This design comes from an exercise in tuning for small area, a short achievable clock period and few clock cycles on the open sky130 flow, not from production work.
Only simulation tests tie the RTL to the original design; equivalence was not proved.
Some runs may be left out. An edit can pass the tests and still lose a function that they never use.

## run.sh

```bash
#!/bin/bash
# synth_recipe.tcl (not shown) runs the flow's synth.tcl, then flattens the netlist and writes it again
# the make line also repeats each setting of config.mk as NAME=value (left out here)
make -C /OpenROAD-flow-scripts/flow DESIGN_CONFIG=/design/flow/config.mk WORK_HOME=/design/flow/orfs CLKGATE_MAP_FILE= SYNTH_SCRIPT=/design/flow/synth_recipe.tcl finish
```

## config.mk

```make
export PLATFORM = sky130hd
export DESIGN_NAME = move_generator
export DESIGN_NICKNAME = move_generator
export VERILOG_FILES = /design/flow/design.v
export SDC_FILE = /design/flow/constraint.sdc
export NUM_CORES = 4
export LEC_CHECK = 0
export CAP_MARGIN = 30
export CORE_MARGIN = 2
export CORE_UTILIZATION = 40
export SETUP_SLACK_MARGIN = 0.3
export SLEW_MARGIN = 30
```

## constraint.sdc

```tcl
create_clock -name core_clock -period 11.0 [get_ports {clk_in}]
set_input_delay 2.2000 -clock core_clock [delete_from_list [all_inputs] [get_ports {clk_in}]]
set_output_delay 2.2000 -clock core_clock [all_outputs]
set_load 0.01 [all_outputs]
```

## design.v

```verilog
typedef enum logic[2:0] {
    SPECIAL_NONE = 3'b000,
    SPECIAL_EN_PASSANT = 3'b001,
    SPECIAL_CASTLE = 3'b010,
    SPECIAL_UNKNOWN = 3'b011,
    SPECIAL_PROMOTE_KNIGHT = 3'b100,
    SPECIAL_PROMOTE_BISHOP = 3'b101,
    SPECIAL_PROMOTE_ROOK = 3'b110,
    SPECIAL_PROMOTE_QUEEN = 3'b111
} move_special_t;
typedef enum logic[2:0] {
    KNIGHT = 3'b000,
    BISHOP = 3'b001,
    ROOK = 3'b010,
    QUEEN = 3'b011,
    PAWN = 3'b100,
    KING = 3'b101
} piece_t;
typedef struct packed  {
    logic[2:0] rnk;
    logic[2:0] fil;
} coord_t;
typedef struct packed {
    logic [4:0][63:0] pieces;
    logic [63:0] pieces_w;
    coord_t[1:0] kings;
    logic[1:0] checkmate;
    logic[3:0] en_passant;
    logic[1:0][1:0] castle;
    logic[14:0] ply;
    logic[6:0] ply50;
} board_t;
typedef struct packed {
    coord_t src;
    coord_t dst;
    move_special_t special;
} move_t;
typedef logic [15:0] eval_t;
`timescale 1ns / 1ps
`default_nettype none
module king_moves(
    input coord_t sq_in,
    output logic [63:0] mask_out
);
    logic [99:0] full_mask;
    always_comb begin
        logic [7:0] shift_amt;
        shift_amt = sq_in.rnk * 7'd10 + sq_in.fil;
        full_mask = (100'h701C07 << shift_amt);
    end
    generate
        for (genvar rnk = 0; rnk < 8; rnk = rnk + 1) begin
            assign mask_out[rnk * 8 + 7:rnk * 8] = full_mask[rnk * 10 + 18:rnk * 10 + 11];
        end
    endgenerate
endmodule
module knight_moves(
    input coord_t sq_in,
    output logic [63:0] mask_out
);
    logic [143:0] full_mask;
    always_comb begin
        logic [7:0] shift_amt;
        shift_amt = sq_in.rnk * 7'd12 + sq_in.fil;
        full_mask = (144'ha01100001100a << shift_amt);
    end
    generate
        for (genvar rnk = 0; rnk < 8; rnk = rnk + 1) begin
            assign mask_out[rnk * 8 + 7:rnk * 8] = full_mask[rnk * 12 + 33:rnk * 12 + 26];
        end
    endgenerate
endmodule
module rook_moves(
    input coord_t sq_in,
    input wire [63:0] occ_in,
    output logic [63:0] mask_out
);
    function [7:0] rev8(logic [7:0] data);
        logic [7:0] out;
        out[0] = data[7];
        out[1] = data[6];
        out[2] = data[5];
        out[3] = data[4];
        out[4] = data[3];
        out[5] = data[2];
        out[6] = data[1];
        out[7] = data[0];
        rev8 = out;
    endfunction
    logic [63:0] gen_result;
    always_comb begin
        logic [5:0] src;
        logic [63:0] other_occ;
        logic [63:0] rnk_shift;
        logic [63:0] fil_shift;
        logic [7:0] rnk_occ;
        logic [7:0] fil_occ;
        logic [63:0] diag_mask;
        logic [63:0] antidiag_mask;
        logic [7:0] e_atk;
        logic [7:0] w_atk;
        logic [7:0] n_atk;
        logic [7:0] s_atk;
        logic [7:0] rnk_atk;
        logic [7:0] fil_atk;
        src = {sq_in.rnk, sq_in.fil};
        other_occ = occ_in & ~(64'b1 << src);
        rnk_shift = other_occ >> (src & 6'h38);
        rnk_occ = rnk_shift[7:0];
        fil_shift = other_occ >> (src & 6'h07);
        fil_occ = {fil_shift[56], fil_shift[48], fil_shift[40], fil_shift[32], fil_shift[24], fil_shift[16], fil_shift[8], fil_shift[0]};
        e_atk = rnk_occ - (8'b1 << (src & 6'h07));
        w_atk = rev8(rnk_occ) - rev8(8'b1 << (src & 6'h07));
        n_atk = fil_occ - (8'b1 << (src >> 3'h3));
        s_atk = rev8(fil_occ) - rev8(8'b1 << (src >> 3'h3));
        rnk_atk = e_atk ^ rev8(w_atk);
        fil_atk = n_atk ^ rev8(s_atk);
        gen_result = ({56'b0, rnk_atk} << (src & 6'h38)) | ({7'b0, fil_atk[7], 7'b0, fil_atk[6], 7'b0, fil_atk[5], 7'b0, fil_atk[4], 7'b0, fil_atk[3], 7'b0, fil_atk[2], 7'b0, fil_atk[1], 7'b0, fil_atk[0]} << (src & 6'h07));
    end
    assign mask_out = gen_result;
endmodule
module bishop_moves(
    input coord_t sq_in,
    input wire [63:0] occ_in,
    output logic [63:0] mask_out
);
    function [63:0] bs64(logic [63:0] data);
        logic [63:0] out;
        out[7:0]   = data[63:56];
        out[15:8]  = data[55:48];
        out[23:16] = data[47:40];
        out[31:24] = data[39:32];
        out[39:32] = data[31:24];
        out[47:40] = data[23:16];
        out[55:48] = data[15:8];
        out[63:56] = data[7:0];
        bs64 = out;
    endfunction
    logic [63:0] gen_result;
    always_comb begin
        logic [5:0] src;
        logic [63:0] other_occ;
        logic [4:0] diag;
        logic [4:0] antidiag;
        logic [119:0] diag_im;
        logic [119:0] antidiag_im;
        logic [63:0] diag_mask;
        logic [63:0] antidiag_mask;
        logic [63:0] ne_atk;
        logic [63:0] sw_atk;
        logic [63:0] nw_atk;
        logic [63:0] se_atk;
        src = {sq_in.rnk, sq_in.fil};
        other_occ = occ_in & ~(64'b1 << src);
        diag = {1'b0, sq_in.rnk} + {1'b0, ~sq_in.fil};
        antidiag = {1'b0, sq_in.rnk} + {1'b0, sq_in.fil};
        diag_im = 120'h8040201008040201 << {diag, 3'b0};
        antidiag_im = 120'h0102040810204080 << {antidiag, 3'b0};
        diag_mask = diag_im[119:56];
        antidiag_mask = antidiag_im[119:56];
        ne_atk = (other_occ & diag_mask) - (64'b1 << src);
        sw_atk = bs64(other_occ & diag_mask) - bs64(64'b1 << src);
        nw_atk = (other_occ & antidiag_mask) - (64'b1 << src);
        se_atk = bs64(other_occ & antidiag_mask) - bs64(64'b1 << src);
        gen_result = ((ne_atk ^ bs64(sw_atk)) & diag_mask) | ((nw_atk ^ bs64(se_atk)) & antidiag_mask);
    end
    assign mask_out = gen_result;
endmodule
module move_generator(
    input wire    clk_in,
    input wire    rst_in,
    input wire [427:0] board_in,
    input wire    captures_only_in,
    input wire    valid_in,
    output logic [14:0] move_out,
    output logic  valid_out,
    output logic  ready_out
);
    logic [427:0] board_reg;
    logic [427:0] board;
    logic processing;
    assign ready_out = ~processing;
    assign board = valid_in ? board_in : board_reg;
    logic [63:0] occupied;
    logic [63:0] allies;
    logic [63:0] enemies;
    logic [63:0] dest_mask;
    logic caponly;
    logic [63:0] occupied_next;
    logic [63:0] allies_next;
    logic [63:0] enemies_next;
    logic [63:0] dest_mask_next;
    logic is_black;
    function [5:0] ctz64(logic [63:0] data);
        logic [5:0] tz;
        logic [63:0] onehot;
        tz = 6'b000000;
        onehot = data & -data;
        for (integer i = 0; i < 64; i = i + 1) begin
            tz = tz | ({6{onehot[i]}} & i);
        end
        ctz64 = tz;
    endfunction
    always_comb begin
        logic [63:0] ours;
        is_black = board[7];
        ours = is_black ? ~board[107:44] : board[107:44];
        occupied_next = 0;
        for (integer i = 0; i < 5; i = i + 1) begin
            occupied_next = occupied_next | board[108 + 64 * i +: 64];
        end
        occupied_next = occupied_next | (64'b1 << board[37:32]) | (64'b1 << board[43:38]);
        allies_next = occupied_next & ours;
        enemies_next = occupied_next & ~ours;
        dest_mask_next = captures_only_in ? enemies_next : ~allies_next;
    end
    coord_t king_sq;
    logic [63:0] king_all_dst;
    king_moves king_m(.sq_in(king_sq), .mask_out(king_all_dst));
    logic [63:0] king_pl_dst;
    logic [63:0] king_pl_dst_cur;
    logic [14:0] king_move;
    logic [1:0] king_castle;
    logic [1:0] king_castle_state;
    logic [1:0] king_castle_state_cur;
    logic [1:0] king_castle_state_next;
    logic king_move_valid;
    assign king_sq = is_black ? board[43:38] : board[37:32];
    assign king_castle = is_black ? board[25:24] : board[23:22];
    assign king_castle_state_cur = king_castle_state;
    assign king_pl_dst_cur = king_pl_dst;
    always_comb begin
        logic [7:0] king_rank_occ;
        king_move = '0;
        king_castle_state_next = king_castle_state_cur;
        king_rank_occ = is_black ? occupied[63:56] : occupied[7:0];
        if (king_pl_dst_cur != 0) begin
            king_move_valid = 1;
            king_move[14:9] = king_sq;
            king_move[8:3] = ctz64(king_pl_dst_cur);
            king_move[2:0] = SPECIAL_NONE;
        end else if (king_castle_state_cur == 2'b00 && king_castle[0] && king_rank_occ[6:5] == 2'b0) begin
            king_move_valid = 1;
            king_move[14:9] = king_sq;
            king_move[8:3] = (king_sq & 6'h38) | (6'h06);
            king_move[2:0] = SPECIAL_CASTLE;
            king_castle_state_next = 2'b1;
        end else if (king_castle_state_cur < 2'b10 && king_castle[1] && king_rank_occ[3:1] == 3'b0) begin
            king_move_valid = 1;
            king_move[14:9] = king_sq;
            king_move[8:3] = (king_sq & 6'h38) | (6'h02);
            king_move[2:0] = SPECIAL_CASTLE;
            king_castle_state_next = 2'b10;
        end else begin
            king_move_valid = 0;
        end
    end
    logic [5:0] knight_dst;
    logic [63:0] knight_avail;
    logic [63:0] knight_avail_cur;
    logic [5:0] knight_gen;
    logic [63:0] knight_all_dst;
    knight_moves knight_m(.sq_in(knight_gen), .mask_out(knight_all_dst));
    logic [63:0] knight_pl_dst;
    logic [63:0] knight_pl_dst_cur;
    logic [14:0] knight_move;
    logic knight_move_valid;
    logic knight_go_next;
    logic knight_new;
    assign knight_avail_cur = knight_avail;
    assign knight_gen = ctz64(knight_avail_cur);
    assign knight_pl_dst_cur = knight_pl_dst;
    always_comb begin
        knight_move = '0;
        knight_dst = '0;
        if (knight_avail_cur != 0 && knight_pl_dst_cur != 0) begin
            knight_dst = ctz64(knight_pl_dst_cur);
            knight_move_valid = 1;
            knight_move[14:9] = knight_gen;
            knight_move[8:3] = knight_dst;
            knight_move[2:0] = SPECIAL_NONE;
            knight_go_next = (knight_pl_dst_cur & (knight_pl_dst_cur - 64'b1)) == 0;
        end else begin
            knight_move_valid = 0;
            knight_go_next = 1;
        end
    end
    logic [5:0] bishop_dst;
    logic [63:0] bishop_avail;
    logic [63:0] bishop_avail_cur;
    logic [5:0] bishop_gen;
    logic [63:0] bishop_all_dst;
    bishop_moves bishop_m(.sq_in(bishop_gen), .occ_in(occupied), .mask_out(bishop_all_dst));
    logic [63:0] bishop_pl_dst;
    logic [63:0] bishop_pl_dst_cur;
    logic [14:0] bishop_move;
    logic bishop_move_valid;
    logic bishop_go_next;
    logic bishop_new;
    assign bishop_avail_cur = bishop_avail;
    assign bishop_gen = ctz64(bishop_avail_cur);
    assign bishop_pl_dst_cur = bishop_pl_dst;
    always_comb begin
        bishop_move = '0;
        bishop_dst = '0;
        if (bishop_avail_cur != 0 && bishop_pl_dst_cur != 0) begin
            bishop_dst = ctz64(bishop_pl_dst_cur);
            bishop_move_valid = 1;
            bishop_move[14:9] = bishop_gen;
            bishop_move[8:3] = bishop_dst;
            bishop_move[2:0] = SPECIAL_NONE;
            bishop_go_next = (bishop_pl_dst_cur & (bishop_pl_dst_cur - 64'b1)) == 0;
        end else begin
            bishop_move_valid = 0;
            bishop_go_next = 1;
        end
    end
    logic [5:0] rook_dst;
    logic [63:0] rook_avail;
    logic [63:0] rook_avail_cur;
    logic [5:0] rook_gen;
    logic [63:0] rook_all_dst;
    rook_moves rook_m(.sq_in(rook_gen), .occ_in(occupied), .mask_out(rook_all_dst));
    logic [63:0] rook_pl_dst;
    logic [63:0] rook_pl_dst_cur;
    logic [14:0] rook_move;
    logic rook_move_valid;
    logic rook_go_next;
    logic rook_new;
    assign rook_avail_cur = rook_avail;
    assign rook_gen = ctz64(rook_avail_cur);
    assign rook_pl_dst_cur = rook_pl_dst;
    always_comb begin
        rook_move = '0;
        rook_dst = '0;
        if (rook_avail_cur != 0 && rook_pl_dst_cur != 0) begin
            rook_dst = ctz64(rook_pl_dst_cur);
            rook_move_valid = 1;
            rook_move[14:9] = rook_gen;
            rook_move[8:3] = rook_dst;
            rook_move[8:3] = ctz64(rook_pl_dst_cur);
            rook_move[2:0] = SPECIAL_NONE;
            rook_go_next = (rook_pl_dst_cur & (rook_pl_dst_cur - 64'b1)) == 0;
        end else begin
            rook_move_valid = 0;
            rook_go_next = 1;
        end
    end
    logic [5:0] pawn_dst;
    logic [63:0] local_occ;
    logic [63:0] local_opp;
    logic [5:0] fw_inc;
    logic is_start_rank;
    logic can_ep;
    logic is_promote_rank;
    logic has_fw;
    logic has_fw2;
    logic has_lcap;
    logic has_rcap;
    logic [63:0] pawn_avail;
    logic [63:0] pawn_avail_cur;
    logic [5:0] pawn_gen;
    logic [3:0] pawn_move_state;
    logic [3:0] pawn_move_state_cur;
    logic [3:0] pawn_move_state_next;
    logic [14:0] pawn_move;
    logic pawn_move_valid;
    logic pawn_go_next;
    logic pawn_new;
    assign pawn_avail_cur = pawn_avail;
    assign pawn_gen = ctz64(pawn_avail_cur);
    assign pawn_move_state_cur = pawn_move_state;
    function [63:0] bs64(logic [63:0] data);
        logic [63:0] out;
        out[7:0]   = data[63:56];
        out[15:8]  = data[55:48];
        out[23:16] = data[47:40];
        out[31:24] = data[39:32];
        out[39:32] = data[31:24];
        out[47:40] = data[23:16];
        out[55:48] = data[15:8];
        out[63:56] = data[7:0];
        bs64 = out;
    endfunction
    always_comb begin
        pawn_move = '0;
        pawn_dst = '0;
        local_occ = '0;
        local_opp = '0;
        fw_inc = '0;
        is_start_rank = '0;
        can_ep = '0;
        is_promote_rank = '0;
        has_fw = '0;
        has_fw2 = '0;
        has_lcap = '0;
        has_rcap = '0;
        pawn_move_state_next = pawn_move_state_cur;
        if (pawn_avail_cur != 0) begin
            local_occ = is_black ? bs64(occupied) >> {~pawn_gen[5:3], pawn_gen[2:0]} : occupied >> pawn_gen;
            local_opp = is_black ? bs64(occupied & board[107:44]) >> {~pawn_gen[5:3], pawn_gen[2:0]} : (occupied & ~board[107:44]) >> pawn_gen;
            fw_inc = is_black ? 6'b111000 : 6'b001000;
            is_start_rank = pawn_gen[5:3] == (is_black ? 3'b110 : 3'b001);
            can_ep = (pawn_gen[5:3] == (is_black ? 3'b011 : 3'b100)) && board[29];
            is_promote_rank = pawn_gen[5:3] == (is_black ? 3'b001 : 3'b110);
            has_fw = ~local_occ[8];
            has_fw2 = has_fw && ~local_occ[16] && is_start_rank;
            has_lcap = (pawn_gen[2:0] != 3'b000) && (local_opp[7] || (pawn_gen[2:0] == board[28:26] + 3'b001 && can_ep));
            has_rcap = (pawn_gen[2:0] != 3'b111) && (local_opp[9] || (pawn_gen[2:0] == board[28:26] - 3'b001 && can_ep));
            if (pawn_move_state_cur <= 4'b0011 && has_fw) begin
                pawn_dst = pawn_gen + fw_inc;
                pawn_move_valid = 1;
                pawn_move[14:9] = pawn_gen;
                pawn_move[8:3] = pawn_dst;
                pawn_move[2:0] = is_promote_rank ? move_special_t'({1'b1, pawn_move_state_cur[1:0]}) : SPECIAL_NONE;
                pawn_move_state_next = is_promote_rank ? pawn_move_state_cur + 4'b1 : (has_fw2 ? 4'b1101 : 4'b0100);
                pawn_go_next = ~has_fw2 & ~has_lcap & ~has_rcap & (~is_promote_rank || pawn_move_state_cur == 4'b0011);
            end else if (pawn_move_state_cur == 4'b1101 && has_fw2) begin
                pawn_dst = pawn_gen + (fw_inc << 1);
                pawn_move_valid = 1;
                pawn_move[14:9] = pawn_gen;
                pawn_move[8:3] = pawn_dst;
                pawn_move[2:0] = SPECIAL_NONE;
                pawn_move_state_next = 4'b0100;
                pawn_go_next = ~has_lcap & ~has_rcap;
            end else if (pawn_move_state_cur <= 4'b0111 && has_lcap) begin
                pawn_dst = pawn_gen + fw_inc - 1;
                pawn_move_valid = 1;
                pawn_move[14:9] = pawn_gen;
                pawn_move[8:3] = pawn_dst;
                pawn_move[2:0] = is_promote_rank ? move_special_t'({1'b1, pawn_move_state_cur[1:0]}) : SPECIAL_NONE;
                pawn_move_state_next = is_promote_rank ? pawn_move_state_cur + 4'b1 : 4'b1000;
                pawn_go_next = ~has_rcap & (~is_promote_rank || pawn_move_state_cur == 4'b0111);
            end else if (pawn_move_state_cur <= 4'b1011 && has_rcap) begin
                pawn_dst = pawn_gen + fw_inc + 1;
                pawn_move_valid = 1;
                pawn_move[14:9] = pawn_gen;
                pawn_move[8:3] = pawn_dst;
                pawn_move[2:0] = is_promote_rank ? move_special_t'({1'b1, pawn_move_state_cur[1:0]}) : SPECIAL_NONE;
                pawn_move_state_next = is_promote_rank ? pawn_move_state_cur + 4'b1 : 4'b1100;
                pawn_go_next = ~is_promote_rank || pawn_move_state_cur == 4'b1011;
            end else begin
                pawn_move_state_next = pawn_move_state_cur;
                pawn_move_valid = 0;
                pawn_go_next = 1;
            end
        end else begin
            pawn_move_valid = 0;
            pawn_go_next = 1;
        end
    end
    logic king_castle_pending;
    always_comb begin
        logic [1:0] castle_r;
        logic [7:0] rank_occ_r;
        castle_r = board_reg[7] ? board_reg[25:24] : board_reg[23:22];
        rank_occ_r = board_reg[7] ? occupied[63:56] : occupied[7:0];
        king_castle_pending = (king_castle_state == 2'b00 && castle_r[0] && rank_occ_r[6:5] == 2'b0) ||
            (king_castle_state < 2'b10 && castle_r[1] && rank_occ_r[3:1] == 3'b0);
    end
    assign processing = (
        king_pl_dst_cur != 0 ||
        king_castle_pending ||
        knight_avail_cur != 0 ||
        bishop_avail_cur != 0 ||
        rook_avail_cur != 0 ||
        pawn_avail_cur != 0
    );
    logic skip_king;
    logic skip_knight;
    logic skip_bishop;
    logic skip_rook;
    logic skip_pawn;
    assign skip_king = 0;
    assign skip_knight = skip_king | king_move_valid;
    assign skip_bishop = skip_knight | (~knight_new & knight_move_valid);
    assign skip_rook = skip_bishop | (~bishop_new & bishop_move_valid);
    assign skip_pawn = skip_rook | (~rook_new & rook_move_valid);
    always_ff @(posedge clk_in) begin
        if (rst_in) begin
            king_pl_dst <= 0;
            king_castle_state <= 2'b11;
            knight_avail <= 0;
            bishop_avail <= 0;
            rook_avail <= 0;
            pawn_avail <= 0;
            valid_out <= 1'b0;
        end else begin
            if (valid_in) begin
                board_reg <= board_in;
                occupied <= occupied_next;
                allies <= allies_next;
                enemies <= enemies_next;
                dest_mask <= dest_mask_next;
                caponly <= captures_only_in;
                king_pl_dst <= king_all_dst & dest_mask_next;
                knight_avail <= board[171:108] & allies_next;
                bishop_avail <= (board[235:172] | board[363:300]) & allies_next;
                rook_avail <= (board[299:236] | board[363:300]) & allies_next;
                pawn_avail <= board[427:364] & allies_next;
                king_castle_state <= 0;
                knight_new <= 1;
                bishop_new <= 1;
                rook_new <= 1;
                pawn_new <= 1;
                valid_out <= 1'b0;
            end else begin
                valid_out <= 1'b0;
                knight_new <= 0;
                bishop_new <= 0;
                rook_new <= 0;
                pawn_new <= 0;
                if (king_move_valid && ~skip_king) begin
                    move_out <= king_move;
                    valid_out <= 1'b1;
                    king_pl_dst <= king_pl_dst & (king_pl_dst - 64'b1);
                    king_castle_state <= king_castle_state_next;
                end
                if (knight_new) begin
                    knight_pl_dst <= knight_all_dst & dest_mask;
                    knight_new <= 0;
                end else begin
                    if (knight_move_valid & ~skip_knight) begin
                        move_out <= knight_move;
                        valid_out <= 1'b1;
                        knight_pl_dst <= knight_pl_dst_cur & (knight_pl_dst_cur - 64'b1);
                    end
                    if (~(knight_move_valid & skip_knight) & knight_go_next) begin
                        knight_new <= 1;
                        knight_avail <= knight_avail_cur & (knight_avail_cur - 64'b1);
                    end
                end
                if (bishop_new) begin
                    bishop_pl_dst <= bishop_all_dst & dest_mask;
                    bishop_new <= 0;
                end else begin
                    if (bishop_move_valid & ~skip_bishop) begin
                        move_out <= bishop_move;
                        valid_out <= 1'b1;
                        bishop_pl_dst <= bishop_pl_dst_cur & (bishop_pl_dst_cur - 64'b1);
                    end
                    if (~(bishop_move_valid & skip_bishop) & bishop_go_next) begin
                        bishop_new <= 1;
                        bishop_avail <= bishop_avail_cur & (bishop_avail_cur - 64'b1);
                    end
                end
                if (rook_new) begin
                    rook_pl_dst <= rook_all_dst & dest_mask;
                    rook_new <= 0;
                end else begin
                    if (rook_move_valid & ~skip_rook) begin
                        move_out <= rook_move;
                        valid_out <= 1'b1;
                        rook_pl_dst <= rook_pl_dst_cur & (rook_pl_dst_cur - 64'b1);
                    end
                    if (~(rook_move_valid & skip_rook) & rook_go_next) begin
                        rook_new <= 1;
                        rook_avail <= rook_avail_cur & (rook_avail_cur - 64'b1);
                    end
                end
                if (pawn_new) begin
                    pawn_move_state <= caponly ? 4'b0100 : 4'b0000;
                    pawn_new <= 0;
                end else begin
                    if (pawn_move_valid & ~skip_pawn) begin
                        move_out <= pawn_move;
                        valid_out <= 1'b1;
                        pawn_move_state <= pawn_move_state_next;
                    end
                    if (~(pawn_move_valid & skip_pawn) &  & pawn_go_next) begin
                        pawn_new <= 1;
                        pawn_avail <= pawn_avail_cur & (pawn_avail_cur - 64'b1);
                    end
                end
            end
        end
    end
endmodule
`default_nettype wire
```

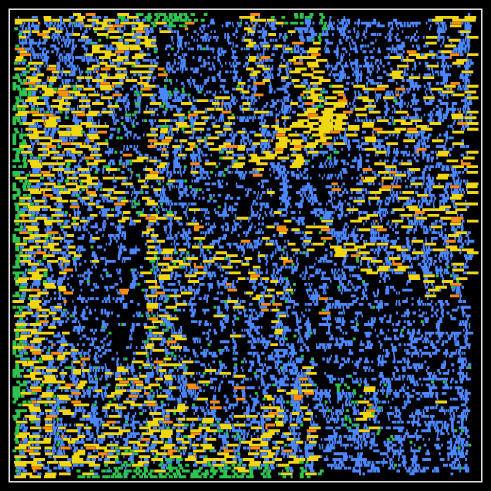
**Above:** run 1 (cell classes on the final placement).
clock drivers and dummy loads -> orange  # cells 240, share of their area 5.0%
flops -> yellow  # cells 1072, share of their area 33%
combinational and other logic -> blue  # cells 7969, share of their area 55%
other buffers and delay cells -> green  # cells 752, share of their area 7.7%
Row Count: 162
core area: 195000 um2

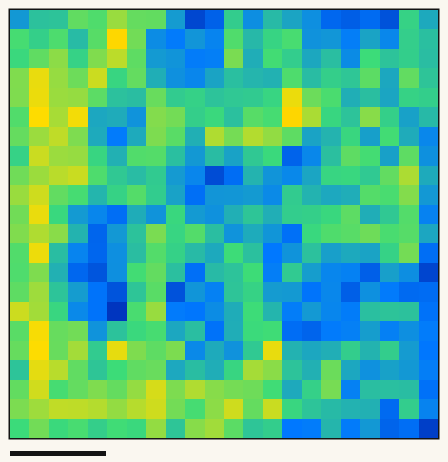
**Above:** run 1 (placement density heat map).
Scale bar: 100 um. The die is cut into 22 by 22 equal tiles; dark blue is low, red is high, 0 to 100% covered.
mean over tiles = 44%
tiles over 75% full = 0.40%
fullest tile = 76%
Initial Util: 40.2%
Layout Utilization: 47.1%

==> flow_summary.json, run 1 <==
{
  "reg2reg_slack_ns": 0.65,
  "grt_overflow": 0,
  "syn_nets": 10110,
  "muxShareOfSynthArea_pct": 6.48,
  "rsz0062_at_grt": "no",
  "numCtsBuffers": 130,
  "crit_cells": 35,
  "start_kind": "flip-flop",
  "postCtsSetupBuffers": 0,
  "worstMarginPinSlew_ns": 1.21,
  "critPathBufInv": 2,
  "synth_compound_area_share_pct": 22.0,
  "fin_setup_tns_ns": 0,
  "drive_above_1_share_pct": 10.8,
  "cpMostUsedCell": "or3_1",
  "finClkSkew_ns": 0.0511,
  "crit_start": "bishop_avail[8]$_SDFFE_PP0P_",
  "synth.most_common_cell": "nand2_1",
  "maxCapViolCount": 0,
  "wirelength_um": 498000,
  "viasPerCell": 6.99,
  "comb.multi_input.count": 7605,
  "rr_endpoint": "bishop_pl_dst[23]$_DFFE_PP_",
  "required_ns": 11.55,
  "tapCellCount": 2542,
  "diodes": 62,
  "ant_nets": 0,
  "die_w_um": 446,
  "clk_pin_slew_ns": 0.06,
  "cpMaxStageDelayCell": "or4b_1",
  "outcome": "finished clean",
  "fmax_ghz": 0.0966,
  "synthAdderAreaFrac_pct": 3.51,
  "hpwl_um": 397000,
  "fin_nets": 10547,
  "areaGrowthSynthToFinish_pct": 17.2,
  "synth-seq-area-share_pct": 37.0,
  "nNonClkBuffers": 752,
  "n_fill_cell": 19265,
  "min_period_ns": 10.35,
  "finalHoldViolations": 0,
  "multiInputGateArea_um2": 46800,
  "worstSkewPairLatency_ns": 0.88
}
Testbench counts for the RTL of run 1, summed over its fixed seeds: cycles 105,954.
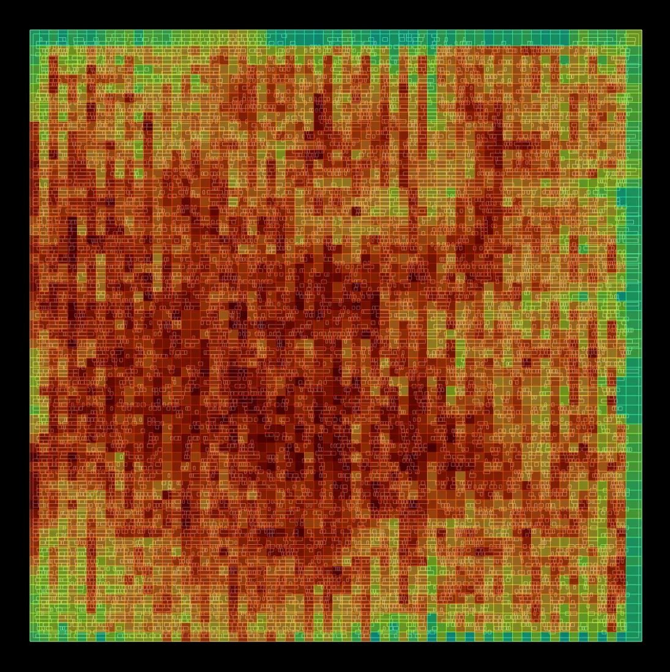
**Above:** run 1 (track usage over the die).
GR Util met3: 16.1%
gr usage total: 48.4%
routed length per placed instance: 39.4 um
met1 GRT Util: 59.5%

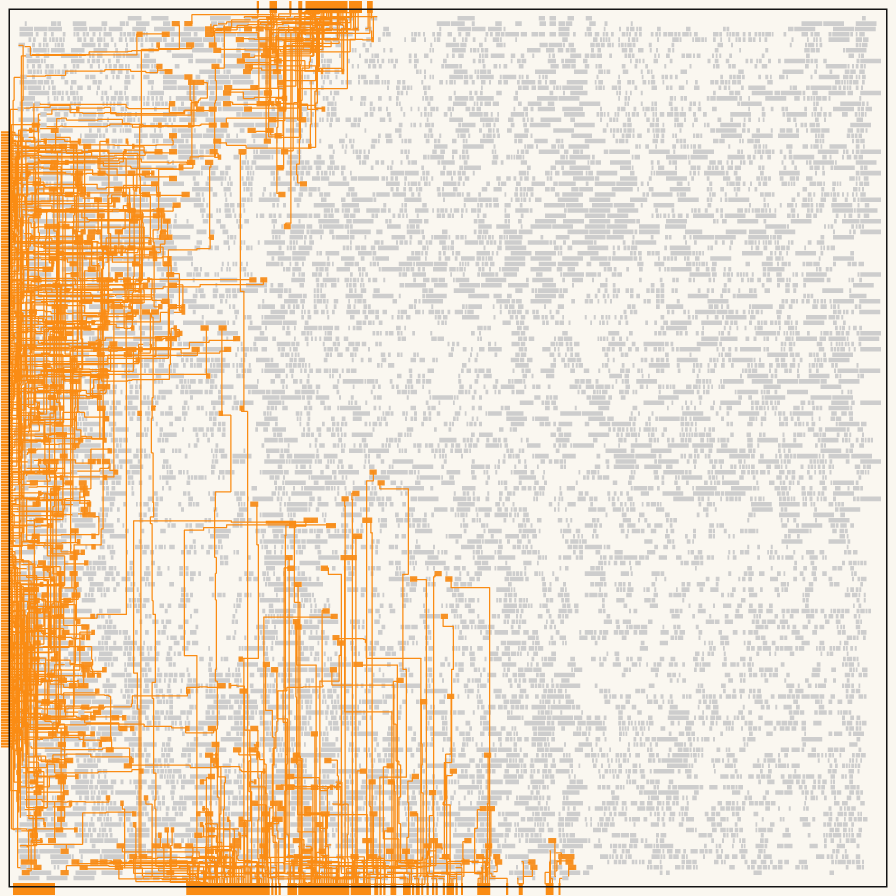
**Above:** run 1 (wires at chosen ports, followed through buffers).
`board_in` -> orange  # direction input, end cells 625, buffers 405, wire 39.0 mm
IO buf count: 425
IO Pins: 449

-- run 1: how the worst min path moves through the flow --
stage	start	endpoint	cells after the start
global route	rook_avail[16]$_SDFFE_PP0P_	rook_avail[16]$_SDFFE_PP0P_	2
global placement	bishop_avail[10]$_SDFFE_PP0P_	bishop_avail[10]$_SDFFE_PP0P_	2
CTS	bishop_avail[10]$_SDFFE_PP0P_	bishop_avail[10]$_SDFFE_PP0P_	2
detailed placement	bishop_avail[17]$_SDFFE_PP0P_	bishop_avail[17]$_SDFFE_PP0P_	2
finish	bishop_avail[10]$_SDFFE_PP0P_	bishop_avail[10]$_SDFFE_PP0P_	2
floorplan	rook_avail[22]$_SDFFE_PP0P_	rook_avail[22]$_SDFFE_PP0P_	2
-- run 1: per-stage QoR --
step | std cells | worst slack [ns] | instance area (um2) | hold WS (ns)
after floorplan | 9488 | 0.929 | 78200 | 0.444
after detailed placement | 12321 | 0.156 | 86800 | 0.476
after global placement | 12314 | 0.303 | 86600 | 0.464
after global routing | 12597 | 0.327 | 91600 | 0.510
final | 12637 | 0.646 | 91700 | 0.484
after CTS | 12561 | 0.306 | 91200 | 0.485
==> run 2: a larger rewrite; changed files in full <==
==> design.v <==
typedef enum logic[2:0] {
    SPECIAL_NONE = 3'b000,
    SPECIAL_EN_PASSANT = 3'b001,
    SPECIAL_CASTLE = 3'b010,
    SPECIAL_UNKNOWN = 3'b011,
    SPECIAL_PROMOTE_KNIGHT = 3'b100,
    SPECIAL_PROMOTE_BISHOP = 3'b101,
    SPECIAL_PROMOTE_ROOK = 3'b110,
    SPECIAL_PROMOTE_QUEEN = 3'b111
} move_special_t;
typedef enum logic[2:0] {
    KNIGHT = 3'b000,
    BISHOP = 3'b001,
    ROOK = 3'b010,
    QUEEN = 3'b011,
    PAWN = 3'b100,
    KING = 3'b101
} piece_t;
typedef struct packed  {
    logic[2:0] rnk;
    logic[2:0] fil;
} coord_t;
typedef struct packed {
    logic [4:0][63:0] pieces;
    logic [63:0] pieces_w;
    coord_t[1:0] kings;
    logic[1:0] checkmate;
    logic[3:0] en_passant;
    logic[1:0][1:0] castle;
    logic[14:0] ply;
    logic[6:0] ply50;
} board_t;
typedef struct packed {
    coord_t src;
    coord_t dst;
    move_special_t special;
} move_t;
typedef logic [15:0] eval_t;
`timescale 1ns / 1ps
`default_nettype none
module move_generator(
    input wire    clk_in,
    input wire    rst_in,
    input wire [427:0] board_in,
    input wire    captures_only_in,
    input wire    valid_in,
    output logic [14:0] move_out,
    output logic  valid_out,
    output logic  ready_out
);
    logic ready_q;
    logic first_q;
    logic [63:0] rN, rD, rO, rP, rW;
    logic [5:0] rK0, rK1;
    logic [3:0] rCastle;
    logic [3:0] rEp;
    logic rBlack, rCap;
    logic [63:0] occ_r;
    assign ready_out = ready_q;
    wire acc = valid_in & ready_q;
    wire [63:0] in_N = board_in[171:108];
    wire [63:0] in_B = board_in[235:172];
    wire [63:0] in_R = board_in[299:236];
    wire [63:0] in_Q = board_in[363:300];
    wire [63:0] in_P = board_in[427:364];
    wire [63:0] own = rW ^ {64{rBlack}};
    logic [63:0] k0_oh, k1_oh;
    always_comb begin
        k0_oh = 64'b0; k0_oh[rK0] = 1'b1;
        k1_oh = 64'b0; k1_oh[rK1] = 1'b1;
    end
    wire [63:0] occ_comb = rN | rD | rO | rP | k0_oh | k1_oh;
    wire [63:0] occ_use = first_q ? occ_comb : occ_r;
    wire [63:0] dm = rCap ? (occ_use & ~own) : ~(occ_use & own);
    wire [63:0] en_r = occ_r & ~own;
    wire [63:0] aN = rN & own;
    wire [63:0] aD = rD & own;
    wire [63:0] aO = rO & own;
    wire [63:0] aP = rP & own;
    wire anyN = |aN;
    wire anyD = |aD;
    wire anyO = |aO;
    wire anyP = |aP;
    wire sel_any = anyN | anyD | anyO | anyP;
    wire selN = anyN;
    wire selD = ~anyN & anyD;
    wire selO = ~anyN & ~anyD & anyO;
    wire selP = ~anyN & ~anyD & ~anyO & anyP;
    wire [63:0] sel_m = anyN ? aN : anyD ? aD : anyO ? aO : aP;
    wire [63:0] sel_low = sel_m & (~sel_m + 64'd1);
    logic [5:0] sel_src;
    always_comb begin
        sel_src = 6'd0;
        for (integer i = 0; i < 64; i = i + 1)
            if (sel_low[i]) sel_src = sel_src | i[5:0];
    end
    logic s1_v;
    logic tK, tC, tN, tD, tO, tP;
    logic [5:0] s1_src;
    wire [2:0] r = s1_src[5:3];
    wire [2:0] f = s1_src[2:0];
    logic [7:0] Rdec, Fdec;
    logic [14:0] Ddec, Adec;
    logic [63:0] oh;
    always_comb begin
        Rdec = 8'b0; Rdec[r] = 1'b1;
        Fdec = 8'b0; Fdec[f] = 1'b1;
        Ddec = 15'b0; Ddec[4'd7 + {1'b0, f} - {1'b0, r}] = 1'b1;
        Adec = 15'b0; Adec[{1'b0, r} + {1'b0, f}] = 1'b1;
        oh = 64'b0; oh[s1_src] = 1'b1;
    end
    wire enRF = s1_v & (tO | tK);
    wire enDA = s1_v & (tD | tK);
    wire [7:0] Rl = Rdec & {8{enRF}};
    wire [7:0] Fl = Fdec & {8{enRF}};
    wire [14:0] Dl = Ddec & {15{enDA}};
    wire [14:0] Al = Adec & {15{enDA}};
    function automatic [7:0] lineatk(input [7:0] o, input [2:0] p);
        logic [7:0] ph, up, dn;
        ph = 8'b0; ph[p] = 1'b1;
        up[0] = 1'b0;
        for (integer k = 1; k < 8; k = k + 1)
            up[k] = ph[k-1] | (up[k-1] & ~o[k-1]);
        dn[7] = 1'b0;
        for (integer k = 6; k >= 0; k = k - 1)
            dn[k] = ph[k+1] | (dn[k+1] & ~o[k+1]);
        lineatk = up | dn;
    endfunction
    logic [7:0] o_r, o_f, o_d, o_a;
    always_comb begin
        for (integer x = 0; x < 8; x = x + 1) begin
            o_r[x] = tK;
            o_f[x] = tK;
            o_d[x] = tK;
            o_a[x] = tK;
            for (integer y = 0; y < 8; y = y + 1) begin
                o_r[x] = o_r[x] | (occ_r[y*8 + x] & Rdec[y]);
                o_f[x] = o_f[x] | (occ_r[x*8 + y] & Fdec[y]);
                o_d[x] = o_d[x] | (occ_r[x*8 + y] & Ddec[y - x + 7]);
                o_a[x] = o_a[x] | (occ_r[x*8 + y] & Adec[x + y]);
            end
        end
    end
    wire [7:0] at_r = lineatk(o_r, f);
    wire [7:0] at_f = lineatk(o_f, r);
    wire [7:0] at_d = lineatk(o_d, r);
    wire [7:0] at_a = lineatk(o_a, r);
    logic [63:0] slide;
    logic [63:0] knight;
    always_comb begin
        for (integer i = 0; i < 8; i = i + 1)
            for (integer j = 0; j < 8; j = j + 1)
                slide[i*8 + j] = (Rl[i] & at_r[j]) | (Fl[j] & at_f[i]) |
                                 (Dl[j - i + 7] & at_d[i]) | (Al[i + j] & at_a[i]);
        for (integer t = 0; t < 64; t = t + 1) begin
            knight[t] = 1'b0;
            for (integer s = 0; s < 64; s = s + 1) begin
                if (((s/8 - t/8 == 1 || t/8 - s/8 == 1) && (s%8 - t%8 == 2 || t%8 - s%8 == 2)) ||
                    ((s/8 - t/8 == 2 || t/8 - s/8 == 2) && (s%8 - t%8 == 1 || t%8 - s%8 == 1)))
                    knight[t] = knight[t] | oh[s];
            end
        end
        knight = knight & {64{s1_v & tN}};
    end
    wire [63:0] ohP = oh & {64{s1_v & tP}};
    wire [63:0] fwd1 = rBlack ? (ohP >> 8) : (ohP << 8);
    wire [63:0] p_push = fwd1 & ~occ_r & {64{~rCap}};
    wire [63:0] fwd2 = rBlack ? (p_push >> 8) : (p_push << 8);
    wire [63:0] p_dbl = fwd2 & ~occ_r & (rBlack ? 64'h000000FF00000000 : 64'h00000000FF000000);
    logic [63:0] epsq;
    always_comb begin
        epsq = 64'b0;
        epsq[{rBlack ? 3'd2 : 3'd5, rEp[2:0]}] = rEp[3];
    end
    wire [63:0] capt = en_r | epsq;
    wire [63:0] p_lc = (fwd1 >> 1) & 64'h7F7F7F7F7F7F7F7F & capt;
    wire [63:0] p_rc = (fwd1 << 1) & 64'hFEFEFEFEFEFEFEFE & capt;
    wire [63:0] BACK = 64'hFF000000000000FF;
    wire p_fl = |(p_lc & BACK);
    wire p_fp = |(p_push & BACK);
    wire p_fr = |(p_rc & BACK);
    wire p_promo = s1_v & tP & (r == (rBlack ? 3'd1 : 3'd6));
    wire p_repl2 = ~rCap & ~p_fp;
    wire [1:0] p_repr = p_fl ? 2'd1 : ((p_fp | rCap) ? 2'd2 : 2'd3);
    wire [1:0] rights = rBlack ? rCastle[3:2] : rCastle[1:0];
    wire [7:0] back = rBlack ? occ_r[63:56] : occ_r[7:0];
    wire c_g = s1_v & tC & rights[0] & ~back[5] & ~back[6];
    wire c_c = s1_v & tC & rights[1] & ~back[1] & ~back[2] & ~back[3];
    logic [63:0] cbits;
    always_comb begin
        cbits = 64'b0;
        for (integer i = 0; i < 8; i = i + 1) begin
            cbits[i*8 + 6] = Rdec[i] & c_g;
            cbits[i*8 + 2] = Rdec[i] & c_c;
        end
    end
    wire [63:0] s2_dst = ((slide | knight) & dm) | p_push | p_dbl | p_lc | p_rc | cbits;
    logic [63:0] cur_dst, nxt_dst;
    logic [5:0] cur_src, nxt_src;
    logic cur_cs, nxt_cs;        
    logic cur_pr, nxt_pr;        
    logic cur_fl, nxt_fl, cur_fp, nxt_fp, cur_fr, nxt_fr;
    logic cur_rl, nxt_rl;
    logic [1:0] cur_rr, nxt_rr;
    logic [3:0] pcnt;
    wire cur_v = |cur_dst;
    wire nxt_v = |nxt_dst;
    wire [63:0] cur_low = cur_dst & (~cur_dst + 64'd1);
    wire cur_multi = |(cur_dst & ~cur_low);
    logic [5:0] cur_idx;
    always_comb begin
        cur_idx = 6'd0;
        for (integer i = 0; i < 64; i = i + 1)
            if (cur_low[i]) cur_idx = cur_idx | i[5:0];
    end
    wire [1:0] rep_m1 = cur_fl ? {1'b0, cur_rl} : (cur_fp ? 2'd0 : cur_rr - 2'd1);
    wire tdone = (pcnt[1:0] == 2'b11) && (pcnt[3:2] == rep_m1);
    wire hold = cur_pr & ~tdone;
    wire cur_last = cur_v & ~cur_multi & ~hold;
    wire cur_free = ~cur_v | cur_last | rst_in;
    wire nxt_take = nxt_v & ~rst_in;
    wire adv = cur_free | ~nxt_v;
    wire load_nxt = rst_in | (nxt_v ? cur_free : ~cur_free);
    wire done = cur_free & ~nxt_v & ~s1_v;
    logic [2:0] special;
    always_comb begin
        if (cur_cs) special = SPECIAL_CASTLE;
        else if (cur_pr) special = {1'b1, pcnt[1:0]};
        else special = SPECIAL_NONE;
    end
    wire [63:0] s2_g = s2_dst & {64{~rst_in}};
    always_ff @(posedge clk_in) begin
        move_out <= {cur_src, cur_idx, special};
        valid_out <= cur_v & ~rst_in;
        if (rst_in) begin
            ready_q <= 1'b1;
            first_q <= 1'b0;
        end else begin
            first_q <= acc;
            if (acc) ready_q <= 1'b0;
            else if (~ready_q & done) ready_q <= 1'b1;
        end
        if (ready_q) begin
            rN <= in_N;
            rD <= in_B | in_Q;
            rO <= in_R | in_Q;
            rP <= in_P;
            rW <= board_in[107:44];
            rK0 <= board_in[37:32];
            rK1 <= board_in[43:38];
            rEp <= board_in[29:26];
            rCastle <= board_in[25:22];
            rBlack <= board_in[7];
            rCap <= captures_only_in;
        end else if (adv & ~(s1_v & tK)) begin
            if (selN) rN <= rN & ~sel_low;
            if (selD) rD <= rD & ~sel_low;
            if (selO) rO <= rO & ~sel_low;
            if (selP) rP <= rP & ~sel_low;
        end
        if (first_q) occ_r <= occ_comb;
        if (rst_in) begin
            s1_v <= 1'b0;
        end else if (acc) begin
            s1_v <= 1'b1;
            {tK, tC, tN, tD, tO, tP} <= 6'b100000;
            s1_src <= board_in[7] ? board_in[43:38] : board_in[37:32];
        end else if (adv) begin
            if (s1_v & tK) begin
                {tK, tC, tN, tD, tO, tP} <= 6'b010000;
            end else begin
                s1_v <= sel_any & ~ready_q;
                {tK, tC, tN, tD, tO, tP} <= {2'b00, selN, selD, selO, selP};
                s1_src <= sel_src;
            end
        end
        if (cur_free) begin
            if (nxt_take) begin
                cur_dst <= nxt_dst; cur_src <= nxt_src; cur_cs <= nxt_cs; cur_pr <= nxt_pr;
                cur_fl <= nxt_fl; cur_fp <= nxt_fp; cur_fr <= nxt_fr; cur_rl <= nxt_rl; cur_rr <= nxt_rr;
            end else begin
                cur_dst <= s2_g; cur_src <= s1_src; cur_cs <= tC; cur_pr <= p_promo;
                cur_fl <= p_fl; cur_fp <= p_fp; cur_fr <= p_fr; cur_rl <= p_repl2; cur_rr <= p_repr;
            end
            pcnt <= 4'd0;
        end else if (hold) begin
            pcnt <= pcnt + 4'd1;
        end else begin
            cur_dst <= cur_dst & ~cur_low;
            pcnt <= 4'd0;
            if (cur_fl) cur_fl <= 1'b0;
            else if (cur_fp) cur_fp <= 1'b0;
            else cur_fr <= 1'b0;
        end
        if (load_nxt) begin
            nxt_dst <= s2_g; nxt_src <= s1_src; nxt_cs <= tC; nxt_pr <= p_promo;
            nxt_fl <= p_fl; nxt_fp <= p_fp; nxt_fr <= p_fr; nxt_rl <= p_repl2; nxt_rr <= p_repr;
        end
    end
endmodule
`default_nettype wire
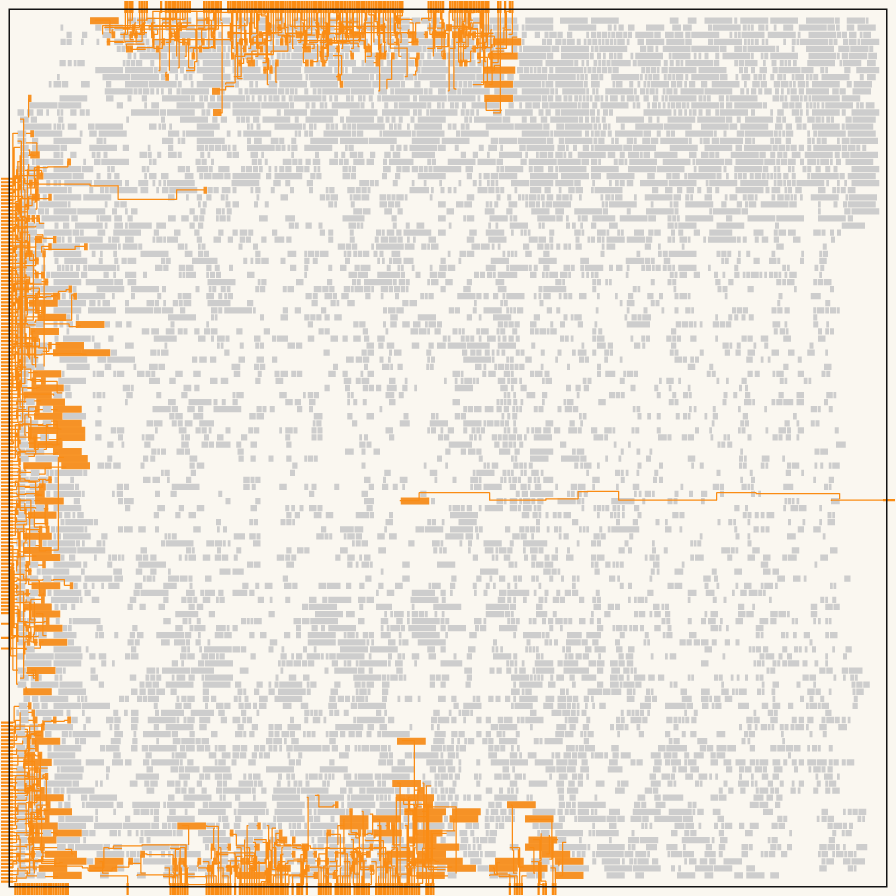
**Above:** run 2 (wires at chosen ports, followed through buffers).
`board_in` -> orange  # direction input, end cells 350, buffers 405, wire 9760 um

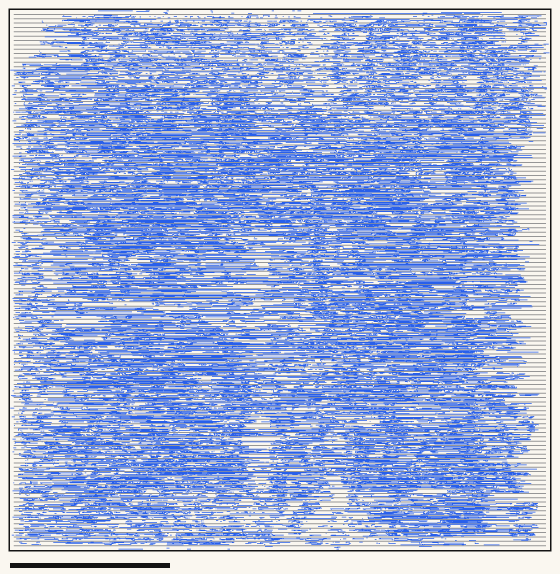
**Above:** run 2 (metal 1).
Scale bar: 100 um. Supply wires on this layer in gray.
share of all routed wire = 32%
wire length on this layer = 105 mm
Detailed Route WL: 329000 um
met1 GRT Util: 60.4%

==> run 2 against run 1 <==
Compared with the run above: first-iteration DRC count fell by 29%; cell count shrank 42%; register-to-register slack improved by 1.3 ns; worst hold slack got worse by 0.13 ns; flip-flop and latch count fell by 477; design area is 41% lower; global-route usage increased by 8.0 points; sequential share of layout area is 0.052 points higher; die area is 43% lower; highest routed layer unchanged.
==> flow_summary.json, run 2 <==
{
  "dp.cells": 7185,
  "worstMarginPinSlew_ns": 1.24,
  "postCtsSetupBuffers": 0,
  "crit_start": "rW[40]$_DFFE_PP_",
  "outcome": "finished clean",
  "numCtsBuffers": 70,
  "placed_area_um2": 51100,
  "viasPerCell": 7.53,
  "syn_nets": 5880,
  "grt_util_met3_pct": 26.2,
  "hp-start": "cur_src[2]$_DFFE_PN_",
  "dp_slack_ns": 2.97,
  "cpMostUsedCell": "buf_4",
  "fin_nets": 6236,
  "hold_slack_ns": 0.357,
  "port_buffers": 425,
  "async_flop_share_pct": 0,
  "layout_setup_ws_ns": 1.96,
  "utilization_pct": 48.7,
  "num_rows": 122,
  "die_w_um": 337,
  "min_period_ns": 9.04,
  "min_to": "move_out[11]$_DFF_P_",
  "finClkSkew_ns": 0.0424,
  "worstSkewPairLatency_ns": 0.70,
  "maxCapViolCount": 0,
  "drive_above_1_share_pct": 8.72,
  "reg2reg_slack_ns": 1.96,
  "synthAdderAreaFrac_pct": 0.924,
  "start_kind": "flip-flop",
  "stdcell_count": 7348,
  "finalHoldViolations": 0,
  "hpwl_um": 253000,
  "rr_endpoint": "s1_src[2]$_DFFE_PP_",
  "synth-seq-area-share_pct": 38.2,
  "synth.most_common_cell": "nand2_1",
  "required_ns": 11.29,
  "fin_setup_tns_ns": 0,
  "grt_overflow": 0,
  "post_drt_wl_per_cell_um": 44.8,
  "synth_compound_area_share_pct": 27.6,
  "areaGrowthSynthToFinish_pct": 21.0,
  "grt_usage_pct": 56.4,
  "cpMaxStageDelayCell": "a211oi_1",
  "n_fill_cell": 10447,
  "hold_path_depth": 0,
  "initial_core_util_pct": 40.3
}
Testbench counts for the RTL of run 2, summed over its fixed seeds: cycles 103,264.
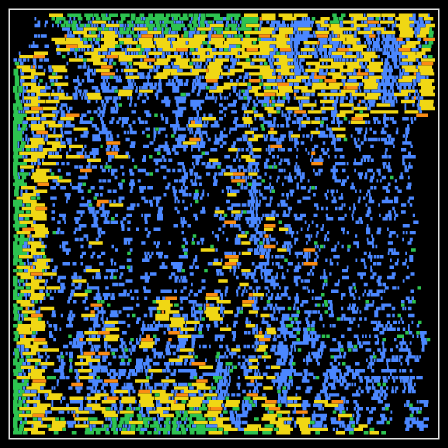
**Above:** run 2 (cell classes on the final placement).
combinational and other logic -> blue  # cells 4462, share of their area 51%
clock drivers and dummy loads -> orange  # cells 125, share of their area 4.4%
other buffers and delay cells -> green  # cells 645, share of their area 12%
flops -> yellow  # cells 595, share of their area 33%
post-route cell area: 53800 um2
core area: 110000 um2

run 2: cell type report:
class / instances / area [um2] / area share [%]
Tap cell: 1488 / 1860 / 3.46
Inverter: 223 / 840 / 1.56
Timing Repair Buffer: 645 / 5990 / 11.1
Sequential cell: 595 / 17000 / 31.6
Multi-Input combinational cell: 4239 / 25700 / 47.8
Antenna cell: 33 / 82.6 / 0.154
Clock inverter: 39 / 410 / 0.763
Clock buffer: 86 / 1870 / 3.49
run 2: worst max-delay path: cells and delay by family (launching register included):
kind / cells / cell delay, ns
AO/OA/AOI/OAI: 6 / 3.34
buffers and inverters: 3 / 0.91
flip-flops: 1 / 0.66
AND/OR/NAND/NOR: 7 / 3.69
run 2: kinds of logic after synthesis:
family,after synthesis
flops,595
mux,106
fa+ha+maj,32
xor+xnor,106
buf+inv,584
simple gates,2169
compound gates,1826
==> run 3: a larger rewrite; changed files in full <==
removed: run.sh
==> design.v <==
typedef enum logic[2:0] {
    SPECIAL_NONE = 3'b000,
    SPECIAL_EN_PASSANT = 3'b001,
    SPECIAL_CASTLE = 3'b010,
    SPECIAL_UNKNOWN = 3'b011,
    SPECIAL_PROMOTE_KNIGHT = 3'b100,
    SPECIAL_PROMOTE_BISHOP = 3'b101,
    SPECIAL_PROMOTE_ROOK = 3'b110,
    SPECIAL_PROMOTE_QUEEN = 3'b111
} move_special_t;
typedef enum logic[2:0] {
    KNIGHT = 3'b000,
    BISHOP = 3'b001,
    ROOK = 3'b010,
    QUEEN = 3'b011,
    PAWN = 3'b100,
    KING = 3'b101
} piece_t;
typedef struct packed  {
    logic[2:0] rnk;
    logic[2:0] fil;
} coord_t;
typedef struct packed {
    logic [4:0][63:0] pieces;
    logic [63:0] pieces_w;
    coord_t[1:0] kings;
    logic[1:0] checkmate;
    logic[3:0] en_passant;
    logic[1:0][1:0] castle;
    logic[14:0] ply;
    logic[6:0] ply50;
} board_t;
typedef struct packed {
    coord_t src;
    coord_t dst;
    move_special_t special;
} move_t;
typedef logic [15:0] eval_t;
`timescale 1ns / 1ps
`default_nettype none
module move_generator(
    input wire    clk_in,
    input wire    rst_in,
    input wire [427:0] board_in,
    input wire    captures_only_in,
    input wire    valid_in,
    output logic [14:0] move_out,
    output logic  valid_out,
    output logic  ready_out
);
    function automatic [63:0] lowbit(input [63:0] x);
        logic [63:0] p;
        p = x;
        for (integer k = 1; k < 64; k = k * 2)
            p = p | (p << k);
        lowbit = x & ~(p << 1);
    endfunction
    function automatic atmost1(input [63:0] x);
        logic [63:0] a, t;
        a = x;
        t = 64'b0;
        for (integer k = 1; k < 64; k = k * 2)
            for (integer i = 0; i + k < 64; i = i + 2 * k) begin
                t[i] = t[i] | t[i + k] | (a[i] & a[i + k]);
                a[i] = a[i] | a[i + k];
            end
        atmost1 = ~t[0];
    endfunction
    function automatic [5:0] enc64(input [63:0] oh);
        enc64 = 6'd0;
        for (integer i = 0; i < 64; i = i + 1)
            if (oh[i]) enc64 = enc64 | i[5:0];
    endfunction
    function automatic [7:0] lineatk(input [7:0] o, input [2:0] p);
        logic [7:0] ph, up, dn;
        ph = 8'b0; ph[p] = 1'b1;
        up[0] = 1'b0;
        for (integer k = 1; k < 8; k = k + 1)
            up[k] = ph[k-1] | (up[k-1] & ~o[k-1]);
        dn[7] = 1'b0;
        for (integer k = 6; k >= 0; k = k - 1)
            dn[k] = ph[k+1] | (dn[k+1] & ~o[k+1]);
        lineatk = up | dn;
    endfunction
    logic ready_q;
    logic first_q;
    logic [63:0] occ_r, rW, rN, rP, PA, PB;
    logic [5:0] rK0, rK1;
    logic [3:0] rCastle;
    logic [3:0] rEp;
    logic rBlack, rCap;
    logic phaseB;
    assign ready_out = ready_q;
    wire acc = valid_in & ready_q;
    wire [63:0] in_N = board_in[171:108];
    wire [63:0] in_B = board_in[235:172];
    wire [63:0] in_R = board_in[299:236];
    wire [63:0] in_Q = board_in[363:300];
    wire [63:0] in_P = board_in[427:364];
    logic [63:0] koh;
    always_comb begin
        koh = 64'b0;
        koh[rK0] = 1'b1;
        koh[rK1] = 1'b1;
    end
    wire [63:0] own = rW;
    wire [63:0] occ_full = occ_r | koh;
    wire [63:0] dm = rCap ? (occ_full & ~own) : ~(occ_full & own);
    logic [63:0] cur_dst, nxt_dst;
    wire cur_v = |cur_dst;
    wire nxt_v = |nxt_dst;
    logic s1_v, s2a_v;
    wire [63:0] mA = PA & own;
    wire [63:0] mB = PB & own;
    wire [63:0] m = phaseB ? mB : mA;
    wire [63:0] sel_low = lowbit(m);
    wire [5:0] sel_src = enc64(sel_low);
    wire sel_found = |m;
    wire sel_N = ~phaseB & |(sel_low & rN);
    wire sel_P = ~phaseB & |(sel_low & rP);
    wire sel_D = ~phaseB & ~sel_N & ~sel_P;
    wire sel_O = phaseB;
    wire mA_last = atmost1(mA);
    wire moreB = |mB;
    wire sel_en = ~ready_q & (~s1_v | ~s2a_v | ~nxt_v | ~cur_v);
    logic s1N, s1D, s1O, s1P;
    logic [5:0] s1_src;
    wire [2:0] r1 = s1_src[5:3];
    wire [2:0] f1 = s1_src[2:0];
    logic [7:0] R1, F1;
    logic [14:0] D1, A1;
    always_comb begin
        R1 = 8'b0; R1[r1] = 1'b1;
        F1 = 8'b0; F1[f1] = 1'b1;
        D1 = 15'b0; D1[4'd7 + {1'b0, f1} - {1'b0, r1}] = 1'b1;
        A1 = 15'b0; A1[{1'b0, r1} + {1'b0, f1}] = 1'b1;
    end
    logic [7:0] o_r, o_f, o_d, o_a;
    always_comb begin
        for (integer x = 0; x < 8; x = x + 1) begin
            o_r[x] = 1'b0;
            o_f[x] = 1'b0;
            o_d[x] = 1'b0;
            o_a[x] = 1'b0;
            for (integer y = 0; y < 8; y = y + 1) begin
                o_r[x] = o_r[x] | (occ_r[y*8 + x] & R1[y]);
                o_f[x] = o_f[x] | (occ_r[x*8 + y] & F1[y]);
                o_d[x] = o_d[x] | (occ_r[x*8 + y] & D1[y - x + 7]);
                o_a[x] = o_a[x] | (occ_r[x*8 + y] & A1[x + y]);
            end
        end
    end
    logic tK, tC, tN, tD, tO, tP;
    logic [5:0] s2_src;
    logic [7:0] q_r, q_f, q_d, q_a;
    wire [2:0] r = s2_src[5:3];
    wire [2:0] f = s2_src[2:0];
    logic [7:0] Rdec, Fdec;
    logic [14:0] Ddec, Adec;
    logic [63:0] oh;
    always_comb begin
        Rdec = 8'b0; Rdec[r] = 1'b1;
        Fdec = 8'b0; Fdec[f] = 1'b1;
        Ddec = 15'b0; Ddec[4'd7 + {1'b0, f} - {1'b0, r}] = 1'b1;
        Adec = 15'b0; Adec[{1'b0, r} + {1'b0, f}] = 1'b1;
        oh = 64'b0; oh[s2_src] = 1'b1;
    end
    wire enRF = s2a_v & (tO | tK);
    wire enDA = s2a_v & (tD | tK);
    wire [7:0] Rl = Rdec & {8{enRF}};
    wire [7:0] Fl = Fdec & {8{enRF}};
    wire [14:0] Dl = Ddec & {15{enDA}};
    wire [14:0] Al = Adec & {15{enDA}};
    wire [7:0] at_r = lineatk(q_r, f);
    wire [7:0] at_f = lineatk(q_f, r);
    wire [7:0] at_d = lineatk(q_d, r);
    wire [7:0] at_a = lineatk(q_a, r);
    logic [63:0] slide;
    logic [63:0] knight;
    always_comb begin
        for (integer i = 0; i < 8; i = i + 1)
            for (integer j = 0; j < 8; j = j + 1)
                slide[i*8 + j] = (Rl[i] & at_r[j]) | (Fl[j] & at_f[i]) |
                                 (Dl[j - i + 7] & at_d[i]) | (Al[i + j] & at_a[i]);
        for (integer t = 0; t < 64; t = t + 1) begin
            knight[t] = 1'b0;
            for (integer s = 0; s < 64; s = s + 1) begin
                if (((s/8 - t/8 == 1 || t/8 - s/8 == 1) && (s%8 - t%8 == 2 || t%8 - s%8 == 2)) ||
                    ((s/8 - t/8 == 2 || t/8 - s/8 == 2) && (s%8 - t%8 == 1 || t%8 - s%8 == 1)))
                    knight[t] = knight[t] | oh[s];
            end
        end
        knight = knight & {64{s2a_v & tN}};
    end
    wire [5:0] fidx = s2_src + (rBlack ? 6'd56 : 6'd8);
    wire [5:0] fidx2 = s2_src + (rBlack ? 6'd48 : 6'd16);
    logic [63:0] ohF, ohF2;
    always_comb begin
        ohF = 64'b0; ohF[fidx] = s2a_v & tP;
        ohF2 = 64'b0; ohF2[fidx2] = s2a_v & tP & ~rCap & (r == (rBlack ? 3'd6 : 3'd1));
    end
    wire [63:0] p_push = ohF & ~occ_r & {64{~rCap}};
    wire push_ok = |p_push;
    wire [63:0] p_dbl = ohF2 & ~occ_r & {64{push_ok}};
    logic [63:0] epsq;
    always_comb begin
        epsq = 64'b0;
        epsq[{rBlack ? 3'd2 : 3'd5, rEp[2:0]}] = rEp[3];
    end
    wire [63:0] capt = (occ_r & ~own) | epsq;
    wire [63:0] p_lc = (ohF >> 1) & 64'h7F7F7F7F7F7F7F7F & capt;
    wire [63:0] p_rc = (ohF << 1) & 64'hFEFEFEFEFEFEFEFE & capt;
    wire [63:0] BACK = 64'hFF000000000000FF;
    wire p_fl = |(p_lc & BACK);
    wire p_fp = |(p_push & BACK);
    wire p_fr = |(p_rc & BACK);
    wire p_promo = s2a_v & tP & (r == (rBlack ? 3'd1 : 3'd6));
    wire p_repl2 = ~rCap & ~p_fp;
    wire [1:0] p_repr = p_fl ? 2'd1 : ((p_fp | rCap) ? 2'd2 : 2'd3);
    wire [1:0] rights = rBlack ? rCastle[3:2] : rCastle[1:0];
    wire [7:0] back = rBlack ? occ_r[63:56] : occ_r[7:0];
    wire c_g = s2a_v & tC & rights[0] & ~back[5] & ~back[6];
    wire c_c = s2a_v & tC & rights[1] & ~back[1] & ~back[2] & ~back[3];
    logic [63:0] cbits;
    always_comb begin
        cbits = 64'b0;
        for (integer i = 0; i < 8; i = i + 1) begin
            cbits[i*8 + 6] = Rdec[i] & c_g;
            cbits[i*8 + 2] = Rdec[i] & c_c;
        end
    end
    wire [63:0] s2_dst = ((slide | knight) & dm) | p_push | p_dbl | p_lc | p_rc | cbits;
    logic [5:0] cur_src, nxt_src;
    logic cur_cs, nxt_cs;        
    logic cur_pr, nxt_pr;        
    logic cur_fl, nxt_fl, cur_fp, nxt_fp, cur_fr, nxt_fr;
    logic cur_rl, nxt_rl;
    logic [1:0] cur_rr, nxt_rr;
    logic [3:0] pcnt;
    wire [63:0] cur_low = lowbit(cur_dst);
    wire cur_one = atmost1(cur_dst);
    wire [5:0] cur_idx = enc64(cur_low);
    wire [1:0] rep_m1 = cur_fl ? {1'b0, cur_rl} : (cur_fp ? 2'd0 : cur_rr - 2'd1);
    wire tdone = (pcnt[1:0] == 2'b11) && (pcnt[3:2] == rep_m1);
    wire hold = cur_pr & ~tdone;
    wire cur_free = ~cur_v | (cur_one & ~hold) | rst_in;
    wire nxt_take = nxt_v & ~rst_in;
    wire adv2 = cur_free | ~nxt_v;
    wire load_nxt = rst_in | (nxt_v ? cur_free : ~cur_free);
    wire done = cur_free & ~nxt_v & ~s2a_v & ~s1_v & phaseB & ~moreB;
    logic [2:0] special;
    always_comb begin
        if (cur_cs) special = SPECIAL_CASTLE;
        else if (cur_pr) special = {1'b1, pcnt[1:0]};
        else special = SPECIAL_NONE;
    end
    wire [63:0] s2_g = s2_dst & {64{~rst_in}};
    always_ff @(posedge clk_in) begin
        move_out <= {cur_src, cur_idx, special};
        valid_out <= cur_v & ~rst_in;
        if (rst_in) begin
            ready_q <= 1'b1;
            first_q <= 1'b0;
        end else begin
            first_q <= acc;
            if (acc) ready_q <= 1'b0;
            else if (~ready_q & done) ready_q <= 1'b1;
        end
        if (ready_q) begin
            occ_r <= in_N | in_B | in_R | in_Q | in_P;
            rW <= board_in[107:44] ^ {64{board_in[7]}};
            rN <= in_N;
            rP <= in_P;
            PA <= in_N | in_B | in_Q | in_P;
            PB <= in_R | in_Q;
            rK0 <= board_in[37:32];
            rK1 <= board_in[43:38];
            rEp <= board_in[29:26];
            rCastle <= board_in[25:22];
            rBlack <= board_in[7];
            rCap <= captures_only_in;
            phaseB <= 1'b0;
        end else begin
            occ_r <= occ_r | koh;
            if (sel_en) begin
                if (phaseB) PB <= PB & ~sel_low;
                else PA <= PA & ~sel_low;
                if (~phaseB & mA_last) phaseB <= 1'b1;
            end
        end
        if (rst_in | ready_q) begin
            s1_v <= 1'b0;
        end else if (sel_en) begin
            s1_v <= sel_found;
            s1_src <= sel_src;
            {s1N, s1D, s1O, s1P} <= {sel_N, sel_D, sel_O, sel_P};
        end else if (adv2 & ~first_q) begin
            s1_v <= 1'b0;
        end
        if (rst_in) begin
            s2a_v <= 1'b0;
        end else if (acc) begin
            s2a_v <= 1'b1;
            {tK, tC, tN, tD, tO, tP} <= 6'b100000;
            s2_src <= board_in[7] ? board_in[43:38] : board_in[37:32];
            {q_r, q_f, q_d, q_a} <= 32'hFFFFFFFF;
        end else if (first_q) begin
            {tK, tC, tN, tD, tO, tP} <= 6'b010000;
        end else if (adv2 | ~s2a_v) begin
            s2a_v <= s1_v;
            {tK, tC, tN, tD, tO, tP} <= {2'b00, s1N, s1D, s1O, s1P};
            s2_src <= s1_src;
            {q_r, q_f, q_d, q_a} <= {o_r, o_f, o_d, o_a};
        end
        if (cur_free) begin
            if (nxt_take) begin
                cur_dst <= nxt_dst; cur_src <= nxt_src; cur_cs <= nxt_cs; cur_pr <= nxt_pr;
                cur_fl <= nxt_fl; cur_fp <= nxt_fp; cur_fr <= nxt_fr; cur_rl <= nxt_rl; cur_rr <= nxt_rr;
            end else begin
                cur_dst <= s2_g; cur_src <= s2_src; cur_cs <= tC; cur_pr <= p_promo;
                cur_fl <= p_fl; cur_fp <= p_fp; cur_fr <= p_fr; cur_rl <= p_repl2; cur_rr <= p_repr;
            end
            pcnt <= 4'd0;
        end else if (hold) begin
            pcnt <= pcnt + 4'd1;
        end else begin
            cur_dst <= cur_dst & ~cur_low;
            pcnt <= 4'd0;
            if (cur_fl) cur_fl <= 1'b0;
            else if (cur_fp) cur_fp <= 1'b0;
            else cur_fr <= 1'b0;
        end
        if (load_nxt) begin
            nxt_dst <= s2_g; nxt_src <= s2_src; nxt_cs <= tC; nxt_pr <= p_promo;
            nxt_fl <= p_fl; nxt_fp <= p_fp; nxt_fr <= p_fr; nxt_rl <= p_repl2; nxt_rr <= p_repr;
        end
    end
endmodule
`default_nettype wire
==> flow/run.sh <==
#!/bin/bash
# Standard ORFS layout (standard.sh, standard synthesis unchanged) with a larger
# setup-slack margin for repair_timing, so that timing repair keeps shortening the critical
# paths below the 11 ns clock period. The SDC, clock period and all other settings are the standard flow's.
set -euo pipefail
MARGIN=6.5
sed -E "s/SETUP_SLACK_MARGIN=[-0-9.]+/SETUP_SLACK_MARGIN=${MARGIN}/" standard.sh > standard_margin.sh
grep -q "SETUP_SLACK_MARGIN=${MARGIN}" standard_margin.sh
bash standard_margin.sh > flow_make.log 2>&1
==> standard.sh <==
#!/bin/bash
# synth_recipe.tcl (not shown) runs the flow's synth.tcl, then flattens the netlist and writes it again
# the make line also repeats each setting of config.mk as NAME=value (left out here)
make -C /OpenROAD-flow-scripts/flow DESIGN_CONFIG=/design/flow/config.mk WORK_HOME=/design/flow/orfs CLKGATE_MAP_FILE= SYNTH_SCRIPT=/design/flow/synth_recipe.tcl "${@:-finish}"
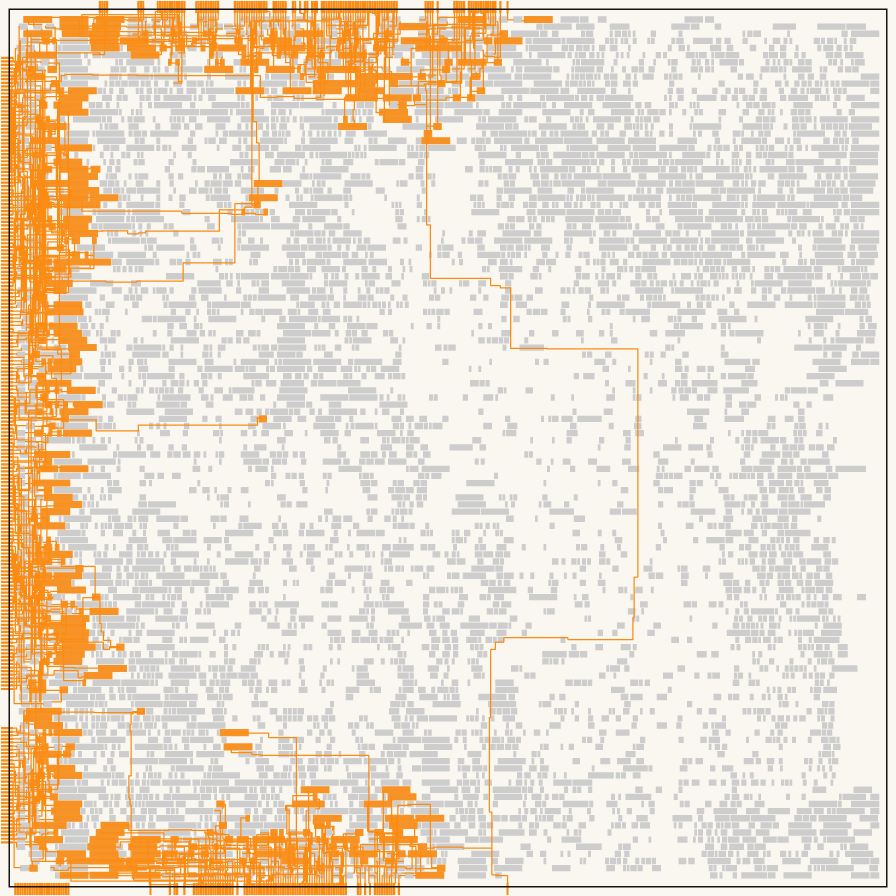
**Above:** run 3 (wires at chosen ports, followed through buffers).
`board_in` -> orange  # direction input, end cells 411, buffers 406, wire 16800 um

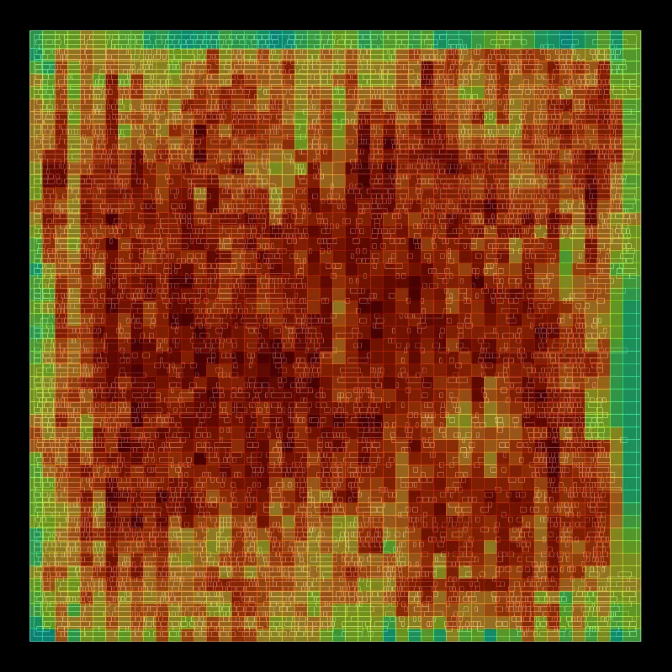
**Above:** run 3 (track usage over the die).
met1 GRT Util: 59.4%
met2 usage: 73.8%
gr busiest metal: met2

==> run 3 against run 2 <==
Compared with the run above: design area increased by 3.1%; first-iteration DRC count is 9.7% lower; sequential share of layout area rose by 0.97 points; via count decreased by 9.0%; still clean on timing, DRC and antenna; critical endpoint is now s1P$_DFFE_PP_.
==> flow_summary.json, run 3 <==
{
  "ios": 449,
  "synthTopCellsByArea": "edfxtp_1 (37%), nand2_1 (4.5%), nor2_1 (4.3%)",
  "utilization_pct": 51.1,
  "drc": 0,
  "async_flop_share_pct": 0,
  "crit_start": "rW[0]$_DFFE_PP_",
  "hpwl_um": 223000,
  "min_to": "move_out[12]$_DFF_P_",
  "multiInputGateArea_um2": 25700,
  "min_period_ns": 4.74,
  "worstSkewPairLatency_ns": 0.70,
  "viasPerCell": 7.25,
  "post_drt_wl_per_cell_um": 41.5,
  "n_fill_cell": 10162,
  "die_w_um": 334,
  "hold_slack_ns": 0.310,
  "stdcell_count": 6944,
  "dp_slack_ns": 4.72,
  "reg2reg_slack_ns": 6.26,
  "start_kind": "flip-flop",
  "finalHoldViolations": 0,
  "rr_endpoint": "s1P$_DFFE_PP_",
  "syn_nets": 5419,
  "design_area_um2": 55400,
  "cpMaxStageDelayCell": "a2111oi_2",
  "clk_pin_slew_ns": 0.10,
  "muxShareOfSynthArea_pct": 4.20,
  "port_buffers": 425,
  "placed_area_um2": 50000,
  "finClkSkew_ns": 0.0478,
  "initial_core_util_pct": 40.2,
  "grt_usage_pct": 50.0,
  "grt_util_met3_pct": 16.2,
  "synth_compound_area_share_pct": 24.2,
  "drive_above_1_share_pct": 15.0,
  "fmax_ghz": 0.211,
  "grt_overflow": 0,
  "design.core.area_um2": 108000,
  "synth.most_common_cell": "edfxtp_1",
  "seq_area_um2": 18100,
  "fin_nets": 5938,
  "fin_setup_tns_ns": 0,
  "required_ns": 11.39,
  "numCtsBuffers": 74,
  "hp-start": "cur_src[3]$_DFFE_PN_",
  "outcome": "finished clean",
  "layout_setup_ws_ns": 6.26,
  "synth-seq-area-share_pct": 41.4,
  "areaGrowthSynthToFinish_pct": 27.1
}
Testbench counts for the RTL of run 3, summed over its fixed seeds: cycles 104,166.
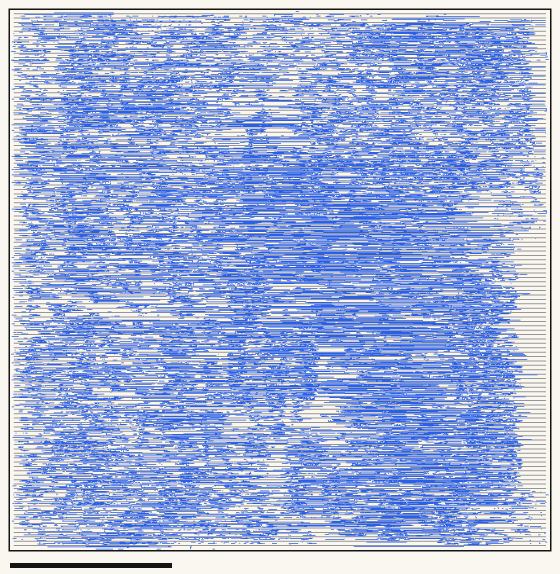
**Above:** run 3 (metal 1).
Scale bar: 100 um. Supply wires on this layer in gray.
main direction = horizontal
nets with wire on the layer = 5584
share of all routed wire = 34%
wire length on this layer = 99.3 mm
longest straight run = 103 um
Detailed Route WL: 288000 um
Via Count: 50346

-- run 3: cell count changes in the layout (fill, tap and decap cells not counted), moves of 69 or more --
cell | before | now
inv_1 | 220 | 123
nand2b_1 | 113 | 38
a221oi_1 | 127 | 44
o31ai_1 | 112 | 35
o21ai_0 | 370 | 301
nand2_1 | 683 | 501
-- run 3: final cells by class --
cell class,instances,area share [%]
multi-input combinational,3890,46.4
sequential,631,32.6
clock buffer,96,3.77
tap,1414,3.19
clock inverter,39,0.709
inverter,133,0.933
timing repair buffer,724,12.3
antenna,17,0.0768
-- run 3: worst max-delay path, delay by kind of cell (launching register included) --
family / cells / cell delay, ns
compound gates: 4 / 2.13
buf+inv: 2 / 0.42
simple gates: 5 / 0.91
flops: 1 / 0.98
-- run 3: repair_timing --
action | in CTS | in global routing
setup buffers | 77 | 46
endpoints found under the setup margin | 486 | 225
cloned | 5 | 1
resized for setup | 224 | 125
pin swaps | 35 | 19
-- run 3: cells by family after synthesis --
kind of cell,count (synthesis)
DFF,631
adders and majority gates,56
buffers and inverters,417
xor gates and xnor gates,108
AOI/OAI and AO/OA,1579
and+or+nand+nor,1978
muxes,166
## Run 4: files that changed since run 3, shown whole
==> design.v <==
typedef enum logic[2:0] {
    SPECIAL_NONE = 3'b000,
    SPECIAL_EN_PASSANT = 3'b001,
    SPECIAL_CASTLE = 3'b010,
    SPECIAL_UNKNOWN = 3'b011,
    SPECIAL_PROMOTE_KNIGHT = 3'b100,
    SPECIAL_PROMOTE_BISHOP = 3'b101,
    SPECIAL_PROMOTE_ROOK = 3'b110,
    SPECIAL_PROMOTE_QUEEN = 3'b111
} move_special_t;
typedef enum logic[2:0] {
    KNIGHT = 3'b000,
    BISHOP = 3'b001,
    ROOK = 3'b010,
    QUEEN = 3'b011,
    PAWN = 3'b100,
    KING = 3'b101
} piece_t;
typedef struct packed  {
    logic[2:0] rnk;
    logic[2:0] fil;
} coord_t;
typedef struct packed {
    logic [4:0][63:0] pieces;
    logic [63:0] pieces_w;
    coord_t[1:0] kings;
    logic[1:0] checkmate;
    logic[3:0] en_passant;
    logic[1:0][1:0] castle;
    logic[14:0] ply;
    logic[6:0] ply50;
} board_t;
typedef struct packed {
    coord_t src;
    coord_t dst;
    move_special_t special;
} move_t;
typedef logic [15:0] eval_t;
`timescale 1ns / 1ps
`default_nettype none
module move_generator(
    input wire    clk_in,
    input wire    rst_in,
    input wire [427:0] board_in,
    input wire    captures_only_in,
    input wire    valid_in,
    output logic [14:0] move_out,
    output logic  valid_out,
    output logic  ready_out
);
    function automatic [63:0] lowbit(input [63:0] x);
        logic [63:0] p;
        p = x;
        for (integer k = 1; k < 64; k = k * 2)
            p = p | (p << k);
        lowbit = x & ~(p << 1);
    endfunction
    function automatic atmost1(input [63:0] x);
        logic [63:0] a, t;
        a = x;
        t = 64'b0;
        for (integer k = 1; k < 64; k = k * 2)
            for (integer i = 0; i + k < 64; i = i + 2 * k) begin
                t[i] = t[i] | t[i + k] | (a[i] & a[i + k]);
                a[i] = a[i] | a[i + k];
            end
        atmost1 = ~t[0];
    endfunction
    function automatic [5:0] enc64(input [63:0] oh);
        enc64 = 6'd0;
        for (integer i = 0; i < 64; i = i + 1)
            if (oh[i]) enc64 = enc64 | i[5:0];
    endfunction
    function automatic [7:0] lineatk(input [7:0] o, input [2:0] p);
        logic [7:0] ph, gu, pu, gd, pd;
        ph = 8'b0; ph[p] = 1'b1;
        gu[0] = 1'b0; pu[0] = 1'b0;
        for (integer k = 1; k < 8; k = k + 1) begin
            gu[k] = ph[k-1];
            pu[k] = ~o[k-1];
        end
        for (integer s = 1; s < 8; s = s * 2)
            for (integer k = 7; k >= s; k = k - 1) begin
                gu[k] = gu[k] | (pu[k] & gu[k-s]);
                pu[k] = pu[k] & pu[k-s];
            end
        gd[7] = 1'b0; pd[7] = 1'b0;
        for (integer k = 0; k < 7; k = k + 1) begin
            gd[k] = ph[k+1];
            pd[k] = ~o[k+1];
        end
        for (integer s = 1; s < 8; s = s * 2)
            for (integer k = 0; k + s < 8; k = k + 1) begin
                gd[k] = gd[k] | (pd[k] & gd[k+s]);
                pd[k] = pd[k] & pd[k+s];
            end
        lineatk = gu | gd;
    endfunction
    logic ready_q;
    logic first_q;
    logic [63:0] c0, c1, c2, rOwn;
    logic [5:0] rK0, rK1;
    logic [3:0] rCastle;
    logic [3:0] rEp;
    logic rBlack, rCap;
    assign ready_out = ready_q;
    wire acc = valid_in & ready_q;
    wire [63:0] in_N = board_in[171:108];
    wire [63:0] in_B = board_in[235:172];
    wire [63:0] in_R = board_in[299:236];
    wire [63:0] in_Q = board_in[363:300];
    wire [63:0] in_P = board_in[427:364];
    logic [63:0] koh;
    always_comb begin
        koh = 64'b0;
        koh[rK0] = 1'b1;
        koh[rK1] = 1'b1;
    end
    wire [63:0] own = rOwn;
    wire [63:0] occ = c0 | c1 | c2 | koh;
    wire [63:0] dm = rCap ? (occ & ~own) : ~(occ & own);
    logic [63:0] cur_dst, nxt_dst;
    wire cur_v = |cur_dst;
    wire nxt_v = |nxt_dst;
    logic s1_v, s2a_v;
    wire [63:0] m = own & (c0 | c1 | c2) & ~(c2 & c1);
    wire [63:0] sel_low = lowbit(m);
    wire [5:0] sel_src = enc64(sel_low);
    wire sel_found = |m;
    wire [2:0] sel_code = {|(sel_low & c2), |(sel_low & c1), |(sel_low & c0)};
    wire sel_N = sel_code == 3'd1;
    wire sel_D = sel_code == 3'd2 || sel_code == 3'd4;
    wire sel_O = sel_code == 3'd3;
    wire sel_P = sel_code == 3'd5;
    wire sel_en = ~ready_q & (~s1_v | ~s2a_v | ~nxt_v | ~cur_v);
    logic s1N, s1D, s1O, s1P;
    logic [5:0] s1_src;
    wire [2:0] r1 = s1_src[5:3];
    wire [2:0] f1 = s1_src[2:0];
    wire [3:0] dsum1 = 4'd7 + {1'b0, f1} - {1'b0, r1};
    wire [3:0] asum1 = {1'b0, r1} + {1'b0, f1};
    logic [7:0] R1, F1;
    logic [14:0] D1, A1;
    always_comb begin
        R1 = 8'b0; R1[r1] = 1'b1;
        F1 = 8'b0; F1[f1] = 1'b1;
        D1 = 15'b0; D1[dsum1] = 1'b1;
        A1 = 15'b0; A1[asum1] = 1'b1;
    end
    logic [7:0] o_r, o_f, o_d, o_a;
    always_comb begin
        for (integer x = 0; x < 8; x = x + 1) begin
            o_r[x] = 1'b0;
            o_f[x] = 1'b0;
            o_d[x] = 1'b0;
            o_a[x] = 1'b0;
            for (integer y = 0; y < 8; y = y + 1) begin
                o_r[x] = o_r[x] | (occ[y*8 + x] & R1[y]);
                o_f[x] = o_f[x] | (occ[x*8 + y] & F1[y]);
                o_d[x] = o_d[x] | (occ[x*8 + y] & D1[y - x + 7]);
                o_a[x] = o_a[x] | (occ[x*8 + y] & A1[x + y]);
            end
        end
    end
    wire [7:0] a1_r = lineatk(o_r, f1);
    wire [7:0] a1_f = lineatk(o_f, r1);
    wire [7:0] a1_d = lineatk(o_d, r1);
    wire [7:0] a1_a = lineatk(o_a, r1);
    logic tK, tC, tN, tD, tO, tP;
    logic [5:0] s2_src;
    logic [3:0] dsum, asum;
    logic [7:0] q_r, q_f, q_d, q_a;
    wire [2:0] r = s2_src[5:3];
    wire [2:0] f = s2_src[2:0];
    logic [7:0] Rdec, Fdec;
    logic [14:0] Ddec, Adec;
    logic [63:0] oh;
    always_comb begin
        Rdec = 8'b0; Rdec[r] = 1'b1;
        Fdec = 8'b0; Fdec[f] = 1'b1;
        Ddec = 15'b0; Ddec[dsum] = 1'b1;
        Adec = 15'b0; Adec[asum] = 1'b1;
        oh = 64'b0; oh[s2_src] = 1'b1;
    end
    logic [7:0] nb_f, nb_r;
    always_comb begin
        for (integer k = 0; k < 8; k = k + 1) begin
            nb_f[k] = (k > 0 ? Fdec[k-1] : 1'b0) | (k < 7 ? Fdec[k+1] : 1'b0);
            nb_r[k] = (k > 0 ? Rdec[k-1] : 1'b0) | (k < 7 ? Rdec[k+1] : 1'b0);
        end
    end
    wire [7:0] at_r = tK ? nb_f : q_r;
    wire [7:0] at_f = tK ? nb_r : q_f;
    wire [7:0] at_d = q_d;
    wire [7:0] at_a = q_a;
    wire [7:0] Kd = nb_r & {8{s2a_v & tK}};
    wire enRF = s2a_v & (tO | tK);
    wire enDA = s2a_v & tD;
    wire [7:0] Rl = Rdec & {8{enRF}};
    wire [7:0] Fl = Fdec & {8{enRF}};
    wire [14:0] Dl = Ddec & {15{enDA}};
    wire [14:0] Al = Adec & {15{enDA}};
    logic [63:0] slide;
    logic [63:0] knight;
    always_comb begin
        for (integer i = 0; i < 8; i = i + 1)
            for (integer j = 0; j < 8; j = j + 1)
                slide[i*8 + j] = (Rl[i] & at_r[j]) | (Fl[j] & at_f[i]) |
                                 (Dl[j - i + 7] & at_d[i]) | (Al[i + j] & at_a[i]) | (Kd[i] & nb_f[j]);
        for (integer t = 0; t < 64; t = t + 1) begin
            knight[t] = 1'b0;
            for (integer s = 0; s < 64; s = s + 1) begin
                if (((s/8 - t/8 == 1 || t/8 - s/8 == 1) && (s%8 - t%8 == 2 || t%8 - s%8 == 2)) ||
                    ((s/8 - t/8 == 2 || t/8 - s/8 == 2) && (s%8 - t%8 == 1 || t%8 - s%8 == 1)))
                    knight[t] = knight[t] | oh[s];
            end
        end
        knight = knight & {64{s2a_v & tN}};
    end
    wire [5:0] fidx = s2_src + (rBlack ? 6'd56 : 6'd8);
    wire [5:0] fidx2 = s2_src + (rBlack ? 6'd48 : 6'd16);
    logic [63:0] ohF, ohF2;
    always_comb begin
        ohF = 64'b0; ohF[fidx] = s2a_v & tP;
        ohF2 = 64'b0; ohF2[fidx2] = s2a_v & tP & ~rCap & (r == (rBlack ? 3'd6 : 3'd1));
    end
    wire [63:0] p_push = ohF & ~occ & {64{~rCap}};
    wire [63:0] p_dbl = ohF2 & ~occ & (rBlack ? ~(occ >> 8) : ~(occ << 8));
    logic [63:0] epsq;
    always_comb begin
        epsq = 64'b0;
        epsq[{rBlack ? 3'd2 : 3'd5, rEp[2:0]}] = rEp[3];
    end
    wire [63:0] capt = (occ & ~own) | epsq;
    wire [63:0] p_lc = (ohF >> 1) & 64'h7F7F7F7F7F7F7F7F & capt;
    wire [63:0] p_rc = (ohF << 1) & 64'hFEFEFEFEFEFEFEFE & capt;
    wire [63:0] BACK = 64'hFF000000000000FF;
    wire p_fl = |(p_lc & BACK);
    wire p_fp = |(p_push & BACK);
    wire p_fr = |(p_rc & BACK);
    wire p_promo = s2a_v & tP & (r == (rBlack ? 3'd1 : 3'd6));
    wire p_repl2 = ~rCap & ~p_fp;
    wire [1:0] p_repr = p_fl ? 2'd1 : ((p_fp | rCap) ? 2'd2 : 2'd3);
    wire [1:0] rights = rBlack ? rCastle[3:2] : rCastle[1:0];
    wire [7:0] back = rBlack ? occ[63:56] : occ[7:0];
    wire c_g = s2a_v & tC & rights[0] & ~back[5] & ~back[6];
    wire c_c = s2a_v & tC & rights[1] & ~back[1] & ~back[2] & ~back[3];
    logic [63:0] cbits;
    always_comb begin
        cbits = 64'b0;
        for (integer i = 0; i < 8; i = i + 1) begin
            cbits[i*8 + 6] = Rdec[i] & c_g;
            cbits[i*8 + 2] = Rdec[i] & c_c;
        end
    end
    wire [63:0] s2_dst = ((slide | knight) & dm) | p_push | p_dbl | p_lc | p_rc | cbits;
    logic [5:0] cur_src, nxt_src;
    logic cur_cs, nxt_cs;        
    logic cur_pr, nxt_pr;        
    logic cur_fl, nxt_fl, cur_fp, nxt_fp, cur_fr, nxt_fr;
    logic cur_rl, nxt_rl;
    logic [1:0] cur_rr, nxt_rr;
    logic [3:0] pcnt;
    wire [63:0] cur_low = lowbit(cur_dst);
    wire cur_one = atmost1(cur_dst);
    wire [5:0] cur_idx = enc64(cur_low);
    wire [1:0] rep_m1 = cur_fl ? {1'b0, cur_rl} : (cur_fp ? 2'd0 : cur_rr - 2'd1);
    wire tdone = (pcnt[1:0] == 2'b11) && (pcnt[3:2] == rep_m1);
    wire hold = cur_pr & ~tdone;
    wire cur_free = ~cur_v | (cur_one & ~hold) | rst_in;
    wire nxt_take = nxt_v & ~rst_in;
    wire adv2 = cur_free | ~nxt_v;
    wire load_nxt = rst_in | (nxt_v ? cur_free : ~cur_free);
    wire done = cur_free & ~nxt_v & ~s2a_v & ~s1_v & ~sel_found;
    logic [2:0] special;
    always_comb begin
        if (cur_cs) special = SPECIAL_CASTLE;
        else if (cur_pr) special = {1'b1, pcnt[1:0]};
        else special = SPECIAL_NONE;
    end
    wire [63:0] s2_g = s2_dst & {64{~rst_in}};
    wire [63:0] take = sel_low & {64{sel_en}};
    wire [63:0] was_q = c2 & ~c0;
    always_ff @(posedge clk_in) begin
        move_out <= {cur_src, cur_idx, special};
        valid_out <= cur_v & ~rst_in;
        if (rst_in) begin
            ready_q <= 1'b1;
            first_q <= 1'b0;
        end else begin
            first_q <= acc;
            if (acc) ready_q <= 1'b0;
            else if (~ready_q & done) ready_q <= 1'b1;
        end
        if (ready_q) begin
            c0 <= in_N | in_R | in_P;
            c1 <= in_B | in_R;
            c2 <= in_Q | in_P;
            rOwn <= board_in[107:44] ^ {64{board_in[7]}};
            rK0 <= board_in[37:32];
            rK1 <= board_in[43:38];
            rEp <= board_in[29:26];
            rCastle <= board_in[25:22];
            rBlack <= board_in[7];
            rCap <= captures_only_in;
        end else begin
            for (integer i = 0; i < 64; i = i + 1)
                if (take[i]) begin
                    c0[i] <= was_q[i];
                    c1[i] <= 1'b1;
                    c2[i] <= ~was_q[i];
                end
        end
        if (rst_in | ready_q) begin
            s1_v <= 1'b0;
        end else if (sel_en) begin
            s1_v <= sel_found;
            s1_src <= sel_src;
            {s1N, s1D, s1O, s1P} <= {sel_N, sel_D, sel_O, sel_P};
        end else if (adv2 & ~first_q) begin
            s1_v <= 1'b0;
        end
        if (rst_in) begin
            s2a_v <= 1'b0;
        end else if (ready_q) begin
            s2a_v <= valid_in;
        end else if (adv2 | ~s2a_v) begin
            s2a_v <= s1_v | first_q;
        end
        if (ready_q) begin
            {tK, tC, tN, tD, tO, tP} <= 6'b100000;
            s2_src <= board_in[7] ? board_in[43:38] : board_in[37:32];
        end else if (first_q) begin
            {tK, tC, tN, tD, tO, tP} <= 6'b010000;
        end else if (adv2 | ~s2a_v) begin
            {tK, tC, tN, tD, tO, tP} <= {2'b00, s1N, s1D, s1O, s1P};
            s2_src <= s1_src;
            dsum <= dsum1;
            asum <= asum1;
            {q_r, q_f, q_d, q_a} <= {a1_r, a1_f, a1_d, a1_a};
        end
        if (cur_free) begin
            if (nxt_take) begin
                cur_dst <= nxt_dst; cur_src <= nxt_src; cur_cs <= nxt_cs; cur_pr <= nxt_pr;
                cur_fl <= nxt_fl; cur_fp <= nxt_fp; cur_fr <= nxt_fr; cur_rl <= nxt_rl; cur_rr <= nxt_rr;
            end else begin
                cur_dst <= s2_g; cur_src <= s2_src; cur_cs <= tC; cur_pr <= p_promo;
                cur_fl <= p_fl; cur_fp <= p_fp; cur_fr <= p_fr; cur_rl <= p_repl2; cur_rr <= p_repr;
            end
            pcnt <= 4'd0;
        end else if (hold) begin
            pcnt <= pcnt + 4'd1;
        end else begin
            cur_dst <= cur_dst & ~cur_low;
            pcnt <= 4'd0;
            if (cur_fl) cur_fl <= 1'b0;
            else if (cur_fp) cur_fp <= 1'b0;
            else cur_fr <= 1'b0;
        end
        if (load_nxt) begin
            nxt_dst <= s2_g; nxt_src <= s2_src; nxt_cs <= tC; nxt_pr <= p_promo;
            nxt_fl <= p_fl; nxt_fp <= p_fp; nxt_fr <= p_fr; nxt_rl <= p_repl2; nxt_rr <= p_repr;
        end
    end
endmodule
`default_nettype wire
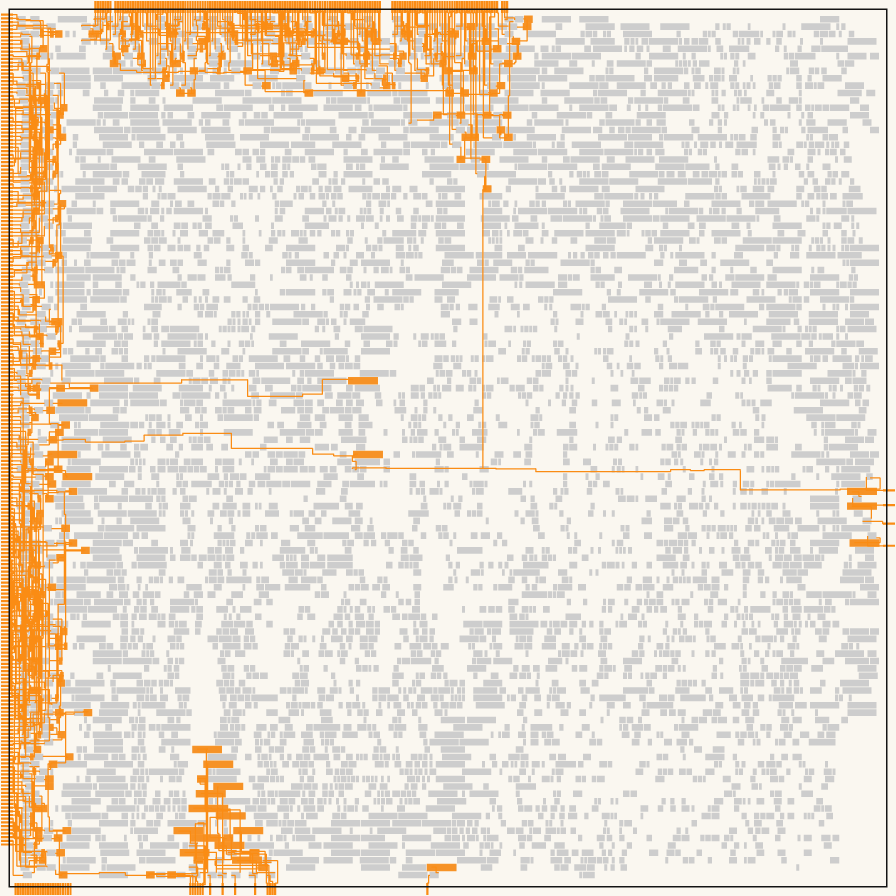
**Above:** run 4 (wires at chosen ports, followed through buffers).
`board_in` -> orange  # direction input, end cells 283, buffers 406, wire 12000 um

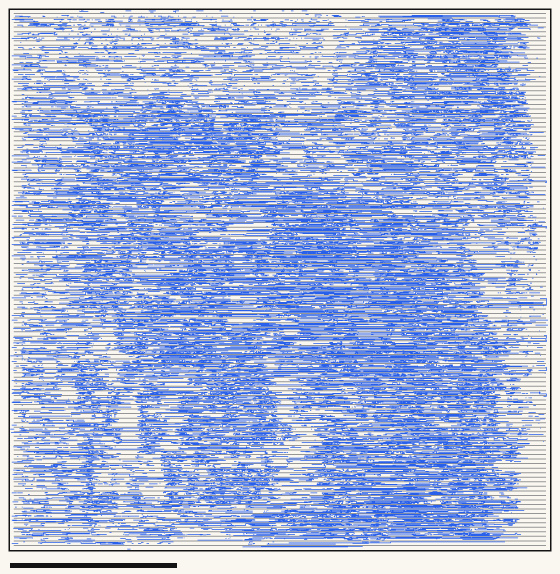
**Above:** run 4 (metal 1).
Scale bar: 100 um. Supply wires on this layer in gray.
share of all routed wire = 36%
longest straight run = 78.7 um
wire length on this layer = 87.1 mm
Detailed Route WL: 240000 um
Via Count: 46669
met1 GRT Util: 54.4%

==> run 4 against run 3 <==
Compared with the run above: cell count down 4.6%; via count is 7.3% lower; worst hold slack improved by 0.033 ns; sequential share of layout area is 2.6 points lower; critical path depth grew 1; critical endpoint is now cur_dst[28]$_DFFE_PP_.
==> flow_summary.json, run 4 <==
{
  "worstSkewPairLatency_ns": 0.70,
  "synth-main-ff-cell": "edfxtp_1",
  "numCtsBuffers": 56,
  "synth_edf_count": 488,
  "multiInputGateArea_um2": 25600,
  "multi_input_area_share_pct": 50.3,
  "crit_start": "s2_src[0]$_DFFE_PP_",
  "fmax_ghz": 0.211,
  "clk_pin_slew_ns": 0.06,
  "design.core.area_um2": 101000,
  "cpMaxStageDelayCell": "a21oi_1",
  "crit_cells": 12,
  "final_cell_mix": "nand2_1 (563), edfxtp_1 (488), nor2_1 (458)",
  "clock_sinks": 518,
  "diodes": 16,
  "ant_nets": 0,
  "outcome": "finished clean",
  "clkCellAreaFrac_pct": 3.66,
  "synthTopCellsByArea": "edfxtp_1 (36%), nand2_1 (5.2%), nor2_1 (4.4%)",
  "drive_above_1_share_pct": 11.6,
  "viasPerCell": 7.05,
  "hpwl_um": 188000,
  "post_drt_wl_per_cell_um": 36.2,
  "maxCapViolCount": 0,
  "placed_area_um2": 46900,
  "hold_slack_ns": 0.343,
  "drc": 0,
  "port_buffers": 425,
  "syn_nets": 5244,
  "areaGrowthSynthToFinish_pct": 24.8,
  "synth.most_common_cell": "nand2_1",
  "buf_share_pct": 11.8,
  "worstMarginPinSlew_ns": 1.12,
  "fin_setup_tns_ns": 0,
  "hold_path_depth": 0,
  "critPathBufInv": 2,
  "reg2reg_slack_ns": 6.26,
  "design_area_um2": 50800,
  "sh_seq_area_pct": 30.0,
  "seq_area_um2": 15300,
  "required_ns": 11.54,
  "nClkBuffers": 65,
  "min_period_ns": 4.74,
  "die_w_um": 323,
  "initial_core_util_pct": 40.2,
  "tapCellCount": 1368,
  "min_to": "move_out[12]$_DFF_P_",
  "nNonClkBuffers": 633,
  "critPathMaxStageDelay_ns": 0.59,
  "n_fill_cell": 9788,
  "finClkSkew_ns": 0.0193,
  "hp-start": "cur_src[3]$_DFFE_PN_",
  "grt_pass1_wl_um": 327000,
  "dominant_cells": "multi-input combinational cells",
  "rsz0062_at_grt": "yes",
  "num_rows": 117,
  "layout_setup_ws_ns": 6.26,
  "inv_count": 94,
  "ios": 449,
  "synth-seq-area-share_pct": 37.5,
  "flops_and_latches": 518,
  "setup_viol": 0,
  "fin_nets": 5681,
  "rr_endpoint": "cur_dst[28]$_DFFE_PP_",
  "synthTopCellsByCount": "nand2_1 (568), edfxtp_1 (488), nor2_1 (472)",
  "comb.multi_input.count": 3888,
  "start_kind": "flip-flop",
  "dp_slack_ns": 5.37,
  "dp.cells": 6425,
  "stdcell_count": 6623,
  "finalHoldViolations": 0
}
Testbench counts for the RTL of run 4, summed over its fixed seeds: cycles 103,931.
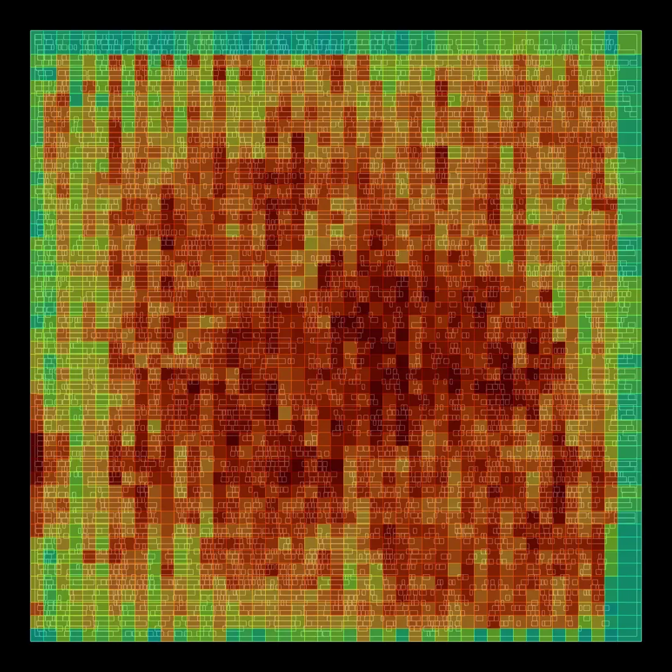
**Above:** run 4 (track usage over the die).
Layout Utilization: 50.2%
gr usage total: 44.3%

[run 4: cell count changes after synthesis, moves of 36 or more]
cell / delta
o21ai_0: -164
mux2_2: -75
or4_1: -65
dfxtp_1: -59
edfxtp_1: -54
nand2b_1: +54
nor3b_1: +51
a21o_1: +48
nand2_1: +48
o31ai_1: +46
nor3_1: -38
inv_1: -36
[run 4: logic make-up (layout without fill, tap and decap cells)]
logic type	count (synthesis)	in the layout	synth area share [%]
other	0	16	0
xor gates and xnor gates	103	103	2.25
adders and majority gates	59	59	1.86
and+or+nand+nor	2091	2092	25.8
DFF	518	518	37.5
buffers and inverters	349	833	3.35
AOI/OAI and AO/OA	1581	1581	28.0
muxes	53	53	1.34
[run 4: metal layers]
layer	vias to the layer above	part of all wire, %	track usage [%]
met1	22516	36	54.4
met3	866	13	13.7
met5	-	0.0046	0
li1	19586	-	-
met4	2	8.8	29.5
met2	3699	42	66.8
[run 4: what timing repair did]
item                       in CTS  in global routing
gates resized for setup       136                108
hold buffers                    0                  0
gates cloned                    1                  2
buffers inserted               40                 32
pin swaps                      13                 15
setup endpoints to repair     350                309
--- run 5: outline of the changes from run 4 ---
design.v: 366 -> 380 lines; modules unchanged: 0
  move_generator: edited, 325 -> 339 lines
--- a/flow/run.sh
+++ b/flow/run.sh
@@ -4,5 +4,5 @@
 # paths below the 11 ns clock period. The SDC, clock period and all other settings are the standard flow's.
 set -euo pipefail
-MARGIN=6.5
+MARGIN=7.0
 sed -E "s/SETUP_SLACK_MARGIN=[-0-9.]+/SETUP_SLACK_MARGIN=${MARGIN}/" standard.sh > standard_margin.sh
 grep -q "SETUP_SLACK_MARGIN=${MARGIN}" standard_margin.sh
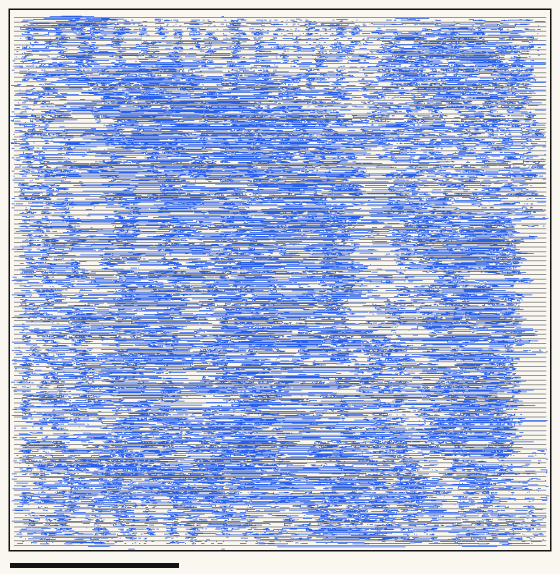
**Above:** run 5 (metal 1).
Scale bar: 100 um. Supply wires on this layer in gray.
main direction = horizontal
longest straight run = 86.3 um
met1 GRT Util: 55.8%
Via Count: 49829
Detailed Route WL: 255000 um

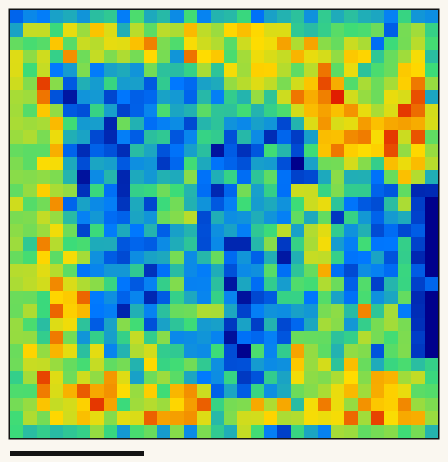
**Above:** run 5 (placement density heat map).
Scale bar: 100 um. The die is cut into 32 by 32 equal tiles; dark blue is low, red is high, 0 to 100% covered.
tiles over 75% full = 12%
nearly empty tiles = 1.3%
emptiest ninth of the die = center
densest ninth of the die = upper right
fullest tile = 97%
mean over tiles = 48%
Layout Utilization: 51.7%
core area: 98700 um2
Initial Util: 40.5%

==> run 5 against run 4 <==
Compared with the run above: die area is 1.9% lower; setup slack better by 0.51 ns; largest cell class unchanged; global-route usage grew 3.3 points; routed wire length increased by 6.6%; maximum frequency increased by 12%; still clean on timing, DRC and antenna; via count increased by 6.8%; flip-flop and latch count fell by 59; core utilization increased by 1.5 points; critical endpoint is now q_d[7]$_DFFE_PP_; critical path type unchanged.
==> flow_summary.json, run 5 <==
{
  "outcome": "finished clean",
  "ctsHoldBuffers": 0,
  "maxCapViolCount": 0,
  "cts_max_level": 2,
  "fmax_ghz": 0.237,
  "slew_headroom_pct": 17.8,
  "design_area_um2": 51000,
  "diodes": 4,
  "dp_slack_ns": 5.31,
  "critPathTopFamily": "compound AO/OA/AOI/OAI gates",
  "final_cell_mix": "nand2_1 (483), edfxtp_1 (429), nor2_1 (425)",
  "worstMarginPinSlew_ns": 1.23,
  "netlist_instances": 4927,
  "numCtsBuffers": 53,
  "n_fill_cell": 9432,
  "num_rows": 115,
  "clkCellAreaFrac_pct": 3.45,
  "drc": 0,
  "fin_setup_tns_ns": 0,
  "clock_sinks": 459,
  "dominant_cells": "multi-input combinational cells",
  "ant_nets": 0,
  "die_area_um2": 102000,
  "fin_nets": 5905,
  "drive_above_1_share_pct": 13.8,
  "synthTopCellsByArea": "edfxtp_1 (32%), nand2_1 (4.6%), nor2_1 (4.2%)",
  "placed_area_um2": 46200,
  "synth_edf_count": 429,
  "postCtsSetupBuffers": 62,
  "critPathBufInv": 3,
  "start_kind": "flip-flop",
  "hpwl_um": 197000,
  "grt_overflow": 0,
  "hold_slack_ns": 0.343,
  "comb.multi_input.count": 4068,
  "setup_viol": 0,
  "nClkBuffers": 69,
  "critPathMaxStageDelay_ns": 0.61,
  "muxShareOfSynthArea_pct": 1.12,
  "min_period_ns": 4.23,
  "cts-resized-gates": 207,
  "buf_share_pct": 13.5,
  "worstSkewPairLatency_ns": 0.71,
  "required_ns": 11.50,
  "finalHoldViolations": 0,
  "async_flop_share_pct": 0,
  "clk_pin_slew_ns": 0.07,
  "synth-main-ff-cell": "edfxtp_1",
  "cpMaxStageDelayCell": "nor4b_1",
  "viasPerCell": 7.37,
  "grt_usage_pct": 47.6,
  "inv_count": 97,
  "synth-seq-area-share_pct": 33.8,
  "synthTopCellsByCount": "nand2_1 (491), nor2_1 (443), edfxtp_1 (429)",
  "synth.most_common_cell": "nand2_1",
  "layout_setup_ws_ns": 6.77,
  "die_w_um": 320,
  "nNonClkBuffers": 743,
  "dp.cells": 6502,
  "flops_and_latches": 459,
  "multi_input_area_share_pct": 52.7,
  "tapCellCount": 1287,
  "finClkSkew_ns": 0.0601,
  "synth-simple-area-share_pct": 27.2,
  "synth-xor-area-share_pct": 2.26,
  "stdcell_count": 6758,
  "multiInputGateArea_um2": 26900,
  "synthesis.area_um2": 39900,
  "synth_top_family_by_area": "compound AO/OA/AOI/OAI gates",
  "ios": 449,
  "synthAdderAreaFrac_pct": 1.67,
  "port_buffers": 425,
  "synth_compound_area_share_pct": 30.2,
  "post_drt_wl_per_cell_um": 37.8,
  "syn_nets": 5410,
  "seq_area_um2": 13500
}
Testbench counts for the RTL of run 5, summed over its fixed seeds: cycles 103,931.
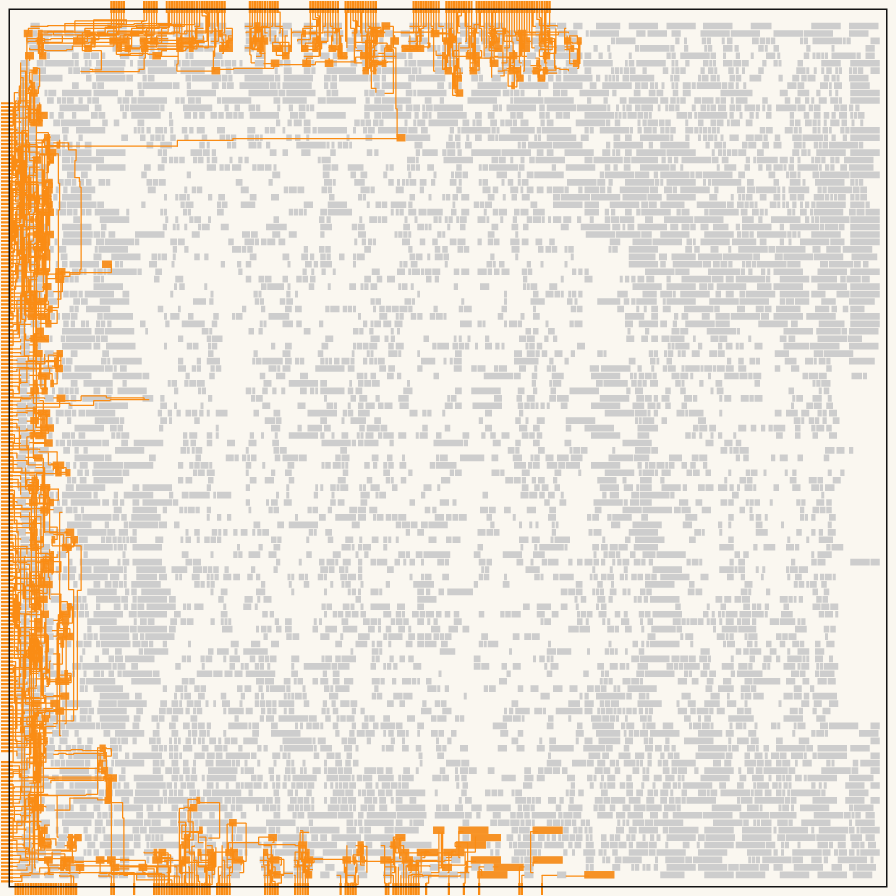
**Above:** run 5 (wires at chosen ports, followed through buffers).
`board_in` -> orange  # direction input, end cells 341, buffers 406, wire 13200 um

[run 5: path summary, 6_finish.rpt]
path | endpoint | startpoint | cells after the start | slack, ns
worst max register to register | q_d[7]$_DFFE_PP_ | dsum1[1]$_SDFFCE_PP1P_ | 12 | 6.77
worst min-delay path | move_out[14]$_DFF_P_ | cur_src[5]$_DFFE_PN_ | 0 | 0.34
worst min register to register | move_out[14]$_DFF_P_ | cur_src[5]$_DFFE_PN_ | 0 | 0.34
worst max-delay path | q_d[7]$_DFFE_PP_ | dsum1[1]$_SDFFCE_PP1P_ | 12 | 6.77
[run 5: routing by layer]
layer / share of wire [%] / GRT usage [%] / wire length, um / vias to the layer above
met5: 0.046 / 0 / 118 / -
met3: 13 / 15.7 / 32500 / 1116
met2: 42 / 71.6 / 108000 / 4118
li1: - / - / - / 20613
met1: 35 / 55.8 / 89300 / 23968
met4: 10 / 37.5 / 25800 / 14
==> run 5 -> run 6 <==
--- a/flow/run.sh
+++ b/flow/run.sh
@@ -3,7 +3,7 @@
 # setup-slack margin for repair_timing, so that timing repair keeps shortening the critical
 # paths below the 11 ns clock period. The SDC, clock period and all other settings are the standard flow's.
 set -euo pipefail
-MARGIN=7.0
+MARGIN=7.5
 sed -E "s/SETUP_SLACK_MARGIN=[-0-9.]+/SETUP_SLACK_MARGIN=${MARGIN}/" standard.sh > standard_margin.sh
 grep -q "SETUP_SLACK_MARGIN=${MARGIN}" standard_margin.sh
 bash standard_margin.sh > flow_make.log 2>&1
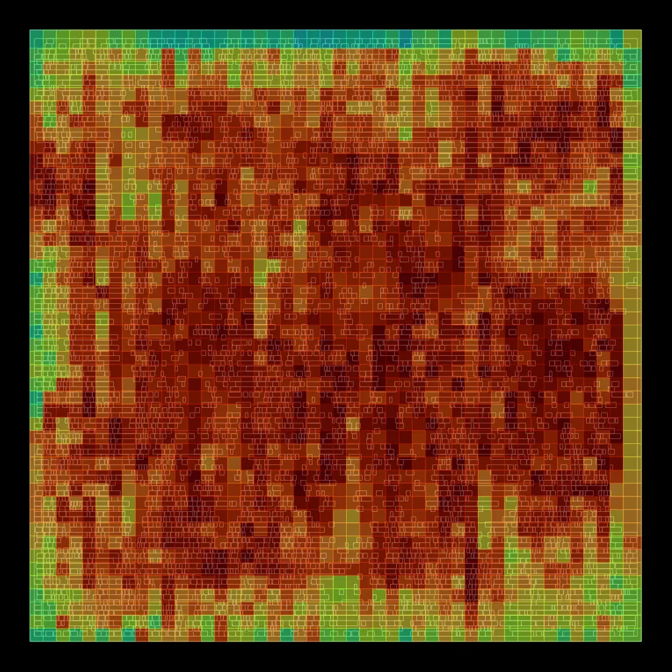
**Above:** run 6 (track usage over the die).
gr usage total: 50.5%
met2 usage: 74.0%

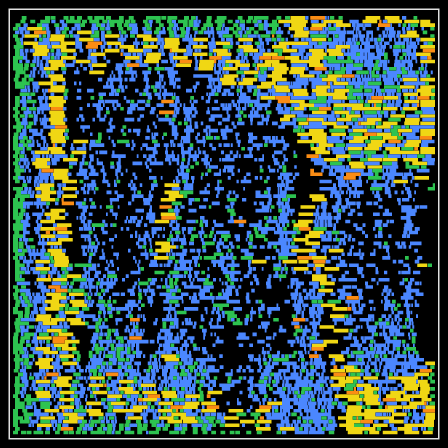
**Above:** run 6 (cell classes on the final placement).
other buffers and delay cells -> green  # cells 1046, share of their area 18%
clock drivers and dummy loads -> orange  # cells 97, share of their area 3.2%
combinational and other logic -> blue  # cells 4167, share of their area 54%
flops -> yellow  # cells 459, share of their area 24%
post-route cell area: 57600 um2
Row Count: 115
Layout Utilization: 58.4%
sequential cell area share: 23.4%

==> run 6 against run 5 <==
Compared with the run above: die area did not move; still clean on timing, DRC and antenna; worst hold slack worse by 0.0010 ns; register-to-register slack better by 0.25 ns; clock skew fell by 0.022 ns; critical endpoint is now q_f[3]$_DFFE_PP_; synthesized cell count is the same; sequential share of layout area is 3.0 points lower; core utilization is 6.7 points higher; non-clock buffer count grew 303; largest cell class unchanged; maximum frequency is 6.3% higher; routed wire length is 8.9% higher.
==> flow_summary.json, run 6 <==
{
  "grt_pass1_wl_um": 369000,
  "placed_area_um2": 46200,
  "viasPerCell": 7.55,
  "cts_max_level": 2,
  "maxCapViolCount": 0,
  "synth_top_family_by_area": "compound AO/OA/AOI/OAI gates",
  "netlist_instances": 4927,
  "synthTopCellsByCount": "nand2_1 (491), nor2_1 (443), edfxtp_1 (429)",
  "rsz0062_at_grt": "yes",
  "areaGrowthSynthToFinish_pct": 44.3,
  "outcome": "finished clean",
  "muxShareOfSynthArea_pct": 1.12,
  "die_w_um": 320,
  "clock_sinks": 459,
  "finClkSkew_ns": 0.0381,
  "firstDrtPassIters": 9,
  "rr_endpoint": "q_f[3]$_DFFE_PP_",
  "grt_overflow": 0,
  "topRoutingLayerUsed": "met5",
  "grt_util_met3_pct": 20.2,
  "drt-met1-wl_um": 92200,
  "finalHoldViolations": 0,
  "gr-max-usage-layer": "met2",
  "r2r_cells": 14,
  "n_fill_cell": 8546,
  "fmax_ghz": 0.252,
  "ios": 449,
  "endpoint": "q_f[3]$_DFFE_PP_",
  "worstSkewPairLatency_ns": 0.71,
  "numCtsBuffers": 52,
  "dp.cells": 6501,
  "die_area_um2": 102000,
  "async_flop_share_pct": 0,
  "drive_above_1_share_pct": 24.2,
  "start_kind": "flip-flop",
  "wl_met2_um": 114000,
  "initial_core_util_pct": 40.5,
  "hp-start": "cur_src[0]$_DFFE_PN_",
  "dp_slack_ns": 5.63,
  "grtUsageMet1_pct": 57.1,
  "synthAdderAreaFrac_pct": 1.67,
  "synth_compound_area_share_pct": 30.2,
  "wirelength_um": 278000,
  "synth_edf_count": 429,
  "drc": 0,
  "synth-xor-area-share_pct": 2.26,
  "required_ns": 11.50,
  "ant_nets": 0,
  "port_buffers": 425,
  "synthesis.area_um2": 39900,
  "min_period_ns": 3.97,
  "synth-simple-area-share_pct": 27.2,
  "hold_slack_ns": 0.342,
  "setup_viol": 0,
  "min_to": "move_out[9]$_DFF_P_",
  "fin_setup_tns_ns": 0,
  "reg2reg_slack_ns": 7.03,
  "final_cell_mix": "buf_4 (477), nand2_1 (474), edfxtp_1 (429)",
  "worstMarginPinSlew_ns": 1.23,
  "hold_path_depth": 0
}
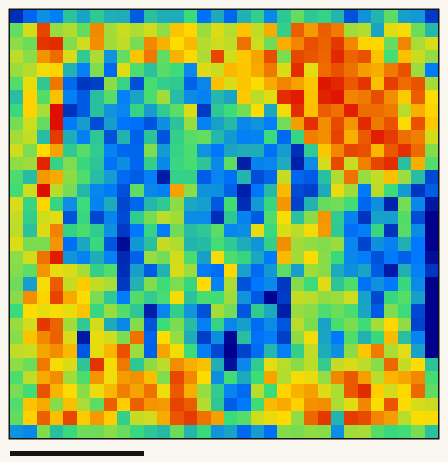
**Above:** run 6 (placement density heat map).
Scale bar: 100 um. The die is cut into 32 by 32 equal tiles; dark blue is low, red is high, 0 to 100% covered.
tiles over 75% full = 25%
mean over tiles = 55%
nearly empty tiles = 1.2%

-- run 6: cell type report --
class / instances / area, um2 / share of cell area, %
clock inverters: 37 / 439 / 0.762
inverters: 97 / 404 / 0.701
flip-flops and latches: 459 / 13500 / 23.4
repair buffers: 1046 / 10300 / 17.8
clock buffers: 60 / 1330 / 2.31
multi-input cells: 4070 / 30100 / 52.1
diodes: 22 / 55.1 / 0.0955
well taps: 1287 / 1610 / 2.79
-- run 6: critical path, cell delays in order, from the launching register on --
cell	delay [ns]
edfxtp_1	0.51
inv_2	0.08
ha_4	0.17
ha_4	0.25
buf_12	0.16
or4_4	0.51
o211ai_1	0.19
o221ai_4	0.19
a2111oi_4	0.38
o41ai_2	0.14
buf_4	0.16
or3_4	0.33
a211oi_4	0.25
a32oi_1	0.16
a21oi_1	0.26
-- run 6: repair_timing --
| item | CTS | global route |
|---|---|---|
| hold buffers | 0 | 0 |
| resized for setup | 588 | 431 |
| gates cloned | 10 | 30 |
| setup buffers | 270 | 145 |
| endpoints found under the setup margin | 825 | 491 |
| pin swaps | 83 | 128 |
==> run 6 -> run 7 <==
--- a/flow/run.sh
+++ b/flow/run.sh
@@ -3,7 +3,7 @@
 # setup-slack margin for repair_timing, so that timing repair keeps shortening the critical
 # paths below the 11 ns clock period. The SDC, clock period and all other settings are the standard flow's.
 set -euo pipefail
-MARGIN=7.5
+MARGIN=6.75
 sed -E "s/SETUP_SLACK_MARGIN=[-0-9.]+/SETUP_SLACK_MARGIN=${MARGIN}/" standard.sh > standard_margin.sh
 grep -q "SETUP_SLACK_MARGIN=${MARGIN}" standard_margin.sh
 bash standard_margin.sh > flow_make.log 2>&1
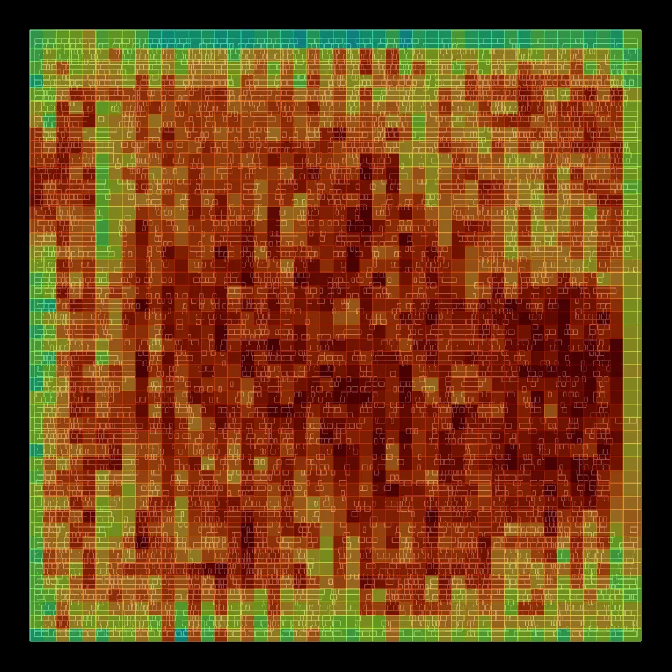
**Above:** run 7 (track usage over the die).
routed length per placed instance: 38.4 um
Layout Utilization: 50.5%
met2 usage: 72.1%

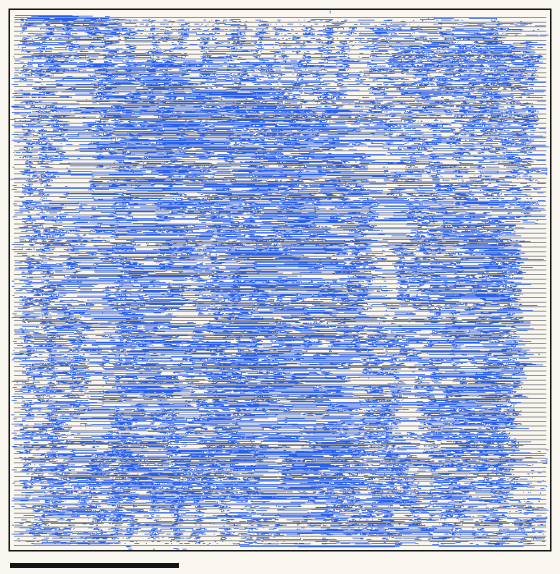
**Above:** run 7 (metal 1).
Scale bar: 100 um. Supply wires on this layer in gray.
nets with wire on the layer = 5499
share of all routed wire = 35%
longest straight run = 97.1 um
main direction = horizontal
Via Count: 49972
Detailed Route WL: 258000 um
met1 GRT Util: 56.4%

==> run 7 against run 6 <==
Compared with the run above: setup slack lost 0.39 ns; global-route usage down 2.6 points; first-iteration DRC count fell by 4.8%; routed wire length shrank 7.3%; die area did not move; maximum frequency decreased by 8.9%; design area down 13%; sequential share of layout area is 3.6 points higher.
==> flow_summary.json, run 7 <==
{
  "synth-main-ff-cell": "edfxtp_1",
  "crit_start": "c0[10]$_DFFE_PP_",
  "crit_chain": "a21oi_1, nand4_1, nor4_1, buf_4, a41oi_1, nand4_1, nor2_1, nand3_1, or3_1, or4_1",
  "cpMaxStageDelayCell": "a41oi_1",
  "async_flop_share_pct": 0,
  "start_kind": "flip-flop",
  "numCtsBuffers": 53,
  "postCtsSetupBuffers": 34,
  "ctsHoldBuffers": 0,
  "clock_sinks": 459,
  "syn_nets": 5410,
  "design.core.area_um2": 98700,
  "layout_setup_ws_ns": 6.64,
  "finalHoldViolations": 0,
  "synth_edf_count": 429,
  "min_to": "move_out[9]$_DFF_P_",
  "drive_above_1_share_pct": 11.2,
  "fmax_ghz": 0.229,
  "rsz0062_at_grt": "yes",
  "synthTopCellsByArea": "edfxtp_1 (32%), nand2_1 (4.6%), nor2_1 (4.2%)",
  "worstSkewPairLatency_ns": 0.72,
  "placed_area_um2": 46200,
  "setup_viol": 0,
  "multiInputGateArea_um2": 26100,
  "grt_max_degree": 93,
  "synth.most_common_cell": "nand2_1",
  "grt_util_met3_pct": 14.9,
  "topRoutingLayerUsed": "met5",
  "firstDrtPassIters": 9,
  "endpoint": "asum1[2]$_SDFFCE_PP1P_",
  "grt_overflow": 0,
  "rr_endpoint": "asum1[2]$_SDFFCE_PP1P_",
  "reg2reg_from": "c0[10]$_DFFE_PP_",
  "fin_nets": 5855,
  "outcome": "finished clean",
  "cts-resized-gates": 93,
  "final_cell_mix": "nand2_1 (487), edfxtp_1 (429), nor2_1 (428)",
  "r2r_cells": 10,
  "cts_max_level": 2,
  "finClkSkew_ns": 0.0682,
  "slew_headroom_pct": 18.5,
  "critPathMaxStageDelay_ns": 0.75,
  "areaGrowthSynthToFinish_pct": 24.9,
  "drt-met1-wl_um": 90200,
  "n_fill_cell": 9422,
  "synth_warnings": 1,
  "required_ns": 11.41,
  "reg2reg_slack_ns": 6.64,
  "num_rows": 115,
  "design_area_um2": 49900,
  "clk_pin_slew_ns": 0.07,
  "maxCapViolCount": 0,
  "fin_setup_tns_ns": 0,
  "viasPerCell": 7.44,
  "worstMarginPinSlew_ns": 1.22,
  "port_buffers": 425,
  "seq_area_um2": 13500,
  "synth-seq-area-share_pct": 33.8,
  "wl_met3_um": 32500,
  "dp_slack_ns": 5.28,
  "drc": 0,
  "cp-end-kind": "flip-flop",
  "hold_path_depth": 0,
  "stdcell_count": 6713,
  "min_period_ns": 4.36,
  "ios": 449,
  "hpwl_um": 200000,
  "hold_slack_ns": 0.345,
  "dp.cells": 6506,
  "synthTopCellsByCount": "nand2_1 (491), nor2_1 (443), edfxtp_1 (429)",
  "initial_core_util_pct": 40.5,
  "wl_met2_um": 109000,
  "ant_nets": 0,
  "hp-start": "cur_src[0]$_DFFE_PN_",
  "grt_pass1_wl_um": 350000,
  "grt_usage_pct": 47.9,
  "gr-max-usage-layer": "met2"
}
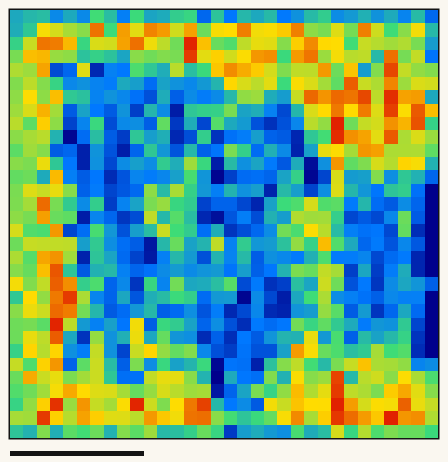
**Above:** run 7 (placement density heat map).
Scale bar: 100 um. The die is cut into 32 by 32 equal tiles; dark blue is low, red is high, 0 to 100% covered.
nearly empty tiles = 1.8%
mean over tiles = 47%
densest ninth of the die = upper right

==> run 7: cell types whose count changed in the layout (fill, tap and decap cells not counted), sizes merged <==
cell	previous run	this run
buf	602	267
diode	22	10
clkdlybuf4s50	406	423
clkbuf	79	68
or2	21	20
clkdlybuf4s15	6	0
clkinvlp	10	7
dlygate4sd2	10	0
clkinv	22	17
inv	95	96
xor2	82	81
bufinv	7	9
bufbuf	3	1
o41a	2	3
==> run 7: layout make-up <==
cell class | instances | area share (%)
multi-input cells | 4069 | 52.3
inverters | 97 | 0.760
clock buffers | 67 | 2.84
clock inverters | 32 | 0.976
flip-flops and latches | 459 | 27.0
repair buffers | 692 | 12.8
well taps | 1287 | 3.23
diodes | 10 | 0.0502
==> run 7: critical path, delay by kind of cell (launching register included) <==
| family | cells | cell delay (ns) |
|---|---|---|
| compound gates | 2 | 1.00 |
| simple gates | 7 | 2.25 |
| flops | 1 | 0.64 |
| buf+inv | 1 | 0.18 |
==> run 7: cell families after synthesis <==
logic type	synth area share (%)
adders and majority gates	1.67
muxes	1.12
DFF	33.8
xor gates and xnor gates	2.26
buffers and inverters	3.84
AOI/OAI and AO/OA	30.2
and+or+nand+nor	27.2

==> layout pictures side by side <==
Placement density heat map.
(a)
Scale bar: 100 um. The die is cut into 34 by 34 equal tiles; dark blue is low, red is high, 0 to 100% covered.
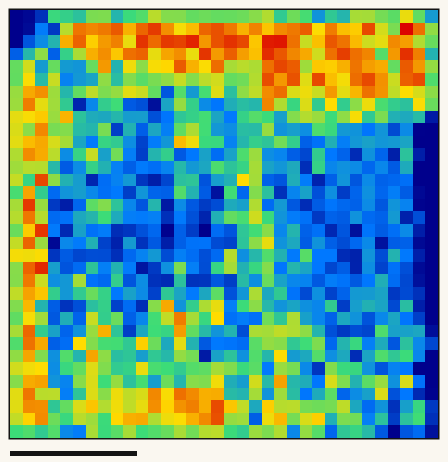
(b)
Scale bar: 100 um. The die is cut into 33 by 33 equal tiles; dark blue is low, red is high, 0 to 100% covered.
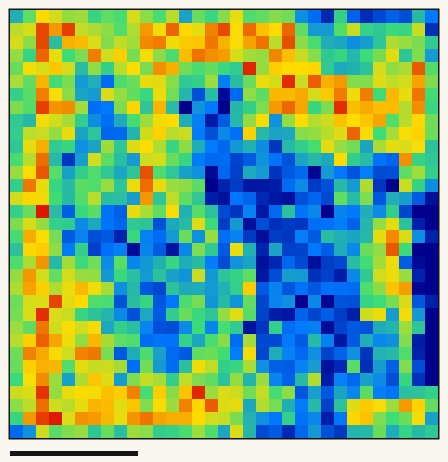
(c)
Scale bar: 100 um. The die is cut into 32 by 32 equal tiles; dark blue is low, red is high, 0 to 100% covered.
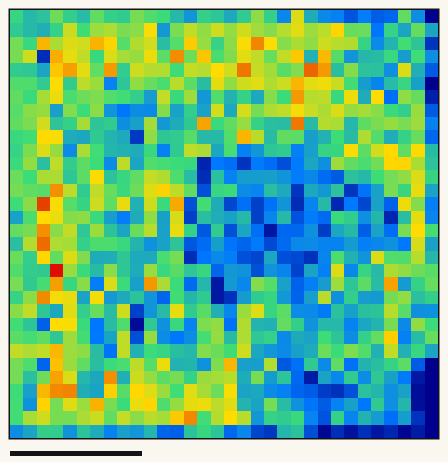
- run 3 = (b)
- run 4 = (c)
- run 2 = (a)


==> layout pictures side by side <==
Cell classes on the final placement.
panel A
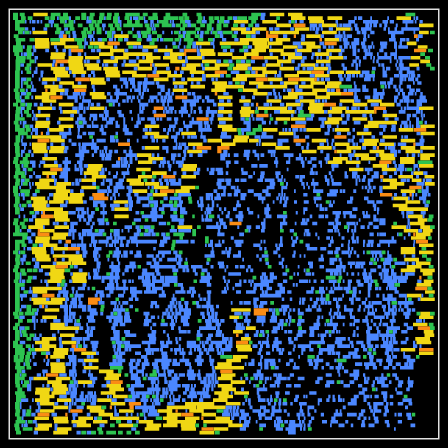
panel B
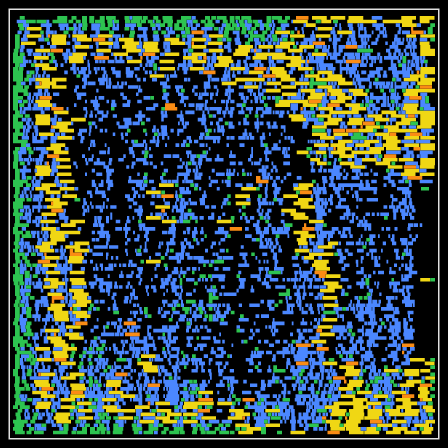
panel C
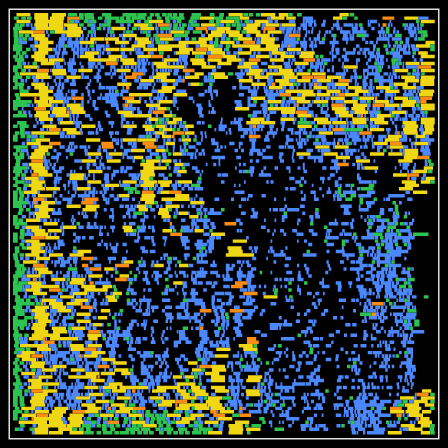
Run 4 is panel A.
Run 5 is panel B.
Run 3 is panel C.
- most sequential cells: panel C

[port drivers added, routing unchanged]
The results above use ideal ports. As a check the final layouts listed here were re-extracted and re-timed, cells and wires unchanged.
Step 1 sets driving cells, clkbuf_16 on the clock port and buf_2 on the other inputs (assumed; they add their load-dependent delay and slew).
Step 2, shift: input delay + t, output delay - t, t = (earliest + latest rising clock arrival at the registers) / 2. This alone moves slack from input paths to output paths.
Slacks: no drivers / after step 1 / after step 2; pairs: no drivers / after step 1.
run	t, ns	setup slack, ns	clock arrival spread, ns
run 1	0.960	0.646 / 0.646 / 0.646	0.051 / 0.052
run 2	0.767	1.958 / 1.958 / 1.958	0.042 / 0.042
run 3	0.756	6.262 / 6.262 / 6.239	0.048 / 0.048
run 4	0.772	6.264 / 6.264 / 6.100	0.019 / 0.020
run 5	0.766	6.773 / 6.773 / 6.373	0.060 / 0.060
run 6	0.777	7.025 / 7.025 / 6.640	0.038 / 0.038
run 7	0.770	6.636 / 6.636 / 6.350	0.069 / 0.068
After both steps setup and hold are still met in every run listed. For run 5, which loses most, drivers alone change the setup slack by 0.000 ns; drivers and shift together by -0.400 ns.
